This design comes from an exercise in tuning for small area, a short achievable clock period and few clock cycles on the open sky130 flow, not from production work. In this exercise RTL edits were held to simulation tests only and were not proved equivalent to the original. Not every run is shown, and edits may drop behaviour that the tests do not exercise.

`flow/run.sh`:
```
#!/bin/bash
# synth_recipe.tcl (not shown) runs the flow's synth.tcl, then flattens the netlist and writes it again
# the make line also repeats each setting of config.mk as NAME=value (left out here)
make -C /OpenROAD-flow-scripts/flow DESIGN_CONFIG=/design/flow/config.mk WORK_HOME=/design/flow/orfs CLKGATE_MAP_FILE= SYNTH_SCRIPT=/design/flow/synth_recipe.tcl finish
```
`flow/config.mk`:
```
export PLATFORM = sky130hd
export DESIGN_NAME = hash
export DESIGN_NICKNAME = hash
export VERILOG_FILES = /design/flow/design.v
export SDC_FILE = /design/flow/constraint.sdc
export NUM_CORES = 8
export LEC_CHECK = 0
export CAP_MARGIN = 20
export CORE_MARGIN = 2
export CORE_UTILIZATION = 40
export SLEW_MARGIN = 20
```
`flow/constraint.sdc`:
```
create_clock -name core_clock -period 40.0 [get_ports {CLK}]
set_input_delay 8.0000 -clock core_clock [delete_from_list [all_inputs] [get_ports {CLK}]]
set_output_delay 8.0000 -clock core_clock [all_outputs]
set_load 0.01 [all_outputs]
```
`flow/design.v`:
```
module hash_r1 (
  input CLK
, input RST
, input emit
, input onloop
, input [31:0] ia
, input [31:0] ib
, input [31:0] ic
, input [31:0] k0
, input [31:0] k1
, input [31:0] k2
, output reg[31:0] oa
, output reg[31:0] ob
, output reg[31:0] oc
);
wire[31:0] a0 = ia + k0;
wire[31:0] b0 = ib + k1;
wire[31:0] c0 = ic + k2;
wire[31:0] a1 = (a0 - c0) ^ {c0[27:0], c0[31:28]};
wire[31:0] c1 = c0 + b0;
wire[31:0] b1 = (b0 - a1) ^ {a1[25:0], a1[31:26]};
wire[31:0] a2 = a1 + c1;
wire[31:0] c2 = (c1 - b1) ^ {b1[23:0], b1[31:24]};
wire[31:0] b2 = b1 + a2;
wire[31:0] a3 = (a2 - c2) ^ {c2[15:0], c2[31:16]};
wire[31:0] c3 = c2 + b2;
wire[31:0] b3 = (b2 - a3) ^ {a3[12:0], a3[31:13]};
wire[31:0] a4 = a3 + c3;
wire[31:0] c4 = (c3 - b3) ^ {b3[27:0], b3[31:28]};
wire[31:0] b4 = b3 + a4;
always @(posedge CLK) begin
  if (RST) begin
    oa <= 32'b0;
    ob <= 32'b0;
    oc <= 32'b0;
  end else begin
    if (emit) begin
      if (onloop) begin
        oa <= a4;
        oc <= c4;
        ob <= b4;
      end else begin
        oa <= ia;
        ob <= ib;
        oc <= ic;
      end
    end
  end
end
endmodule
module hash_r2 (
  input CLK
, input RST
, input emit
, input onloop
, input [7:0] wcount
, input [31:0] ia
, input [31:0] ib
, input [31:0] ic
, input [31:0] k0
, input [31:0] k1
, input [31:0] k2
, output reg[31:0] o
);
reg[31:0] a0, b0, c0;
wire[31:0] c1 = (c0 ^ b0) - {b0[17:0], b0[31:18]};
wire[31:0] a1 = (a0 ^ c1) - {c1[20:0], c1[31:21]};
wire[31:0] b1 = (b0 ^ a1) - {a1[6:0], a1[31:7]};
wire[31:0] c2 = (c1 ^ b1) - {b1[15:0], b1[31:16]};
wire[31:0] a2 = (a1 ^ c2) - {c2[27:0], c2[31:28]};
wire[31:0] b2 = (b1 ^ a2) - {a2[17:0], a2[31:18]};
wire[31:0] c3 = (c2 ^ b2) - {b2[7:0], b2[31:8]};
always @(posedge CLK) begin
  if (RST)
    o <= 32'b0;
  else begin
    if (emit) begin
      if (onloop)
        o <= c3;
      else
        o <= ic;
    end
  end
end
always @* begin
  case (wcount)
    8'd12: begin
      c0 = ic + k2;
      b0 = ib + k1;
      a0 = ia + k0;
    end
    8'd11: begin
      c0 = ic + (k2 & 32'h00FFFFFF);
      b0 = ib + k1;
      a0 = ia + k0;
    end
    8'd10: begin
      c0 = ic + (k2 & 32'h0000FFFF);
      b0 = ib + k1;
      a0 = ia + k0;
    end
    8'd9: begin
      c0 = ic + (k2 & 32'h000000FF);
      b0 = ib + k1;
      a0 = ia + k0;
    end
    8'd8: begin
      c0 = ic;
      b0 = ib + k1;
      a0 = ia + k0;
    end
    8'd7: begin
      c0 = ic;
      b0 = ib + (k1 & 32'h00FFFFFF);
      a0 = ia + k0;
    end
    8'd6: begin
      c0 = ic;
      b0 = ib + (k1 & 32'h0000FFFF);
      a0 = ia + k0;
    end
    8'd5: begin
      c0 = ic;
      b0 = ib + (k1 & 32'h000000FF);
      a0 = ia + k0;
    end
    8'd4: begin
      c0 = ic;
      b0 = ib;
      a0 = ia + k0;
    end
    8'd3: begin
      c0 = ic;
      b0 = ib;
      a0 = ia + (k0 & 32'h00FFFFFF);
    end
    8'd2: begin
      c0 = ic;
      b0 = ib;
      a0 = ia + (k0 & 32'h0000FFFF);
    end
    8'd1: begin
      c0 = ic;
      b0 = ib;
      a0 = ia + (k0 & 32'h000000FF);
    end
    default: begin
      c0 = ic;
      b0 = ib;
      a0 = ia;
    end
  endcase
end
endmodule
module hash (
  input CLK
, input RST
, input enable
, input onloop
, input [7:0] wcount       
, input [7:0] word         
, input [7:0] key_length   
, input [7:0] interval
, output reg valid
, output reg[31:0] hashkey
);
reg[31:0] k0, k1, k2;      
reg[3:0]  count12;         
reg       fresh;           
wire[31:0] sa, sb, sc;     
wire[31:0] lc;             
wire last  = enable & (wcount == 8'd1);
wire emit  = enable & (count12 == 4'd11) & ~last;
wire[31:0] init = 32'hDEADBEEF + key_length + interval;
wire[31:0] a    = fresh ? init : sa;
wire[31:0] b    = fresh ? init : sb;
wire[31:0] c    = fresh ? init : sc;
wire[95:0] kw = {k2, k1, k0} | ({88'b0, word} << {count12, 3'b0});
hash_r1 round ( .CLK(CLK)
              , .RST(RST)
              , .emit(emit)
              , .onloop(1'b1)
              , .ia(a)
              , .ib(b)
              , .ic(c)
              , .k0(kw[31:0])
              , .k1(kw[63:32])
              , .k2(kw[95:64])
              , .oa(sa)
              , .ob(sb)
              , .oc(sc) );
hash_r2 lastround ( .CLK(CLK)
                  , .RST(RST)
                  , .emit(last)
                  , .onloop(1'b1)
                  , .wcount({4'b0, count12} + 8'd1)
                  , .ia(a)
                  , .ib(b)
                  , .ic(c)
                  , .k0(kw[31:0])
                  , .k1(kw[63:32])
                  , .k2(kw[95:64])
                  , .o(lc) );
reg done;
always @(posedge CLK) begin
  if (RST) begin
    count12 <= 4'd0;
    fresh   <= 1'b1;
    k0      <= 32'b0;
    k1      <= 32'b0;
    k2      <= 32'b0;
  end else begin
    if (enable) begin
      if (last || count12 == 4'd11) begin
        count12 <= 4'd0;
        fresh   <= last;
        k0      <= 32'b0;
        k1      <= 32'b0;
        k2      <= 32'b0;
      end else begin
        count12 <= count12 + 4'd1;
        {k2, k1, k0} <= kw;
      end
    end
  end
end
always @(posedge CLK) begin
  if (RST) begin
    done    <= 1'b0;
    valid   <= 1'b0;
    hashkey <= 32'b0;
  end else begin
    done    <= last;
    valid   <= done;
    hashkey <= lc;
  end
end
endmodule
```
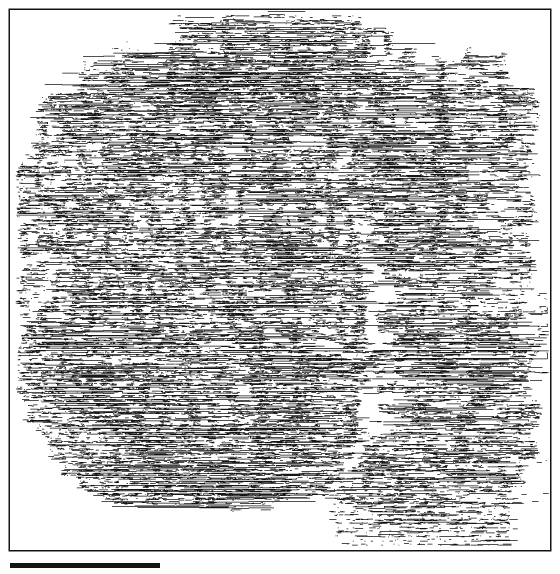
**Above:** run 1 (M1 wires).
Scale bar: 100 µm.
nets with wire on the layer	7862
share of all routed wire	40%
main direction	horizontal
wire length on this layer	88.2 mm
longest straight run	119 µm

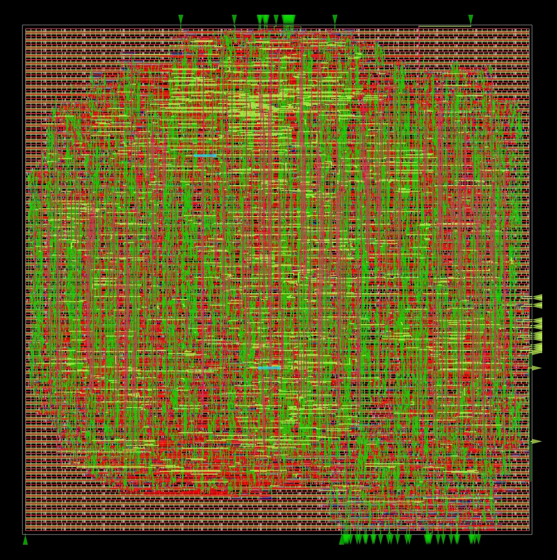
**Above:** run 1 (the routed nets).
routed wire length: 218 mm
Via Count: 51904

==> impl_metrics.toml, run 1 <==
[layout]
final_common_cell = "xnor2_1"
multiInputGateArea_um2 = 41900
final_area_um2 = 57400
post-route-util_pct = 45.7
layout_common_cells = "xnor2_1, inv_1, ha_1, a21oi_1, nor2_1"
antenna_cells = 0
drive_above_1_share_pct = 9.63

[worst_setup_path]
crit_family = "compound AO/OA/AOI/OAI gates"
required_ns = 40.49
arrival_ns = 38.53
ff2ff_path_depth = 159
critical-path-slowest-cell = "fa_1"
criticalPathCategory = "input pin to flop"
worst-path-buf-inv = 18

[grt]
grt_usage_pct = 32.4
first_global_vias = 49304
antenna_found_initial = 2

[clock_network]
cts_root_buf = "clkbuf_16"
clockBufferDepth = 3
clkLatencyLatePin_ns = 0.59

[placed_design]
gp_congestion = 1.07
place_hpwl_mm = 187
placed_cell_area_um2 = 56100

[timing]
finalSetupTns_ns = 0
fin_ws_ns = 1.96
setup_viol = 0
worst_pin_slew_ns = 1.29

[synth]
syn_area_um2 = 50400
netlist_instances = 6906
syn_nets = 7704
postSynthAreaPerCell_um2 = 7.30

[flow_run]
maxCapViolCount = 0

[outcome]
outcome = "finished clean"
Testbench counts for the RTL of run 1, summed over its fixed seeds: cycles 83,872.
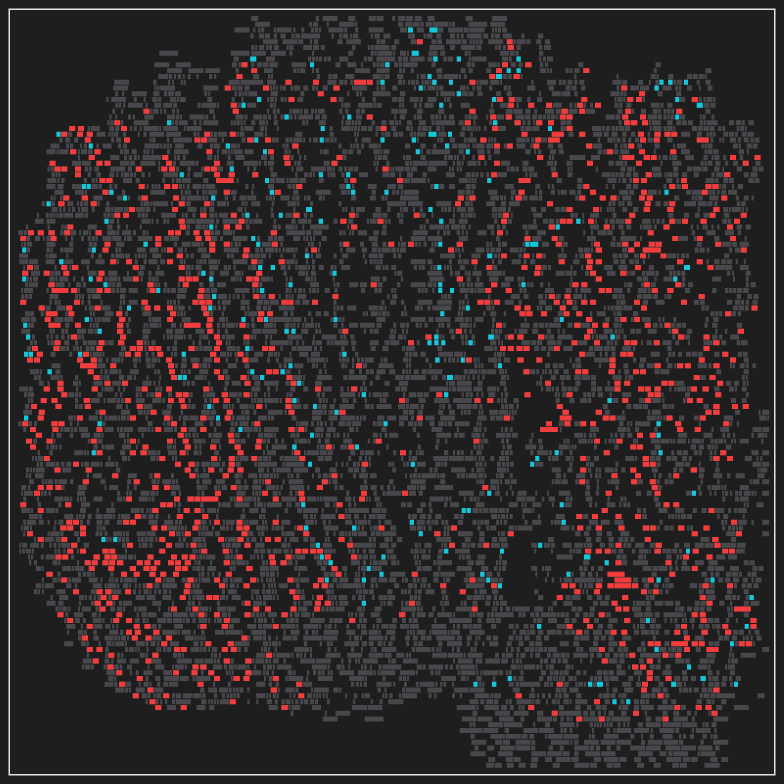
**Above:** run 1 (gate families picked out).
family	color	cells	most used	where
XOR/XNOR gates	red	1065	xnor2_1	all over the die
AND and OR gates	cyan	220	or2_2	all over the die

run 1: routing by layer:
metal | global-route usage [%] | routed length, µm | vias to the layer above
li1 | - | - | 24964
met5 | 0 | 27 | -
met2 | 54.0 | 98400 | 1828
met1 | 38.6 | 88200 | 24554
met4 | 23.7 | 19000 | 4
met3 | 3.56 | 12400 | 554
run 1: worst register-to-register path, delay by kind of cell, from the launching register on:
family          cells  cell delay (ns)
mux                 2             0.21
simple gates       20             2.99
fa+ha+maj          10             3.03
xor+xnor            7             1.15
buf+inv            15             2.18
flops               1             0.84
compound gates    105            19.93
run 1: state kept, by name, summed over array words and instances (netlist names):
register and cells:
round.oa 32, k0 32, k2 32, done 1, fresh 1, round.ob 32, valid 1, k1 32
lastround.o 32, count12 4, round.oc 32, hashkey 32
run 1: how the worst max path moves through the flow:
| stage | depth (start not counted) | to | start | slack (ns) |
|---|---|---|---|---|
| after floorplan | 152 | lastround.o[28] | key_length[1] | 4.72 |
| after global placement | 161 | lastround.o[28] | key_length[1] | 0.62 |
| after detailed placement | 161 | lastround.o[28] | interval[1] | 0.59 |
| after CTS | 161 | lastround.o[28] | interval[1] | 0.90 |
| after global routing | 163 | lastround.o[24] | interval[1] | -0.13 |
| final | 163 | lastround.o[28] | key_length[1] | 1.96 |
run 1: cell families after synthesis:
family          synth area share, %
compound gates                 26.8
fa+ha+maj                      19.4
simple gates                   17.0
buf+inv                        6.78
flops                          10.4
mux                           0.732
xor+xnor                       18.9
run 1: Yosys cell counts, types with 30 or more instances:
cell type  number  area (µm²)
nor3_1        151         756
inv_1         745        2800
nand2_1       485        1820
a31oi_1        47         294
a21boi_0       94         706
nor2b_1       117         732
a21o_1        225        1690
nor2_1        542        2030
or2_2          64         400
xnor2_1       787        6890
a211oi_1       51         383
o21a_1        110         826
ha_1          740        9260
or3_1          42         263
nand4_1        41         257
nand3_1       100         500
a221oi_1       30         263
o21ai_0       391        1960
and3_1         51         319
o21bai_1      129         968
clkbuf_1      140         526
nand2b_1       77         482
xor2_1        261        2290
and2_1         42         263
a21oi_1       658        3290
dfxtp_1       263        5270
run 1: what timing repair did:
action,CTS,global route
endpoints found under the setup margin,0,25
hold buffers,0,0
resized for setup,0,33
run 1: cell type report:
cell class                 count  area share (%)
multi-input combinational   5738            73.1
sequential                   263            9.18
timing repair buffer         524            7.14
inverter                     748            4.89
tap                         1650            3.60
clock buffer                  41            1.60
clock inverter                20           0.478
**Run 1: signal wires on met2**

Cells faint in the background.
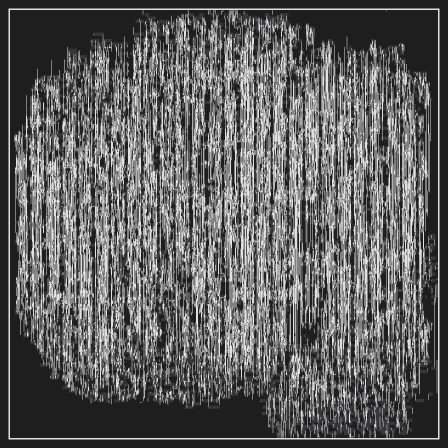

==> run 2: a larger rewrite; changed files in full <==
==> flow/design.v <==
module hash_add32 (
  input  [31:0] x
, input  [31:0] y
, input         ci
, output [31:0] s
);
  wire [31:0] g0 = x & y;
  wire [31:0] p0 = x ^ y;
  wire [31:0] G [0:5];
  wire [31:0] P [0:5];
  assign G[0] = {g0[31:1], g0[0] | (p0[0] & ci)};
  assign P[0] = p0;
  genvar l, i;
  generate
    for (l = 0; l < 5; l = l + 1) begin : lv
      for (i = 0; i < 32; i = i + 1) begin : bt
        if ((i >> l) & 1) begin : op
          assign G[l+1][i] = G[l][i] | (P[l][i] & G[l][((i >> l) << l) - 1]);
          assign P[l+1][i] = P[l][i] & P[l][((i >> l) << l) - 1];
        end else begin : pass
          assign G[l+1][i] = G[l][i];
          assign P[l+1][i] = P[l][i];
        end
      end
    end
  endgenerate
  assign s = p0 ^ {G[5][30:0], ci};
endmodule
module hash_fstep #(parameter R = 0) (
  input  [31:0] x
, input  [31:0] y
, output [31:0] o
);
  wire [31:0] ry = (y << R) | (y >> (32 - R));
  hash_add32 u (.x(x ^ y), .y(~ry), .ci(1'b1), .s(o));
endmodule
module hash_mline (
  input  [31:0] x
, input  [31:0] y
, input  [31:0] z
, input  [31:0] ry       
, output [31:0] xo
, output [31:0] yo
);
  wire [31:0] d;
  hash_add32 us (.x(x), .y(~y), .ci(1'b1), .s(d));
  hash_add32 ua (.x(y), .y(z), .ci(1'b0), .s(yo));
  assign xo = d ^ ry;
endmodule
module hash (
  input CLK
, input RST
, input enable
, input onloop
, input [7:0] wcount       
, input [7:0] word         
, input [7:0] key_length   
, input [7:0] interval
, output reg valid
, output reg[31:0] hashkey
);
reg       i_v;             
reg       i_last;          
reg       i_rst;           
reg [7:0] i_b;
reg [7:0] i_len, i_iv;
always @(posedge CLK) begin
  i_v    <= enable & ~RST;
  i_last <= (wcount == 8'd1);
  i_rst  <= RST;
  i_b    <= word;
  i_len  <= key_length;
  i_iv   <= interval;
end
reg [8:0] s9;
always @(posedge CLK) s9 <= {1'b0, i_len} + {1'b0, i_iv};
wire [31:0] init = 32'hDEADBEEF + {23'b0, s9};
reg [3:0] pos;             
reg       fresh;           
reg       op_last;         
reg [1:0] op_lane;         
reg       op_fresh;        
reg       mb;              
reg       f1v, f2v;        
wire lane_a = (pos[3:2] == 2'd0);
wire lane_b = (pos[3:2] == 2'd1);
wire p3     = (pos[1:0] == 2'd3);
wire p10    = (pos == 4'd10);
wire p11    = (pos == 4'd11);
wire nl     = i_v & ~i_last;
wire ev_wa  = nl & p3 & lane_a;               
wire ev_wb  = nl & p3 & lane_b;               
wire ev_wc  = nl & p10;                       
wire ev_ma  = nl & p11;                       
always @(posedge CLK) begin
  if (i_rst) begin
    pos     <= 4'd0;
    fresh   <= 1'b1;
    op_last <= 1'b0;
    mb      <= 1'b0;
    f1v     <= 1'b0;
    f2v     <= 1'b0;
  end else begin
    if (i_v) begin
      pos   <= (i_last | p11) ? 4'd0 : pos + 4'd1;
      if (i_last)     fresh <= 1'b1;
      else if (ev_wa) fresh <= 1'b0;
    end
    op_last  <= i_v & i_last;
    op_lane  <= pos[3:2];
    op_fresh <= fresh;
    mb       <= ev_ma;
    f1v      <= op_last;
    f2v      <= f1v;
  end
end
reg [31:0] w;
always @(posedge CLK) begin
  if (i_v) begin
    case (pos[1:0])
      2'd0: w <= {24'b0, i_b};
      2'd1: w[15:8]  <= i_b;
      2'd2: w[23:16] <= i_b;
      2'd3: w <= p11 ? {i_b, 24'b0} : {i_b, w[23:0]};
    endcase
  end
end
reg [31:0] sa, sb, sc;
wire [31:0] w_eff = ev_wc ? {8'b0, i_b, w[15:0]} : {i_b, w[23:0]};
wire        bt_add = ev_wa | ev_wb | ev_wc;
wire [31:0] add_x = op_last ? (op_fresh ? init :
                               op_lane == 2'd0 ? sa :
                               op_lane == 2'd1 ? sb : sc)
                            : (fresh ? init : ev_wa ? sa : ev_wb ? sb : sc);
wire [31:0] add_y = op_last ? w : w_eff;
wire [31:0] add_s;
hash_add32 wadd (.x(add_x), .y(add_y), .ci(1'b0), .s(add_s));
wire [31:0] la = (op_lane == 2'd0) ? add_s : sa;
wire [31:0] lb = (op_lane == 2'd1) ? add_s : (op_fresh ? init : sb);
wire [31:0] lc = (op_lane == 2'd2) ? add_s : (op_fresh ? init : sc);
wire [31:0] fc1;
hash_fstep #(14) f1 (.x(lc), .y(lb), .o(fc1));
wire [7:0]  ctop = sc[31:24] + (mb ? 8'd0 : i_b);
wire [31:0] mc0  = {ctop, sc[23:0]};
wire [31:0] ma1, mc1, mb1, ma2, mc2, mb2;
hash_mline l1 (.x(sa),  .y(mc0), .z(sb),
               .ry(mb ? {mc0[15:0], mc0[31:16]} : {mc0[27:0], mc0[31:28]}),
               .xo(ma1), .yo(mc1));
hash_mline l2 (.x(sb),  .y(ma1), .z(mc1),
               .ry(mb ? {ma1[12:0], ma1[31:13]} : {ma1[25:0], ma1[31:26]}),
               .xo(mb1), .yo(ma2));
hash_mline l3 (.x(mc1), .y(mb1), .z(ma2),
               .ry(mb ? {mb1[27:0], mb1[31:28]} : {mb1[23:0], mb1[31:24]}),
               .xo(mc2), .yo(mb2));
always @(posedge CLK) begin
  if (op_last) begin
    sa <= la;
    sb <= lb;
    sc <= fc1;
  end else if (ev_ma | mb) begin
    sa <= ma2;
    sb <= mb2;
    sc <= mc2;
  end else if (bt_add) begin
    if (ev_wa) sa <= add_s;
    if (ev_wb) sb <= add_s;
    if (ev_wc) sc <= add_s;
    if (fresh) begin
      sb <= init;
      sc <= init;
    end
  end
end
reg [31:0] ta, tb, tc;
wire [31:0] fa1, fb1, fc2, fa2, fb2, fc3;
hash_fstep #(11) f2 (.x(sa),  .y(sc),  .o(fa1));
hash_fstep #(25) f3 (.x(sb),  .y(fa1), .o(fb1));
hash_fstep #(16) f4 (.x(sc),  .y(fb1), .o(fc2));
always @(posedge CLK) begin
  ta <= fa1;
  tb <= fb1;
  tc <= fc2;
end
hash_fstep #(4)  f5 (.x(ta),  .y(tc),  .o(fa2));
hash_fstep #(14) f6 (.x(tb),  .y(fa2), .o(fb2));
hash_fstep #(24) f7 (.x(tc),  .y(fb2), .o(fc3));
always @(posedge CLK) begin
  hashkey <= fc3;
  valid   <= f2v & ~i_rst & ~RST;
end
endmodule
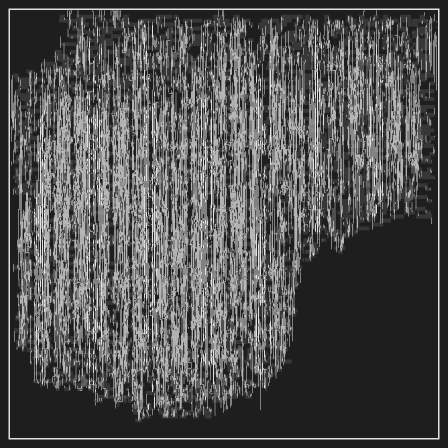
**Above:** run 2 (signal wires on met2).
Cells faint in the background.
nets with wire on the layer	3784
wire length on this layer	60.6 mm
longest straight run	125 µm
main direction	vertical

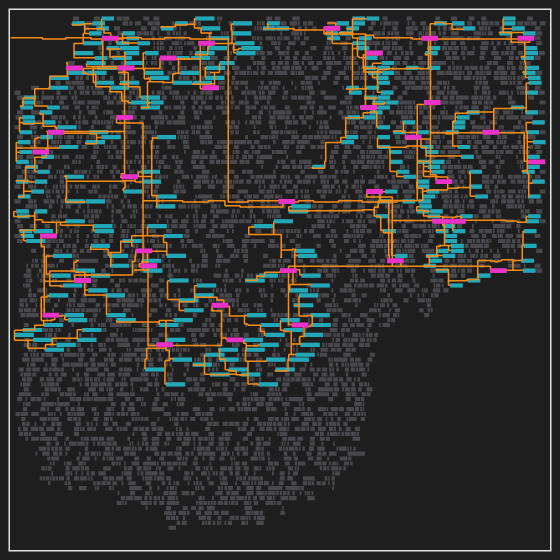
**Above:** run 2 (clock distribution).
[flip-flops] cyan | count: 305
[cells driving clock nets] magenta | count: 36
[clock wires] orange | length: 4690 µm
routed clock nets	37

==> impl_metrics.toml, run 2 <==
[synth]
yosys-top-cells-count = "ha_1, xnor2_1, inv_1, a21oi_1, nor2_1"
yosys.area.top_type_share_pct = 16.0
syn_area_um2 = 34400
postSynthAreaPerCell_um2 = 8.55
netlist_instances = 4019

[worst_setup_path]
crit_path_start = "sc[2]"
required_ns = 40.47
ff2ff_path_depth = 37
crit_family = "compound AO/OA/AOI/OAI gates"
crit_path_end = "tc[31]"
arrival_ns = 11.52
worst-path-buf-inv = 4

[timing]
setup_viol = 0
finalSetupTns_ns = 0
worst_pin_slew_ns = 1.18

[layout]
post-route-util_pct = 44.4
final_area_um2 = 37800
final_common_cell = "ha_1"

[route]
vias = 30583

[placed_design]
place_hpwl_mm = 114
placed_cell_area_um2 = 36700

[grt]
first_global_vias = 28568

[clock_network]
clkLatencyLatePin_ns = 0.58

[outcome]
outcome = "finished clean"
Testbench counts for the RTL of run 2, summed over its fixed seeds: cycles 83,896.
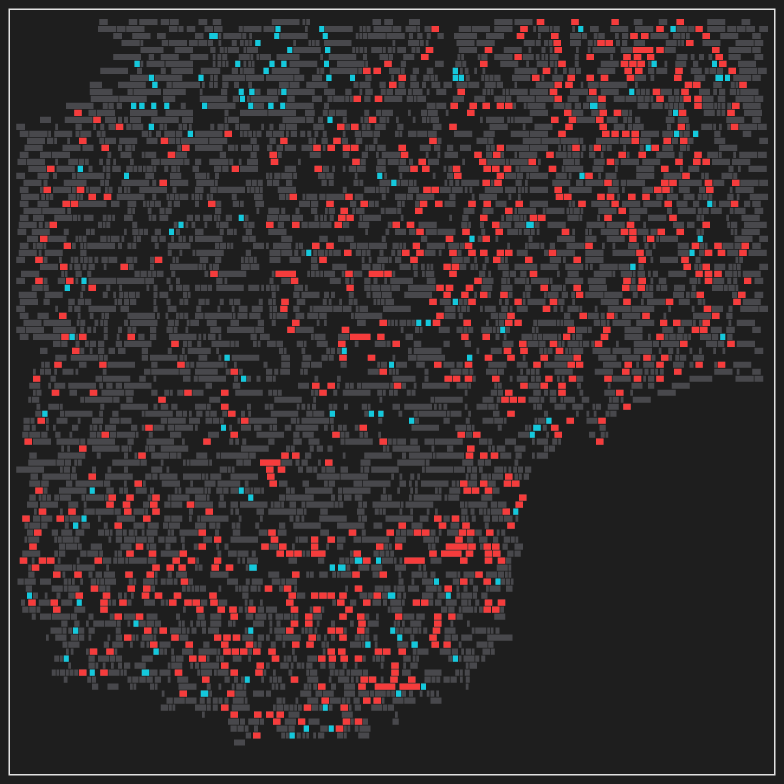
**Above:** run 2 (gate families picked out).
family	color	cells	most used	where
XOR/XNOR gates	red	682	xnor2_1	all over the die
AND and OR gates	cyan	123	and2_1	all over the die

==> run 2: changes by cell type in the layout (fill, tap and decap cells not counted), moves of 93 or more <==
cell / before / now
nor2_1: 537 / 260
nand2_1: 483 / 221
nor3_1: 151 / 58
xnor2_1: 782 / 415
edfxtp_1: 0 / 131
ha_1: 740 / 440
a21o_1: 225 / 105
inv_1: 745 / 345
o21ai_0: 377 / 244
a21oi_1: 653 / 331
buf_4: 457 / 77
==> run 2: metrics by stage <==
stage / instances / hold slack, ns / worst slack [ns]
3_5_place_dp: 5193 / 0.428 / 29.03
5_1_grt: 5258 / 0.483 / 28.37
6_report: 5259 / 0.447 / 28.96
3_3_place_gp: 5193 / 0.433 / 29.01
4_1_cts: 5258 / 0.457 / 29.01
2_1_floorplan: 4019 / 0.414 / 29.99
==> run 2: routing by layer <==
| layer | share of wire (%) | up-vias | global-route usage, % |
|---|---|---|---|
| met5 | 0.0064 | - | 0 |
| met4 | 9.7 | 2 | 24.9 |
| met3 | 8.9 | 487 | 5.49 |
| met2 | 43 | 1618 | 48.1 |
| met1 | 38 | 14234 | 37.9 |
| li1 | - | 14242 | - |
==> run 2: kinds of logic (layout without fill, tap and decap cells) <==
| logic type | after synthesis | in the layout | share of synthesized area, % |
|---|---|---|---|
| adder cells (fa/ha/maj) | 514 | 514 | 20.3 |
| buffers and inverters | 462 | 557 | 5.06 |
| XOR/XNOR | 682 | 682 | 17.8 |
| other | 0 | 1 | 0 |
| flip-flops | 305 | 305 | 21.6 |
| AO/OA/AOI/OAI | 1049 | 1049 | 19.3 |
| AND/OR/NAND/NOR | 878 | 878 | 12.2 |
| multiplexers | 129 | 129 | 3.85 |
==> run 2: layout make-up <==
type | instances | area [µm²]
Antenna cell | 1 | 2.50
Clock buffer | 47 | 982
Sequential cell | 305 | 7430
Fill cell | 8596 | 47300
Clock inverter | 18 | 185
Multi-Input combinational cell | 3252 | 25200
Tap cell | 1144 | 1430
Timing Repair Buffer | 144 | 1250
Inverter | 348 | 1310
**Run 2: the routed nets**

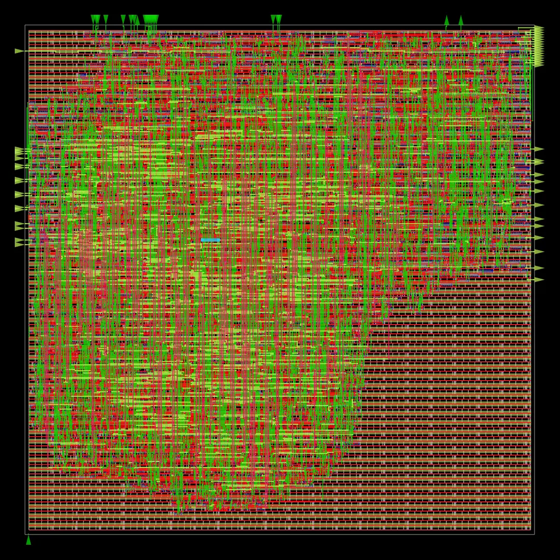

==> inputs of run 3 (changes only) <==
--- a/flow/config.mk
+++ b/flow/config.mk
@@ -5,6 +5,7 @@
 export SDC_FILE = /design/flow/constraint.sdc
 export NUM_CORES = 8
 export LEC_CHECK = 0
+export ABC_AREA = 1
 export CAP_MARGIN = 20
 export CORE_MARGIN = 2
 export CORE_UTILIZATION = 40
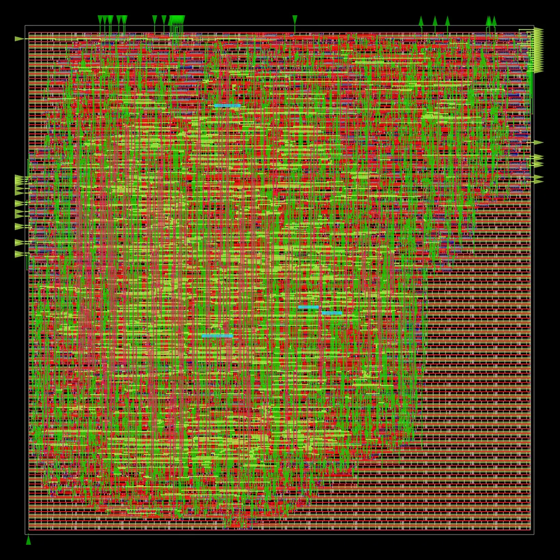
**Above:** run 3 (the routed nets).
routed wire length: 149 mm
Wirelength per Cell: 24.0 µm
met3 routed WL: 14.0 mm

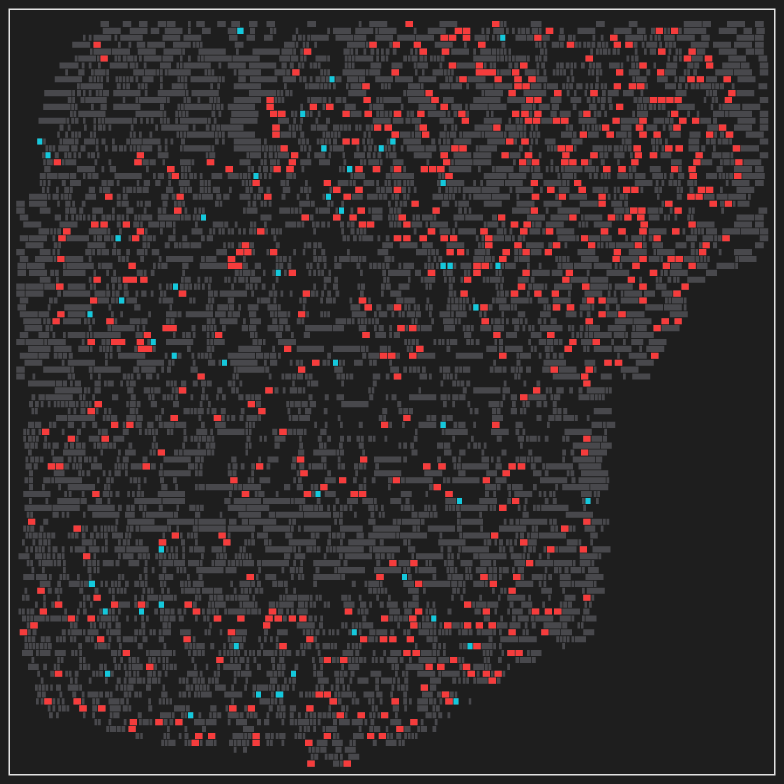
**Above:** run 3 (gate families picked out).
family	color	cells	most used
XOR/XNOR gates	red	519	xor2_1
AND and OR gates	cyan	48	or2_2

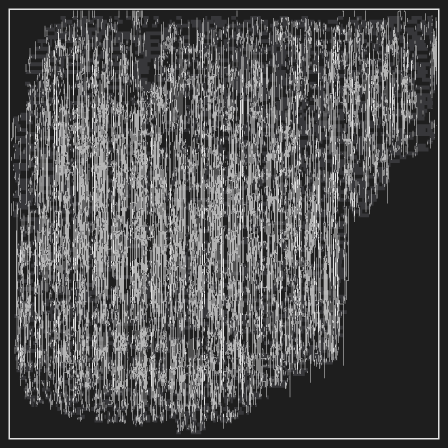
**Above:** run 3 (signal wires on met2).
Cells faint in the background.
wire length on this layer	62.4 mm
nets with wire on the layer	4411
main direction	vertical
longest straight run	156 µm
share of all routed wire	42%

==> impl_metrics.toml, run 3 <==
[outcome]
outcome = "finished clean"

[clock_network]
post_cts_resized = 0
cts_inserted_buffers = 37
post_cts_buffers = 0
clock_sinks = 305
clkLatencyLatePin_ns = 0.60
cts_tree = "done"

[timing]
final-max-slew-violation-count = 0
setup_viol = 0
hold_slack_ns = 0.409
post-route-period-util_pct = 24.4
clock.fmax_mhz = 102
worst_pin_slew_ns = 1.08
finalSetupTns_ns = 0

[worst_setup_path]
crit_family = "simple AND/OR/NAND/NOR gates"
startpoint_type = "flop"
worst-path-buf-inv = 5
regToRegStartpoint = "pos[0]"
arrival_ns = 10.20
required_ns = 40.43
crit_path_start = "pos[0]"

[grt]
antenna_found_initial = 9
grt_pass1_wl_mm = 212
first_global_vias = 31338

[die]
std_cell_rows = 108

[layout]
nFillCells = 8969
final_common_cell = "nand2_1"
drive_above_1_share_pct = 4.86
layout_common_cells = "nand2_1, inv_1, ha_1, xor2_1, o21ai_0"

[placed_design]
place_hpwl_mm = 123

[synth]
yosys.area.top_type_share_pct = 15.6
syn_area_um2 = 35200
synth_ff_type = "dfxtp_1"
yosysWarnings = 2
synth_edf_count = 131
yosys-top-cells-count = "nand2_1, inv_1, ha_1, xor2_1, o21ai_0"
netlist_instances = 4952
postSynthAreaPerCell_um2 = 7.11

[flow_run]
maxCapViolCount = 0

[route]
vias = 34247
run 3: cell count changes in the layout (fill, tap and decap cells not counted), moves of 50 or more:
cell      change
mux2i_1     -104
o21a_1       -51
and2_1       -50
xor2_1       +91
a21oi_1      -57
o21ai_0      +52
nand2b_1     -50
xnor2_1     -249
nand3_1     +150
nand2_1     +831
nor2b_1      -72
inv_1       +526
a21o_1       -76
run 3: kinds of logic after synthesis:
kind of cell	synth area share [%]
flops	21.1
xor+xnor	13.0
buf+inv	10.6
simple gates	20.5
mux	0.0284
compound gates	14.9
fa+ha+maj	19.7
run 3: layer usage:
metal  global-route usage, %  vias to the layer above  wire [µm]
li1                        -                    16222          -
met1                    41.5                    15770      60200
met2                    49.4                     1777      62400
met3                    5.79                      470      14000
met4                    22.7                        8      12500
met5                       0                        -         50
run 3: tightest hold or removal path, stage by stage (launching register included):
cell,delay (ns)
dfxtp_1,0.30
inv_1,0.04
nor2_1,0.03
run 3: per-stage QoR:
step / cell area, µm² / std cells / utilization, % / setup WS [ns]
2_1_floorplan: 35200 / 4952 / - / 31.27
3_3_place_gp: 37400 / 6133 / 43.0 / 30.59
3_5_place_dp: 37400 / 6133 / 43.0 / 30.56
4_1_cts: 38600 / 6199 / 44.4 / 30.54
5_1_grt: 38600 / 6199 / 44.4 / 29.57
6_report: 38700 / 6204 / 44.4 / 30.23
run 3: final cells by class:
| class | instances | area [µm²] | area share (%) |
|---|---|---|---|
| sequential | 305 | 7420 | 19.2 |
| clock inverter | 15 | 133 | 0.343 |
| tap | 1155 | 1450 | 3.74 |
| timing repair buffer | 127 | 1120 | 2.90 |
| inverter | 890 | 3340 | 8.64 |
| antenna | 5 | 12.5 | 0.0324 |
| clock buffer | 51 | 1100 | 2.85 |
| multi-input combinational | 3656 | 24100 | 62.3 |
run 3: path summary, 6_finish.rpt:
kind	slack [ns]	endpoint	depth (start not counted)
max	30.23	sc[16]	47
min	0.41	f2v	2
max reg2reg	30.23	sc[16]	47
min reg2reg	0.41	f2v	2
**Run 3: M1 wires**

Scale bar: 100 µm.
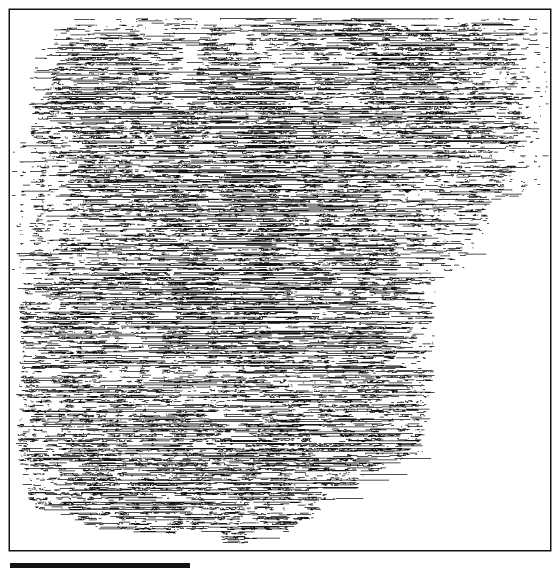

==> inputs of run 4 (changes only) <==
==> flow/flow/run.sh (new file) <==
#!/bin/bash
# Layout flow: the standard ORFS flow with a custom synthesis mapping
# (flow/synth.tcl, flow/abc.script) and timing repair aimed at a tighter
# setup target than the clock period. Each tool's output goes to a log here.
set -euo pipefail
W=$(pwd)
export FLOW_DIR=$W/flow
MARGIN=${FLOW_SETUP_MARGIN:-31}
VARS=(DESIGN_CONFIG=$W/config.mk WORK_HOME=$W/orfs CLKGATE_MAP_FILE=
      SYNTH_SCRIPT=$W/flow/synth.tcl)
make -C "$FLOW_HOME" "${VARS[@]}" synth > "$W/synth.log" 2>&1
make -C "$FLOW_HOME" "${VARS[@]}" SETUP_SLACK_MARGIN=$MARGIN \
  "BUFFER_PORTS_ARGS=-buffer_cell sky130_fd_sc_hd__buf_2" finish > "$W/layout.log" 2>&1
R=$W/orfs/results/$FLOW_PLATFORM/hash/base
: # left out here: write the final layout as DEF
==> flow/flow/abc.script (new file) <==
strash
dch
amap
topo
stime -c
buffer -c
upsize -c
dnsize -c
==> flow/flow/synth.tcl (new file) <==
proc synth {args} { yosys synth -nofsm -noshare {*}$args }
proc abc {args} {
  set i [lsearch -exact $args -script]
  if {$i >= 0} { set args [lreplace $args $i [expr {$i+1}] -script $::env(FLOW_DIR)/abc.script] }
  set i [lsearch -exact $args -D]
  if {$i >= 0} { set args [lreplace $args $i [expr {$i+1}]] }
  puts "flow: abc $args"
  yosys abc {*}$args
}
proc extract_fa {args} { puts "flow: extract_fa skipped" }
source $::env(SCRIPTS_DIR)/synth.tcl
# left out here: clear keep_hierarchy, flatten, clean up, hide names made inside functions, write 1_2_yosys.v
==> flow/standard.sh (new file) <==
#!/bin/bash
# synth_recipe.tcl (not shown) runs the flow's synth.tcl, then flattens the netlist and writes it again
# the make line also repeats each setting of config.mk as NAME=value (left out here)
make -C /OpenROAD-flow-scripts/flow DESIGN_CONFIG=/design/flow/config.mk WORK_HOME=/design/flow/orfs CLKGATE_MAP_FILE= SYNTH_SCRIPT=/design/flow/synth_recipe.tcl "${@:-finish}"
--- a/flow/config.mk
+++ b/flow/config.mk
@@ -5,7 +5,6 @@
 export SDC_FILE = /design/flow/constraint.sdc
 export NUM_CORES = 8
 export LEC_CHECK = 0
-export ABC_AREA = 1
 export CAP_MARGIN = 20
 export CORE_MARGIN = 2
 export CORE_UTILIZATION = 40
removed: flow/run.sh
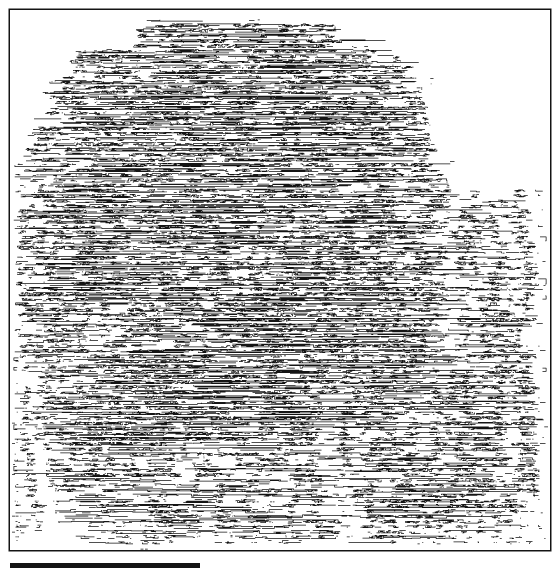
**Above:** run 4 (M1 wires).
Scale bar: 100 µm.
share of all routed wire	37%
nets with wire on the layer	5083
main direction	horizontal
longest straight run	87.9 µm
wire length on this layer	60.0 mm

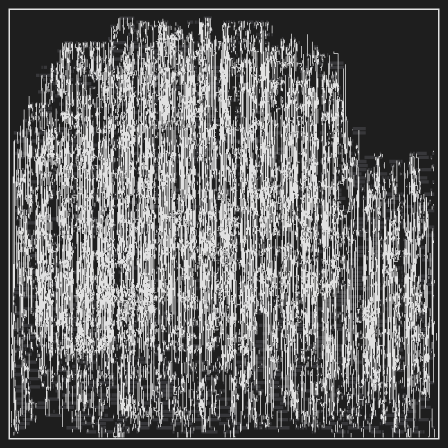
**Above:** run 4 (signal wires on met2).
Cells faint in the background.
longest straight run	133 µm
share of all routed wire	41%
wire length on this layer	65.5 mm
nets with wire on the layer	4165
main direction	vertical

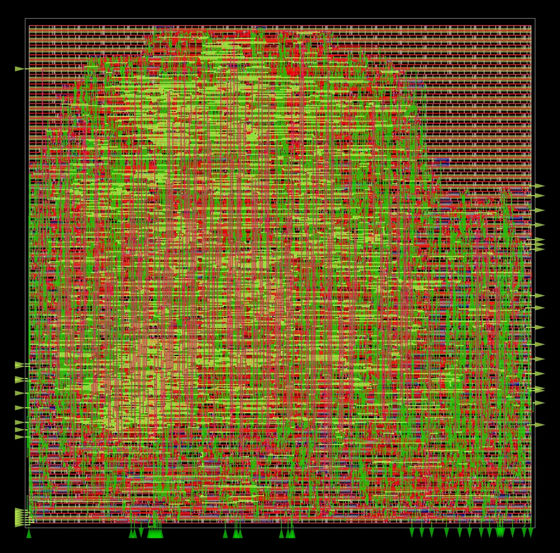
**Above:** run 4 (the routed nets).
Wirelength per Cell: 25.6 µm
wl on met1: 60.0 mm

==> impl_metrics.toml, run 4 <==
[placed_design]
place_hpwl_mm = 127

[synth]
syn_area_um2 = 31400
synth_ff_type = "dfxtp_1"
postSynthAreaPerCell_um2 = 6.21
synth_edf_count = 131
yosys.area.top_type_share_pct = 12.5
yosys-top-cells-count = "nor2_1, a21oi_1, nand2_1, o21ai_0, inv_1"
netlist_instances = 5054

[die]
std_cell_rows = 102

[worst_setup_path]
timing.rr.end = "sc[25]"
arrival_ns = 1.01
startpoint_type = "flop"
regToRegStartpoint = "op_lane[1]"
crit_cells = 1
crit_family = "flip-flops"
r2r_slack_ns = 31.31

[route]
finalWirelength_mm = 160
vias = 38355

[clock_network]
clkLatencyLatePin_ns = 0.60
cts_tree = "done"
clock_sinks = 305
cts_inserted_buffers = 41

[outcome]
outcome = "finished clean"

[timing]
clock.fmax_mhz = 111
post-route-period-util_pct = 22.5
fin_ws_ns = 30.99
worst_pin_slew_ns = 1.31
hold_slack_ns = 0.411

[layout]
drive_above_1_share_pct = 11.1
post-route-util_pct = 45.9
nFillCells = 8267
layout_common_cells = "nor2_1, a21oi_1, nand2_1, o21ai_0, inv_1"

[hold_path]
min_path_cells = 2
min_to = "valid"

[flow_run]
maxCapViolCount = 0

[grt]
antenna_found_initial = 4
first_global_vias = 33100
[run 4: cell count changes in the layout (fill, tap and decap cells not counted), moves of 269 or more]
cell / before / now
xor2_1: 347 / 16
a21oi_1: 274 / 638
nand2_1: 1052 / 567
nor2_1: 289 / 1015
o22ai_1: 45 / 314
ha_1: 440 / 0
inv_1: 871 / 506
[run 4: area by class of cell]
type | instances | area (µm²) | share of cell area [%]
diodes | 5 | 12.5 | 0.0351
flip-flops and latches | 305 | 7430 | 20.9
repair buffers | 193 | 1390 | 3.90
well taps | 1040 | 1300 | 3.66
multi-input cells | 4055 | 21900 | 61.5
inverters | 580 | 2200 | 6.19
clock buffers | 55 | 1160 | 3.26
clock inverters | 18 | 200 | 0.562
[run 4: metal layers]
metal	vias up	global-route usage, %	share of wire [%]
met5	-	0	0
met3	651	9.29	11
met1	16817	46.1	37
met4	0	31.6	10
li1	18523	-	-
met2	2364	56.6	41
[run 4: what timing repair did]
action | CTS | global route
cloned | 0 | 0
setup buffers | 2 | 36
setup endpoints to repair | 67 | 95
pin swaps | 0 | 15
resized for setup | 27 | 106
[run 4: worst max path at each step]
stage	startpoint	end	slack, ns
finish	valid	valid	30.99
global route	pos[0]	sc[31]	30.88
global placement	sc[6]	sc[21]	30.10
floorplan	wcount[2]	i_last	31.21
CTS	valid	valid	30.97
detailed placement	sc[6]	sc[21]	30.10
[run 4: per-stage QoR]
step	cells	area (µm²)
floorplan	5054	31400
global placement	6135	33200
detailed placement	6135	33200
CTS	6210	34700
global route	6247	35600
finish	6251	35600
[run 4: cells by family after synthesis]
kind of cell | synth area share, %
flops | 23.6
buf+inv | 8.47
xor+xnor | 0.641
simple gates | 25.2
compound gates | 42.1
**Run 4: gate families picked out**

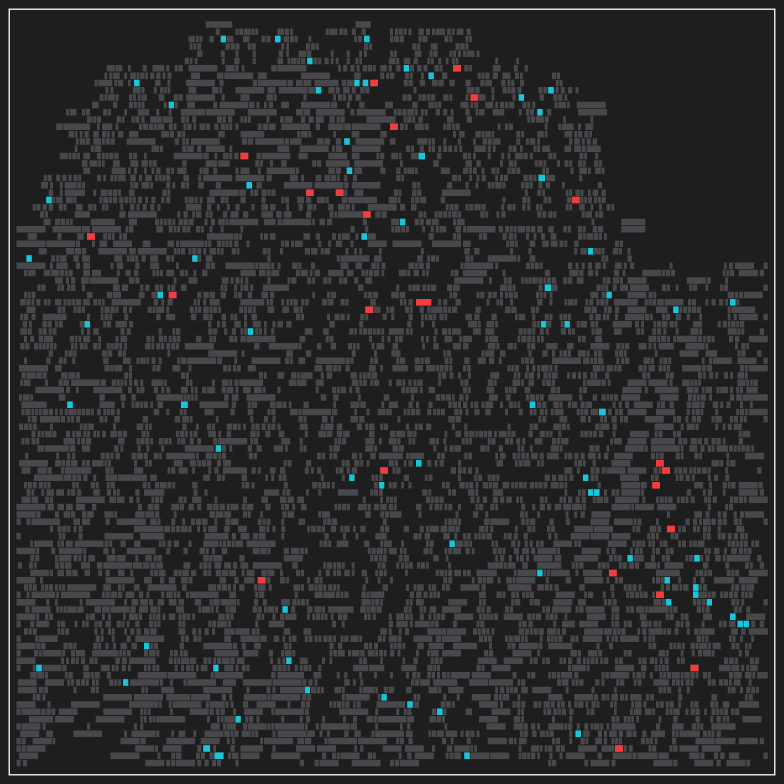

==> inputs of run 5 (changes only) <==
--- a/flow/design.v
+++ b/flow/design.v
@@ -80,7 +80,7 @@
 reg       op_last;         
 reg [1:0] op_lane;         
 reg       op_fresh;        
-reg       mb;              
+reg       m2, m3;          
 reg       f1v, f2v;        
 wire lane_a = (pos[3:2] == 2'd0);
 wire lane_b = (pos[3:2] == 2'd1);
@@ -97,7 +97,8 @@
     pos     <= 4'd0;
     fresh   <= 1'b1;
     op_last <= 1'b0;
-    mb      <= 1'b0;
+    m2      <= 1'b0;
+    m3      <= 1'b0;
     f1v     <= 1'b0;
     f2v     <= 1'b0;
   end else begin
@@ -109,7 +110,8 @@
     op_last  <= i_v & i_last;
     op_lane  <= pos[3:2];
     op_fresh <= fresh;
-    mb       <= ev_ma;
+    m2       <= ev_ma;
+    m3       <= m2;
     f1v      <= op_last;
     f2v      <= f1v;
   end
@@ -126,41 +128,43 @@
   end
 end
 reg [31:0] sa, sb, sc;
-wire [31:0] w_eff = ev_wc ? {8'b0, i_b, w[15:0]} : {i_b, w[23:0]};
+wire        m1   = ev_ma;
+wire [7:0]  ctop = sc[31:24] + (m1 ? i_b : 8'd0);
+wire [31:0] mx   = sa;
+wire [31:0] my   = {ctop, sc[23:0]};
+wire [31:0] mz   = sb;
+wire [31:0] mx1, my1, mz1, mx2;
+hash_mline la_ (.x(mx),  .y(my),  .z(mz),
+                .ry(m1 ? {my[27:0], my[31:28]} : m2 ? {my[23:0], my[31:24]} : {my[12:0], my[31:13]}),
+                .xo(mx1), .yo(my1));
+hash_mline lb_ (.x(mz),  .y(mx1), .z(my1),
+                .ry(m1 ? {mx1[25:0], mx1[31:26]} : m2 ? {mx1[15:0], mx1[31:16]} : {mx1[27:0], mx1[31:28]}),
+                .xo(mz1), .yo(mx2));
+wire        mg     = m3 & op_last;
+wire [31:0] w_eff  = ev_wc ? {8'b0, i_b, w[15:0]} : {i_b, w[23:0]};
 wire        bt_add = ev_wa | ev_wb | ev_wc;
-wire [31:0] add_x = op_last ? (op_fresh ? init :
-                               op_lane == 2'd0 ? sa :
-                               op_lane == 2'd1 ? sb : sc)
-                            : (fresh ? init : ev_wa ? sa : ev_wb ? sb : sc);
+wire [31:0] add_x  = mg ? my1 :
+                     op_last ? (op_fresh ? init :
+                                op_lane == 2'd0 ? sa :
+                                op_lane == 2'd1 ? sb : sc)
+                             : (fresh ? init : ev_wa ? sa : ev_wb ? sb : sc);
 wire [31:0] add_y = op_last ? w : w_eff;
 wire [31:0] add_s;
 hash_add32 wadd (.x(add_x), .y(add_y), .ci(1'b0), .s(add_s));
-wire [31:0] la = (op_lane == 2'd0) ? add_s : sa;
-wire [31:0] lb = (op_lane == 2'd1) ? add_s : (op_fresh ? init : sb);
-wire [31:0] lc = (op_lane == 2'd2) ? add_s : (op_fresh ? init : sc);
+wire [31:0] la = (mg | op_lane == 2'd0) ? add_s : sa;
+wire [31:0] lb = mg ? mx2 : (op_lane == 2'd1) ? add_s : (op_fresh ? init : sb);
+wire [31:0] lc = mg ? mz1 : (op_lane == 2'd2) ? add_s : (op_fresh ? init : sc);
 wire [31:0] fc1;
 hash_fstep #(14) f1 (.x(lc), .y(lb), .o(fc1));
-wire [7:0]  ctop = sc[31:24] + (mb ? 8'd0 : i_b);
-wire [31:0] mc0  = {ctop, sc[23:0]};
-wire [31:0] ma1, mc1, mb1, ma2, mc2, mb2;
-hash_mline l1 (.x(sa),  .y(mc0), .z(sb),
-               .ry(mb ? {mc0[15:0], mc0[31:16]} : {mc0[27:0], mc0[31:28]}),
-               .xo(ma1), .yo(mc1));
-hash_mline l2 (.x(sb),  .y(ma1), .z(mc1),
-               .ry(mb ? {ma1[12:0], ma1[31:13]} : {ma1[25:0], ma1[31:26]}),
-               .xo(mb1), .yo(ma2));
-hash_mline l3 (.x(mc1), .y(mb1), .z(ma2),
-               .ry(mb ? {mb1[27:0], mb1[31:28]} : {mb1[23:0], mb1[31:24]}),
-               .xo(mc2), .yo(mb2));
 always @(posedge CLK) begin
   if (op_last) begin
     sa <= la;
     sb <= lb;
     sc <= fc1;
-  end else if (ev_ma | mb) begin
-    sa <= ma2;
-    sb <= mb2;
-    sc <= mc2;
+  end else if (m1 | m2 | m3) begin
+    sa <= my1;
+    sc <= mz1;
+    sb <= mx2;
   end else if (bt_add) begin
     if (ev_wa) sa <= add_s;
     if (ev_wb) sb <= add_s;
--- a/flow/flow/run.sh
+++ b/flow/flow/run.sh
@@ -10,6 +10,7 @@
       SYNTH_SCRIPT=$W/flow/synth.tcl)
 make -C "$FLOW_HOME" "${VARS[@]}" synth > "$W/synth.log" 2>&1
 make -C "$FLOW_HOME" "${VARS[@]}" SETUP_SLACK_MARGIN=$MARGIN \
-  "BUFFER_PORTS_ARGS=-buffer_cell sky130_fd_sc_hd__buf_2" finish > "$W/layout.log" 2>&1
+  "BUFFER_PORTS_ARGS=-buffer_cell sky130_fd_sc_hd__buf_2" ${FLOW_TARGET:-finish} > "$W/layout.log" 2>&1
+[ "${FLOW_TARGET:-finish}" = finish ] || exit 0
 R=$W/orfs/results/$FLOW_PLATFORM/hash/base
 : # left out here: write the final layout as DEF
--- a/flow/config.mk
+++ b/flow/config.mk
@@ -8,4 +8,6 @@
 export CAP_MARGIN = 20
 export CORE_MARGIN = 2
 export CORE_UTILIZATION = 40
+export CTS_CLUSTER_DIAMETER = 80
+export CTS_CLUSTER_SIZE = 20
 export SLEW_MARGIN = 20
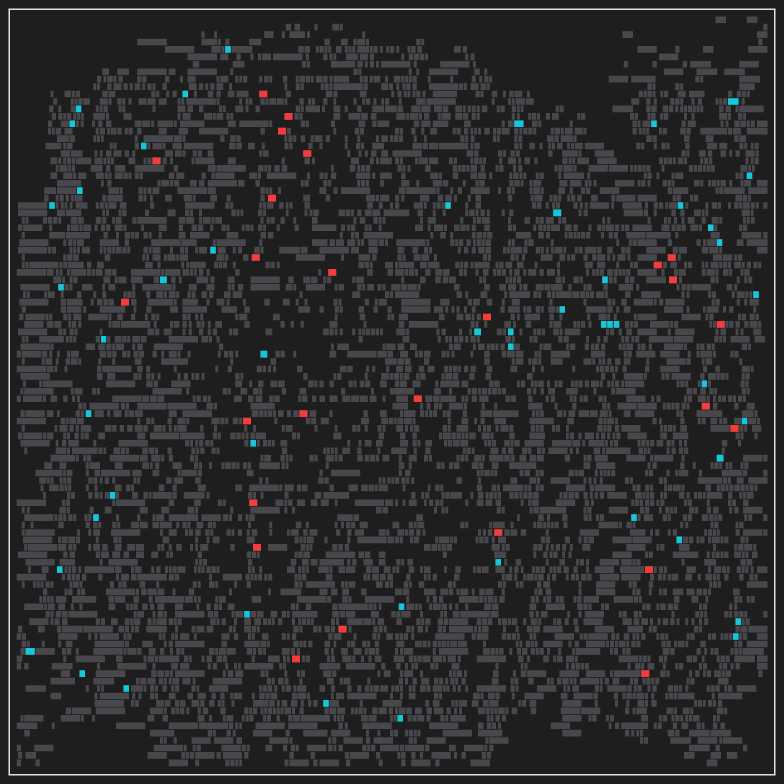
**Above:** run 5 (gate families picked out).
family	color	cells	most used
XOR/XNOR gates	red	26	xor2_1
AND and OR gates	cyan	50	or2_2

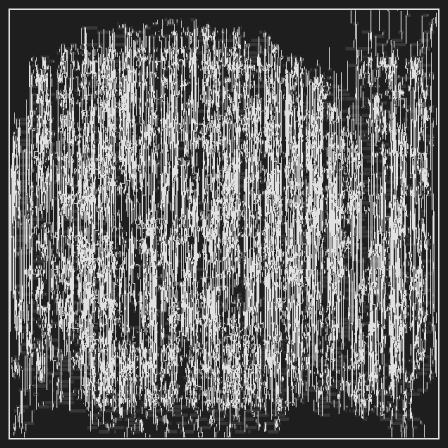
**Above:** run 5 (signal wires on met2).
Cells faint in the background.
main direction	vertical
share of all routed wire	41%
longest straight run	170 µm

==> impl_metrics.toml, run 5 <==
[flow_run]
maxCapViolCount = 0

[worst_setup_path]
crit_path_start = "valid"
arrival_ns = 1.08
regToRegStartpoint = "pos[3]"
crit_cells = 1
crit_path_end = "valid"
worst-path-buf-inv = 1
r2r_slack_ns = 31.27
timing.rr.end = "sc[20]"
startpoint_type = "flop"
crit_family = "flip-flops"

[route]
finalWirelength_mm = 154
vias = 36158
top_layer = "met5"
wl_met3_mm = 16.9
drt-met1-wl_mm = 57.5
route.met2.wl_mm = 63.6
wl_per_cell_um = 26.1

[synth]
synth_ff_type = "dfxtp_1"
postSynthAreaPerCell_um2 = 6.39
yosys.area.top_type_share_pct = 12.9
netlist_instances = 4756
seq_area_frac_synth_pct = 24.5
synth_edf_count = 131
yosys-top-cells-count = "nor2_1, a21oi_1, nand2_1, o21ai_0, inv_1"
syn_area_um2 = 30400

[die]
io_pins = 69
die_h_um = 280
std_cell_rows = 101

[layout]
drive_above_1_share_pct = 15.2
nFillCells = 7879
area_growth_pct = 14.9
fin_cells = 5872
final_area_um2 = 34900
layout_common_cells = "nor2_1, a21oi_1, nand2_1, o21ai_0, inv_1"

[timing]
fin_ws_ns = 30.92
post-route-period-util_pct = 22.7
finalSetupTns_ns = 0
hold_slack_ns = 0.455
clock.fmax_mhz = 110
final-max-slew-violation-count = 0
worst_pin_slew_ns = 1.23

[grt]
antenna_found_initial = 3
first_global_vias = 31360

[clock_network]
cts_tree = "done"
path_clk_slew_ns = 0.09
cts_inserted_buffers = 30
clock_sinks = 306
clkLatencyLatePin_ns = 0.67

[placed_design]
gp_congestion = 1.03
place_inst = 5744
placed_cell_area_um2 = 32100
pre_cts_ws_ns = 29.49
place_hpwl_mm = 120

[hold_path]
hold_class = "flop to flop"

[outcome]
outcome = "finished clean"
Testbench counts for the RTL of run 5, summed over its fixed seeds: cycles 83,896.
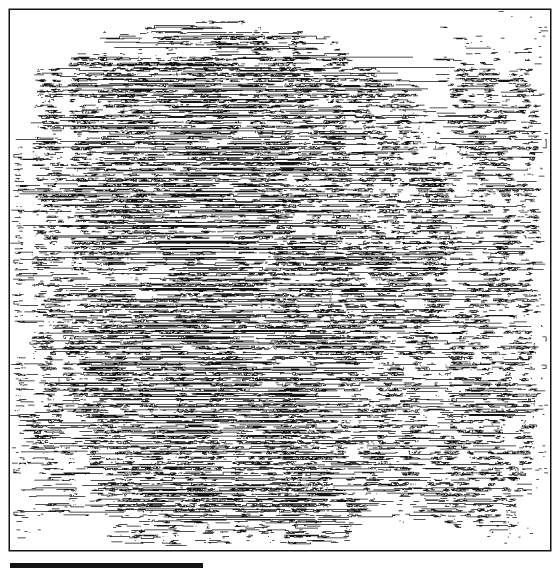
**Above:** run 5 (M1 wires).
Scale bar: 100 µm.
main direction	horizontal
wire length on this layer	57.5 mm

run 5: changes by cell type after synthesis, moves of 32 or more:
cell / change
a21oi_1: -84
inv_1: -84
o21ai_0: -77
nand2_1: -68
nor2_1: -35
a22oi_1: +32
run 5: timing repair:
item	in CTS	in global routing
buffers inserted	18	52
hold buffers	0	0
endpoints found under the setup margin	62	87
pin swaps	6	25
resized for setup	59	214
run 5: layout make-up:
class                      instances  area, µm²  area share (%)
clock inverter                    21        289           0.828
multi-input combinational       3788      21400            61.3
clock buffer                      34        786            2.25
sequential                       306       7460            21.4
inverter                         513       1990            5.69
antenna                            2       5.00          0.0143
tap                              978       1220            3.50
timing repair buffer             230       1750            5.01
run 5: kinds of logic after synthesis:
group / count (synthesis) / synth area share, %
buffers and inverters: 662 / 8.42
AO/OA/AOI/OAI: 2021 / 42.2
flip-flops: 306 / 24.5
XOR/XNOR: 26 / 0.749
AND/OR/NAND/NOR: 1741 / 24.1
run 5: through the flow:
step	utilization [%]
after floorplan	-
after global placement	42.4
after detailed placement	42.4
after CTS	44.4
after global routing	46.2
final	46.2
run 5: worst min path at each step:
stage / from / endpoint / cells past startpoint / slack (ns)
after floorplan: f2v / valid / 2 / 0.40
after global placement: f1v / f2v / 1 / 0.42
after detailed placement: f1v / f2v / 1 / 0.43
after CTS: f1v / f2v / 1 / 0.46
after global routing: f1v / f2v / 1 / 0.48
final: f1v / f2v / 1 / 0.46
run 5: routing by layer:
layer,vias up,track usage (%)
met4,2,30.4
met2,2109,57.1
met1,16078,46.3
li1,17461,-
met3,508,8.17
met5,-,0
**Run 5: clock distribution**

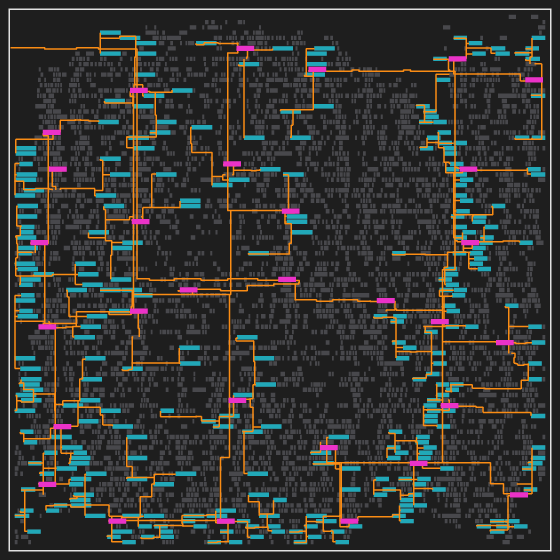

==> inputs of run 6 (changes only) <==
--- a/flow/design.v
+++ b/flow/design.v
@@ -82,16 +82,16 @@
 reg       op_fresh;        
 reg       m2, m3;          
 reg       f1v, f2v;        
-wire lane_a = (pos[3:2] == 2'd0);
-wire lane_b = (pos[3:2] == 2'd1);
-wire p3     = (pos[1:0] == 2'd3);
-wire p10    = (pos == 4'd10);
-wire p11    = (pos == 4'd11);
-wire nl     = i_v & ~i_last;
-wire ev_wa  = nl & p3 & lane_a;               
-wire ev_wb  = nl & p3 & lane_b;               
-wire ev_wc  = nl & p10;                       
-wire ev_ma  = nl & p11;                       
+wire p11 = (pos == 4'd11);
+wire [3:0] pnext = i_rst ? 4'd0 : ~i_v ? pos : (i_last | p11) ? 4'd0 : pos + 4'd1;
+wire       pnl   = enable & ~RST & (wcount != 8'd1);
+reg        ev_wa, ev_wb, ev_wc, ev_ma;
+always @(posedge CLK) begin
+  ev_wa <= pnl & (pnext == 4'd3);             
+  ev_wb <= pnl & (pnext == 4'd7);             
+  ev_wc <= pnl & (pnext == 4'd10);            
+  ev_ma <= pnl & (pnext == 4'd11);            
+end
 always @(posedge CLK) begin
   if (i_rst) begin
     pos     <= 4'd0;
@@ -102,8 +102,8 @@
     f1v     <= 1'b0;
     f2v     <= 1'b0;
   end else begin
+    pos <= pnext;
     if (i_v) begin
-      pos   <= (i_last | p11) ? 4'd0 : pos + 4'd1;
       if (i_last)     fresh <= 1'b1;
       else if (ev_wa) fresh <= 1'b0;
     end
--- a/flow/config.mk
+++ b/flow/config.mk
@@ -10,4 +10,6 @@
 export CORE_UTILIZATION = 40
 export CTS_CLUSTER_DIAMETER = 80
 export CTS_CLUSTER_SIZE = 20
+export PLACE_DENSITY = 0.75
 export SLEW_MARGIN = 20
+export TNS_END_PERCENT = 20
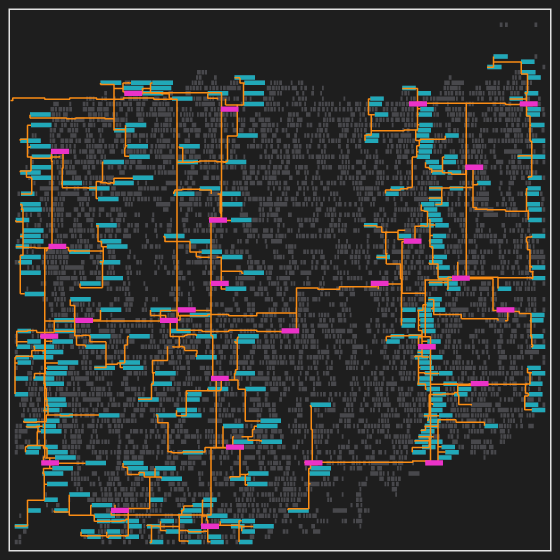
**Above:** run 6 (clock distribution).
[cells driving clock nets] magenta | count: 27
[clock wires] orange | length: 4500 µm
[flip-flops] cyan | count: 310
flops lie	all over the die
routed clock nets	28

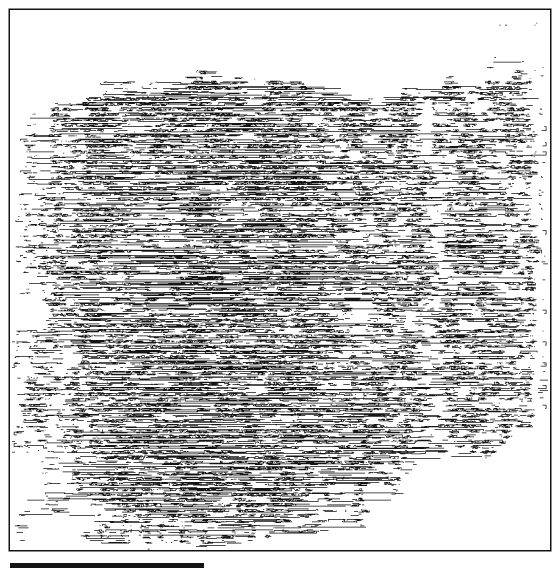
**Above:** run 6 (M1 wires).
Scale bar: 100 µm.
main direction	horizontal
wire length on this layer	52.4 mm

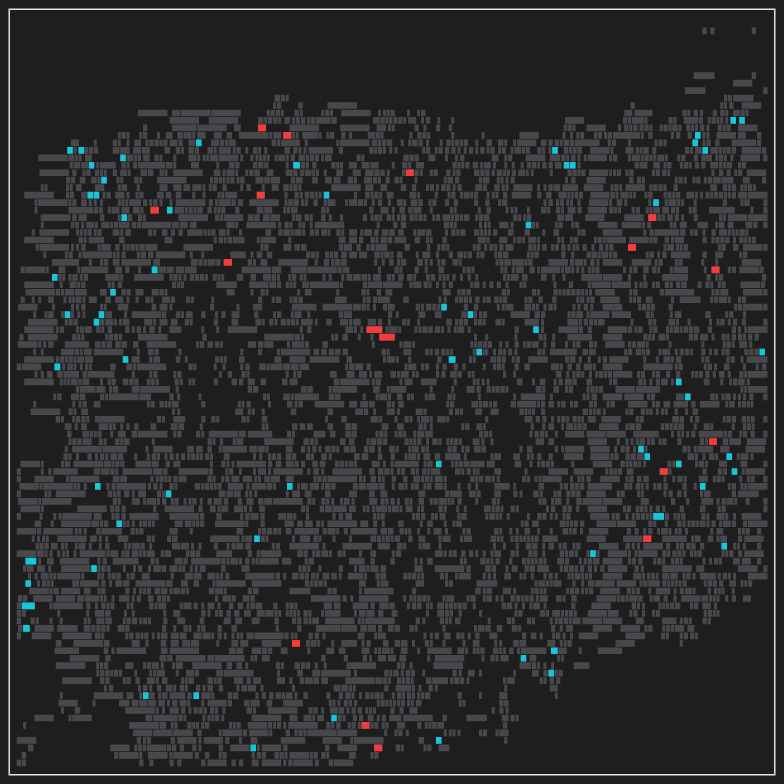
**Above:** run 6 (gate families picked out).
family	color	cells	most used
AND and OR gates	cyan	66	or3_1
XOR/XNOR gates	red	17	xor2_1

==> impl_metrics.toml, run 6 <==
[outcome]
outcome = "finished clean"

[worst_setup_path]
crit_path_start = "valid"
arrival_ns = 1.06
crit_path_end = "valid"
worst-path-buf-inv = 1
startpoint_type = "flop"
r2r_slack_ns = 31.10
crit_family = "flip-flops"

[layout]
nFillCells = 7826
post-route-util_pct = 45.4
antenna_cells = 0
drive_above_1_share_pct = 10.4
area_growth_pct = 12.4

[timing]
finalSetupTns_ns = 0
fin_ws_ns = 30.94
clock.fmax_mhz = 110

[grt]
first_global_vias = 31045
antenna_found_initial = 1

[synth]
yosys.area.top_type_share_pct = 13.1
synth_ff_type = "dfxtp_1"
seq_area_frac_synth_pct = 25.0
syn_area_um2 = 30100
postSynthAreaPerCell_um2 = 6.24
yosys-top-cells-count = "nor2_1, a21oi_1, nand2_1, o21ai_0, inv_1"
synth_edf_count = 131
netlist_instances = 4819

[flow_run]
maxCapViolCount = 0

[placed_design]
pre_cts_ws_ns = 30.16
gp_congestion = 1.07
place_hpwl_mm = 112

[route]
wl_per_cell_um = 24.6
finalWirelength_mm = 144

[hold_path]
hold_class = "flop to flop"

[clock_network]
cts_tree = "done"
clock_sinks = 310
clkLatencyLatePin_ns = 0.64
ctsHoldBuffers = 0
path_clk_slew_ns = 0.07

[die]
std_cell_rows = 100
Testbench counts for the RTL of run 6, summed over its fixed seeds: cycles 83,896.
-- run 6: changes by cell type after synthesis, sizes merged, moves of 15 or more --
cell,before,now
a22oi,94,56
o221ai,44,66
o32ai,42,61
a21oi,622,660
nor2,1013,1033
a221oi,26,50
a222oi,29,14
-- run 6: timing repair --
action,4_1_cts,5_1_grt
resized for setup,29,145
pin swaps,3,9
endpoints found under the setup margin,66,76
buffers inserted,8,33
cloned,0,1
-- run 6: cell families (layout without fill, tap and decap cells) --
| logic type | Yosys count | count (layout) | share of synthesized area [%] |
|---|---|---|---|
| xor gates and xnor gates | 17 | 17 | 0.495 |
| buffers and inverters | 671 | 756 | 8.48 |
| AOI/OAI and AO/OA | 2052 | 2052 | 42.1 |
| DFF | 310 | 310 | 25.0 |
| and+or+nand+nor | 1769 | 1769 | 23.9 |
-- run 6: per-layer routing --
metal,track usage [%],up-vias,part of all wire (%)
li1,-,17556,-
met5,0,-,0.0090
met3,11.3,598,14
met4,28.5,2,10
met1,42.4,15982,36
met2,51.0,2600,40
-- run 6: stage by stage --
stage | instance area [µm²] | cells | hold WS, ns
final | 33800 | 5873 | 0.434
after detailed placement | 31600 | 5781 | 0.426
after floorplan | 30100 | 4819 | 0.404
after global placement | 31600 | 5781 | 0.417
after global routing | 33800 | 5873 | 0.445
after CTS | 32800 | 5839 | 0.437
-- run 6: worst min path at each step --
stage | from | to | cells past startpoint
after floorplan | f2v | valid | 2
after global placement | i_last | op_last | 2
after detailed placement | i_last | op_last | 2
after CTS | i_last | op_last | 2
after global routing | f1v | f2v | 1
final | i_last | op_last | 2
-- run 6: layout make-up --
type / count / area [µm²] / share of cell area (%)
clock buffer: 31 / 701 / 2.07
timing repair buffer: 186 / 1300 / 3.84
inverter: 520 / 1980 / 5.86
clock inverter: 19 / 299 / 0.885
sequential: 310 / 7530 / 22.3
multi-input combinational: 3838 / 20800 / 61.5
tap: 969 / 1210 / 3.59
-- run 6: worst register-to-register path, delay by kind of cell, from the launching register on --
| kind | cells | cell delay, ns |
|---|---|---|
| AO/OA/AOI/OAI | 23 | 5.50 |
| buffers and inverters | 7 | 1.10 |
| flip-flops | 1 | 0.51 |
| AND/OR/NAND/NOR | 12 | 1.51 |
**Run 6: the routed nets**

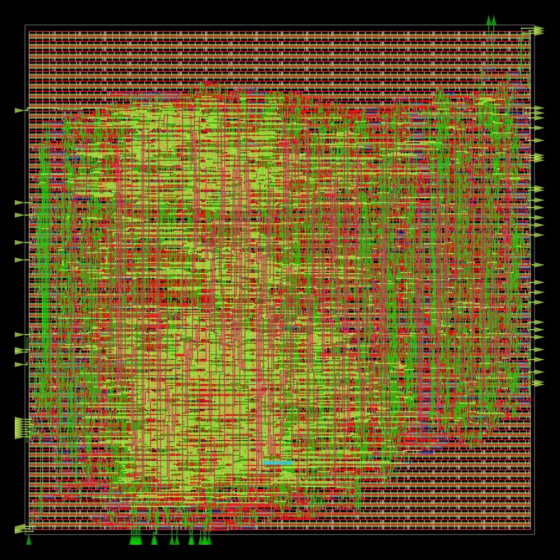

==> inputs of run 7 (changes only) <==
--- a/flow/design.v
+++ b/flow/design.v
@@ -78,19 +78,38 @@
 reg [3:0] pos;             
 reg       fresh;           
 reg       op_last;         
-reg [1:0] op_lane;         
-reg       op_fresh;        
 reg       m2, m3;          
 reg       f1v, f2v;        
 wire p11 = (pos == 4'd11);
 wire [3:0] pnext = i_rst ? 4'd0 : ~i_v ? pos : (i_last | p11) ? 4'd0 : pos + 4'd1;
 wire       pnl   = enable & ~RST & (wcount != 8'd1);
 reg        ev_wa, ev_wb, ev_wc, ev_ma;
-always @(posedge CLK) begin
+reg  [7:0] i_top;          
+always @(posedge CLK) begin
+  i_top <= (pnl & pnext == 4'd11) ? word : 8'd0;
   ev_wa <= pnl & (pnext == 4'd3);             
   ev_wb <= pnl & (pnext == 4'd7);             
   ev_wc <= pnl & (pnext == 4'd10);            
   ev_ma <= pnl & (pnext == 4'd11);            
+end
+wire fresh_n = i_rst | (i_v ? (i_last | (fresh & ~ev_wa)) : fresh);
+wire last_n  = ~i_rst & i_v & i_last;
+wire mg_n    = last_n & m2;
+reg  xs_my1, xs_init, xs_sa, xs_sb, xs_sc;
+reg  la_add, lb_mx2, lb_add, lb_init, lc_mz1, lc_add, lc_init;
+always @(posedge CLK) begin
+  xs_my1  <= mg_n;
+  xs_init <= last_n ? fresh : fresh_n;
+  xs_sa   <= last_n ? (~fresh & ~m2 & pos[3:2] == 2'd0) : (~fresh_n & pnl & pnext == 4'd3);
+  xs_sb   <= last_n ? (~fresh & pos[3:2] == 2'd1)       : (~fresh_n & pnl & pnext == 4'd7);
+  xs_sc   <= last_n ? (~fresh & pos[3:2] == 2'd2)       : (~fresh_n & pnl & pnext == 4'd10);
+  la_add  <= m2 | pos[3:2] == 2'd0;
+  lb_mx2  <= m2;
+  lb_add  <= ~m2 & pos[3:2] == 2'd1;
+  lb_init <= ~m2 & pos[3:2] != 2'd1 & fresh;
+  lc_mz1  <= m2;
+  lc_add  <= ~m2 & pos[3:2] == 2'd2;
+  lc_init <= ~m2 & pos[3:2] != 2'd2 & fresh;
 end
 always @(posedge CLK) begin
   if (i_rst) begin
@@ -108,8 +127,6 @@
       else if (ev_wa) fresh <= 1'b0;
     end
     op_last  <= i_v & i_last;
-    op_lane  <= pos[3:2];
-    op_fresh <= fresh;
     m2       <= ev_ma;
     m3       <= m2;
     f1v      <= op_last;
@@ -129,7 +146,7 @@
 end
 reg [31:0] sa, sb, sc;
 wire        m1   = ev_ma;
-wire [7:0]  ctop = sc[31:24] + (m1 ? i_b : 8'd0);
+wire [7:0]  ctop = sc[31:24] + i_top;
 wire [31:0] mx   = sa;
 wire [31:0] my   = {ctop, sc[23:0]};
 wire [31:0] mz   = sb;
@@ -140,20 +157,18 @@
 hash_mline lb_ (.x(mz),  .y(mx1), .z(my1),
                 .ry(m1 ? {mx1[25:0], mx1[31:26]} : m2 ? {mx1[15:0], mx1[31:16]} : {mx1[27:0], mx1[31:28]}),
                 .xo(mz1), .yo(mx2));
-wire        mg     = m3 & op_last;
 wire [31:0] w_eff  = ev_wc ? {8'b0, i_b, w[15:0]} : {i_b, w[23:0]};
 wire        bt_add = ev_wa | ev_wb | ev_wc;
-wire [31:0] add_x  = mg ? my1 :
-                     op_last ? (op_fresh ? init :
-                                op_lane == 2'd0 ? sa :
-                                op_lane == 2'd1 ? sb : sc)
-                             : (fresh ? init : ev_wa ? sa : ev_wb ? sb : sc);
+wire [31:0] add_x  = ({32{xs_my1}}  & my1) | ({32{xs_init}} & init) |
+                     ({32{xs_sa}}   & sa)  | ({32{xs_sb}}   & sb)   | ({32{xs_sc}} & sc);
 wire [31:0] add_y = op_last ? w : w_eff;
 wire [31:0] add_s;
 hash_add32 wadd (.x(add_x), .y(add_y), .ci(1'b0), .s(add_s));
-wire [31:0] la = (mg | op_lane == 2'd0) ? add_s : sa;
-wire [31:0] lb = mg ? mx2 : (op_lane == 2'd1) ? add_s : (op_fresh ? init : sb);
-wire [31:0] lc = mg ? mz1 : (op_lane == 2'd2) ? add_s : (op_fresh ? init : sc);
+wire [31:0] la = la_add ? add_s : sa;
+wire [31:0] lb = ({32{lb_mx2}} & mx2) | ({32{lb_add}} & add_s) | ({32{lb_init}} & init) |
+                 ({32{~(lb_mx2 | lb_add | lb_init)}} & sb);
+wire [31:0] lc = ({32{lc_mz1}} & mz1) | ({32{lc_add}} & add_s) | ({32{lc_init}} & init) |
+                 ({32{~(lc_mz1 | lc_add | lc_init)}} & sc);
 wire [31:0] fc1;
 hash_fstep #(14) f1 (.x(lc), .y(lb), .o(fc1));
 always @(posedge CLK) begin
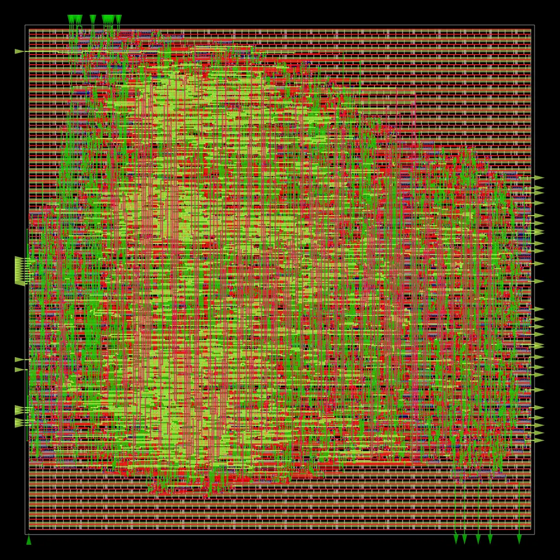
**Above:** run 7 (the routed nets).
highest routed layer: met4
wl on met1: 49.0 mm
Via Count: 34999
met3 routed WL: 17.7 mm
routed wire length: 136 mm

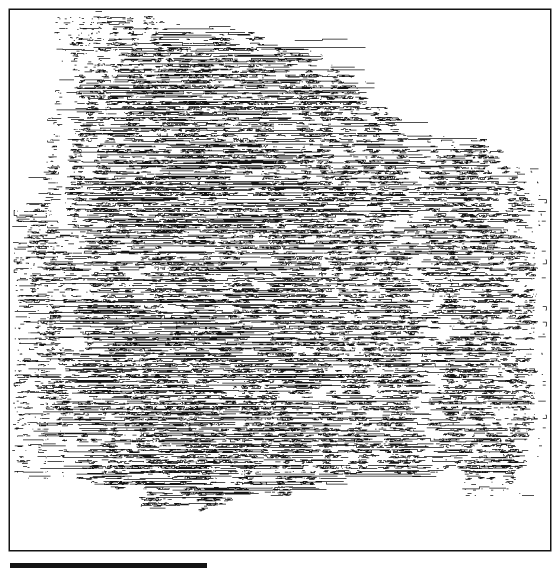
**Above:** run 7 (M1 wires).
Scale bar: 100 µm.
wire length on this layer	49.0 mm
longest straight run	83.7 µm
share of all routed wire	36%
main direction	horizontal

==> impl_metrics.toml, run 7 <==
[synth]
seq_area_frac_synth_pct = 26.7
synth_ff_type = "dfxtp_1"
yosysWarnings = 2
yosys-top-cells-count = "nor2_1, a21oi_1, nand2_1, o21ai_0, inv_1"
synth_edf_count = 128
netlist_instances = 4508
syn_area_um2 = 29200
yosys.area.top_type_share_pct = 13.6
synth_most_common_cell = "nor2_1"
postSynthAreaPerCell_um2 = 6.48

[hold_path]
hold_class = "flop to flop"
min_path_cells = 2
min_to = "valid"
worstHoldStart = "f2v"

[timing]
clock.fmax_mhz = 110
setup_viol = 0
rsz0062_at_grt = "yes"
finalHoldViolations = 0
final-max-slew-violation-count = 0
finalSetupTns_ns = 0
skew_ns = 0.0521

[clock_network]
clkLatencyLatePin_ns = 0.65
path_clk_slew_ns = 0.09
cts_root_buf = "clkbuf_16"
cts_tree = "done"
clock_sinks = 326
ctsHoldBuffers = 0
cts_inserted_buffers = 29
htreeDepth = 1

[layout]
final_area_um2 = 33000
final_common_cell = "nor2_1"
drive_above_1_share_pct = 11.6
area_growth_pct = 13.0
fin_cells = 5597

[worst_setup_path]
worst-path-buf-inv = 1
arrival_ns = 1.09
r2r_slack_ns = 31.10
crit_family = "flip-flops"
endpoint_kind = "output port"
startpoint_type = "flop"

[placed_design]
place_hpwl_mm = 106
gp_congestion = 1.09
placed_cell_area_um2 = 30800
place_inst = 5488

[outcome]
outcome = "finished clean"

[route]
detail-route-antenna-nets = 0
wl_per_cell_um = 24.2

[grt]
first_global_vias = 29943
antenna_found_initial = 2

[die]
std_cell_rows = 99
die_h_um = 274
io_pins = 69
start_util_pct = 40.2
die-area_um2 = 75300

[flow_run]
maxCapViolCount = 0

[power_and_ir_drop]
Testbench counts for the RTL of run 7, summed over its fixed seeds: cycles 83,896.
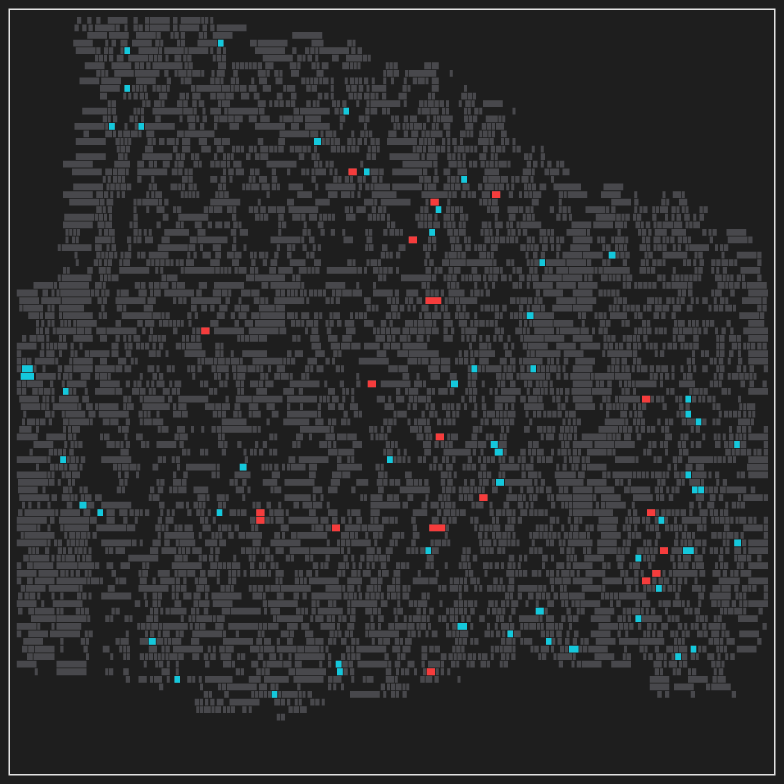
**Above:** run 7 (gate families picked out).
family	color	cells	most used
XOR/XNOR gates	red	19	xor2_1
AND and OR gates	cyan	55	or3_1

-- run 7: worst max path at each step --
| stage | to | start |
|---|---|---|
| 2_1_floorplan | i_top[0] | wcount[2] |
| 3_3_place_gp | sc[20] | sc[1] |
| 3_5_place_dp | sc[20] | sc[1] |
| 4_1_cts | valid | valid |
| 5_1_grt | tc[27] | sc[0] |
| 6_report | valid | valid |
-- run 7: cells by family (layout without fill, tap and decap cells) --
family / Yosys count / after routing / share of synthesized area (%)
compound gates: 1867 / 1867 / 40.4
xor+xnor: 19 / 19 / 0.569
buf+inv: 612 / 740 / 8.09
flops: 326 / 326 / 26.7
other cells: 0 / 2 / 0
simple gates: 1684 / 1684 / 24.3
-- run 7: cell type report --
class	instances	area, µm²
Sequential cell	326	7810
Antenna cell	2	5.00
Tap cell	959	1200
Clock buffer	33	762
Fill cell	7427	39700
Clock inverter	19	259
Timing Repair Buffer	176	1210
Multi-Input combinational cell	3570	19800
Inverter	512	1980
-- run 7: what timing repair did --
item,4_1_cts,5_1_grt
endpoints found under the hold margin,0,0
setup endpoints to repair,75,78
buffers inserted,17,37
resized for setup,36,133
pin swaps,6,16
-- run 7: per-stage QoR --
| step | utilization (%) | hold WS [ns] | setup WS (ns) |
|---|---|---|---|
| after floorplan | - | 0.367 | 30.87 |
| after global placement | 42.4 | 0.420 | 29.85 |
| after global routing | 45.4 | 0.457 | 30.84 |
| final | 45.4 | 0.446 | 30.91 |
| after detailed placement | 42.4 | 0.434 | 29.83 |
| after CTS | 44.2 | 0.447 | 30.90 |
-- run 7: layer usage --
layer	track usage (%)	share of wire (%)	up-vias
met4	29.7	11	0
met5	0	0	-
met3	9.49	13	605
met1	41.7	36	15349
li1	-	-	16633
met2	50.6	40	2412
**Run 7: signal wires on met2**

Cells faint in the background.
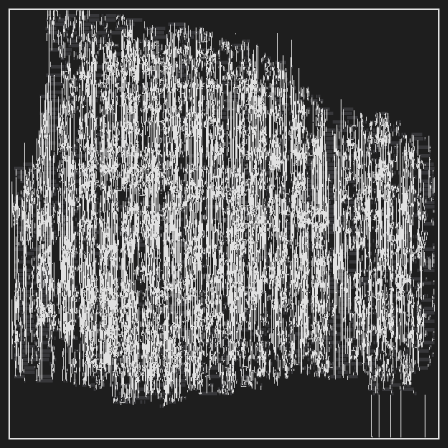

==> inputs of run 8 (changes only) <==
--- a/flow/flow/run.sh
+++ b/flow/flow/run.sh
@@ -9,6 +9,10 @@
 VARS=(DESIGN_CONFIG=$W/config.mk WORK_HOME=$W/orfs CLKGATE_MAP_FILE=
       SYNTH_SCRIPT=$W/flow/synth.tcl)
 make -C "$FLOW_HOME" "${VARS[@]}" synth > "$W/synth.log" 2>&1
+if [ -n "${FLOW_FP_MARGIN:-}" ]; then
+  make -C "$FLOW_HOME" "${VARS[@]}" SETUP_SLACK_MARGIN=$FLOW_FP_MARGIN \
+    "BUFFER_PORTS_ARGS=-buffer_cell sky130_fd_sc_hd__buf_2" floorplan > "$W/floorplan.log" 2>&1
+fi
 make -C "$FLOW_HOME" "${VARS[@]}" SETUP_SLACK_MARGIN=$MARGIN \
   "BUFFER_PORTS_ARGS=-buffer_cell sky130_fd_sc_hd__buf_2" ${FLOW_TARGET:-finish} > "$W/layout.log" 2>&1
 [ "${FLOW_TARGET:-finish}" = finish ] || exit 0
--- a/flow/config.mk
+++ b/flow/config.mk
@@ -8,8 +8,8 @@
 export CAP_MARGIN = 20
 export CORE_MARGIN = 2
 export CORE_UTILIZATION = 40
-export CTS_CLUSTER_DIAMETER = 80
-export CTS_CLUSTER_SIZE = 20
+export CTS_CLUSTER_DIAMETER = 90
+export CTS_CLUSTER_SIZE = 24
 export PLACE_DENSITY = 0.75
 export SLEW_MARGIN = 20
 export TNS_END_PERCENT = 20
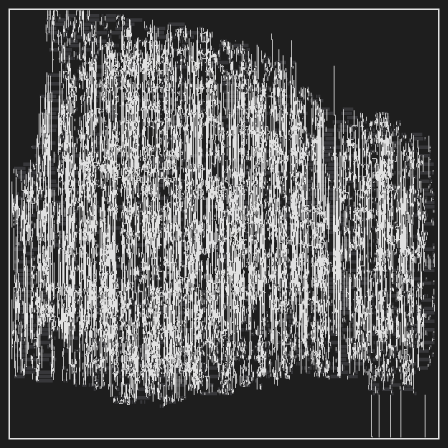
**Above:** run 8 (signal wires on met2).
Cells faint in the background.
wire length on this layer	53.5 mm
main direction	vertical
longest straight run	122 µm

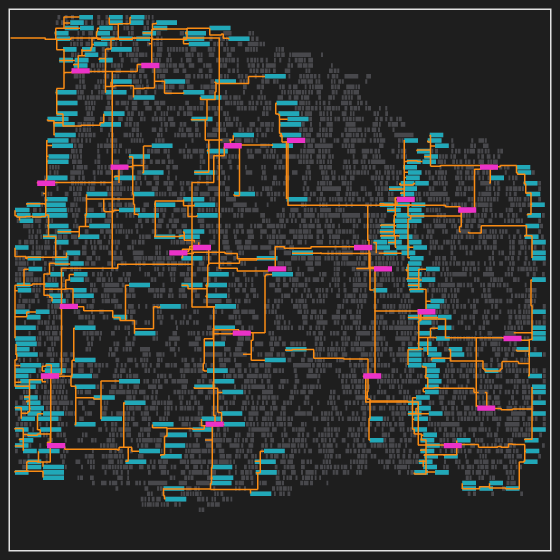
**Above:** run 8 (clock distribution).
[clock wires] orange | length: 4650 µm
[cells driving clock nets] magenta | count: 24
[flip-flops] cyan | count: 326
routed clock nets	25
flops lie	all over the die

==> impl_metrics.toml, run 8 <==
[worst_setup_path]
startpoint_type = "flop"
arrival_ns = 1.04
crit_family = "flip-flops"
r2r_slack_ns = 31.10
crit_path_end = "hashkey[27]"
worst-path-buf-inv = 1
timing.rr.end = "sc[21]"
crit_path_start = "hashkey[27]"

[hold_path]
hold_class = "flop to flop"

[die]
die_h_um = 274
std_cell_rows = 99
io_pins = 69
start_util_pct = 40.2
die-area_um2 = 75300

[clock_network]
clkLatencyLatePin_ns = 0.62
cts_tree = "done"
cts_inserted_buffers = 24
ctsHoldBuffers = 0
clock_sinks = 326
cts_root_buf = "clkbuf_16"
htreeDepth = 1

[synth]
seq_area_frac_synth_pct = 26.7
synth_edf_count = 128
netlist_instances = 4508
synth_ff_type = "dfxtp_1"
yosys-top-cells-count = "nor2_1, a21oi_1, nand2_1, o21ai_0, inv_1"
async_flop_share_pct = 0
synth_most_common_cell = "nor2_1"
syn_area_um2 = 29200

[placed_design]
place_hpwl_mm = 106
pre_cts_ws_ns = 29.83
placed_cell_area_um2 = 30800
place_inst = 5488
gp_congestion = 1.09

[layout]
nFillCells = 7438
fin_cells = 5583
post-route-util_pct = 45.2
area_growth_pct = 12.4
drive_above_1_share_pct = 11.5
final_area_um2 = 32900
antenna_cells = 0
final_common_cell = "nor2_1"

[route]
detail-route-antenna-nets = 0
finalWirelength_mm = 135

[timing]
rsz0062_at_grt = "yes"
final-max-slew-violation-count = 0
maxSlewHeadroom_pct = 18.4
setup_viol = 0
hold_slack_ns = 0.442
fin_ws_ns = 30.96
skew_ns = 0.0380

[outcome]
outcome = "finished clean"

[flow_run]
maxCapViolCount = 0

[grt]
antenna_found_initial = 0
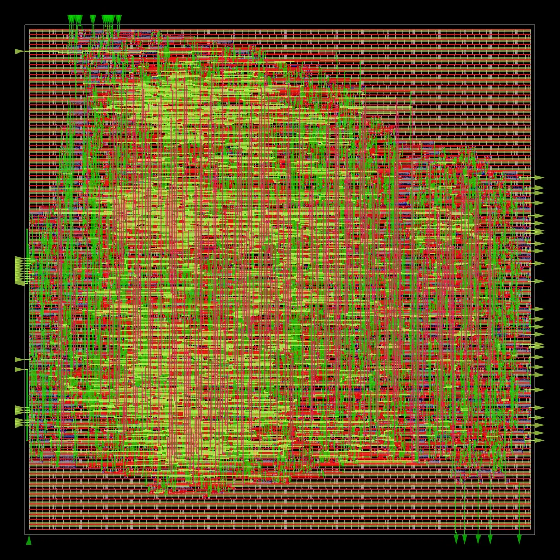
**Above:** run 8 (the routed nets).
Via Count: 34680
met2 wire length: 53.5 mm
Wirelength per Cell: 24.2 µm
GRT Total Usage: 34.4%

[run 8: what timing repair did]
action | CTS | global route
setup buffers | 16 | 37
gates resized for setup | 38 | 139
endpoints found under the setup margin | 74 | 81
pin swaps | 6 | 19
[run 8: cells by family (layout without fill, tap and decap cells)]
logic type | Yosys count | in the layout | synth area share, %
AND/OR/NAND/NOR | 1684 | 1684 | 24.3
XOR/XNOR | 19 | 19 | 0.569
flip-flops | 326 | 326 | 26.7
buffers and inverters | 612 | 728 | 8.09
AO/OA/AOI/OAI | 1867 | 1867 | 40.4
[run 8: how the worst min path moves through the flow]
stage,slack (ns),start,endpoint,cells after the start
2_1_floorplan,0.37,m2,lc_mz1,0
3_3_place_gp,0.42,f1v,f2v,1
3_5_place_dp,0.43,f1v,f2v,1
4_1_cts,0.44,f2v,valid,2
5_1_grt,0.45,f2v,valid,2
6_report,0.44,f2v,valid,2
[run 8: layout make-up]
| class | count | area (µm²) | area share (%) |
|---|---|---|---|
| clock buffer | 27 | 654 | 1.99 |
| clock inverter | 15 | 211 | 0.644 |
| inverter | 512 | 1980 | 6.02 |
| multi-input combinational | 3570 | 19800 | 60.3 |
| sequential | 326 | 7810 | 23.8 |
| tap | 959 | 1200 | 3.65 |
| timing repair buffer | 174 | 1180 | 3.60 |
[run 8: worst register-to-register path, delay by kind of cell (launching register included)]
| kind | cells | cell delay, ns |
|---|---|---|
| compound gates | 24 | 4.84 |
| simple gates | 17 | 2.78 |
| flops | 1 | 0.59 |
| buf+inv | 2 | 0.43 |
[run 8: metal layers]
metal	wire, µm	vias to the layer above	part of all wire [%]	global-route usage, %
li1	-	16582	-	-
met1	48400	15161	36	41.5
met2	53500	2327	40	50.0
met3	17700	610	13	9.05
met4	15400	0	11	30.8
met5	0	-	0	0

## what the ideal ports hide
Ports are ideal in the flow. The routed layouts listed here were re-timed in OpenROAD. Step 1 (the two cells are an assumption about what drives the block):
set clk [get_ports {CLK}]
set_driving_cell -lib_cell sky130_fd_sc_hd__clkbuf_16 $clk
set_driving_cell -lib_cell sky130_fd_sc_hd__buf_2 [delete_from_list [all_inputs] $clk]
Step 2 times the ports against the registers' clock, not the clock port: input delays grow and output delays shrink by t, the midpoint of the rising clock arrivals with the driver on. a / b / c = ideal / step 1 / step 2; a / b = the first two.
| run | t (ns) | setup slack, ns | worst setup path after step 2 | latest minus earliest clock arrival (ns) | worst register clock-pin slew, ns |
|---|---|---|---|---|---|
| run 1 | 0.655 | 1.961 / 2.008 / 1.353 | input to register | 0.032 / 0.032 | 0.07 / 0.07 |
| run 2 | 0.631 | 28.956 / 28.956 / 28.956 | register to register | 0.026 / 0.026 | 0.07 / 0.07 |
| run 3 | 0.638 | 30.231 / 30.231 / 30.231 | register to register | 0.046 / 0.046 | 0.07 / 0.07 |
| run 4 | 0.659 | 30.986 / 30.911 / 31.098 | input to register | 0.040 / 0.041 | 0.07 / 0.07 |
| run 5 | 0.707 | 30.915 / 30.847 / 31.271 | register to register | 0.067 / 0.067 | 0.09 / 0.09 |
| run 6 | 0.688 | 30.942 / 30.869 / 30.833 | input to register | 0.043 / 0.043 | 0.09 / 0.09 |
| run 7 | 0.691 | 30.912 / 30.845 / 30.640 | input to register | 0.059 / 0.060 | 0.09 / 0.09 |
| run 8 | 0.663 | 30.958 / 30.891 / 30.647 | input to register | 0.038 / 0.038 | 0.10 / 0.10 |
After both steps every run listed still meets setup and hold. The setup slack of run 1, which loses most, moves by +0.047 ns with the drivers and by -0.608 ns with both steps.
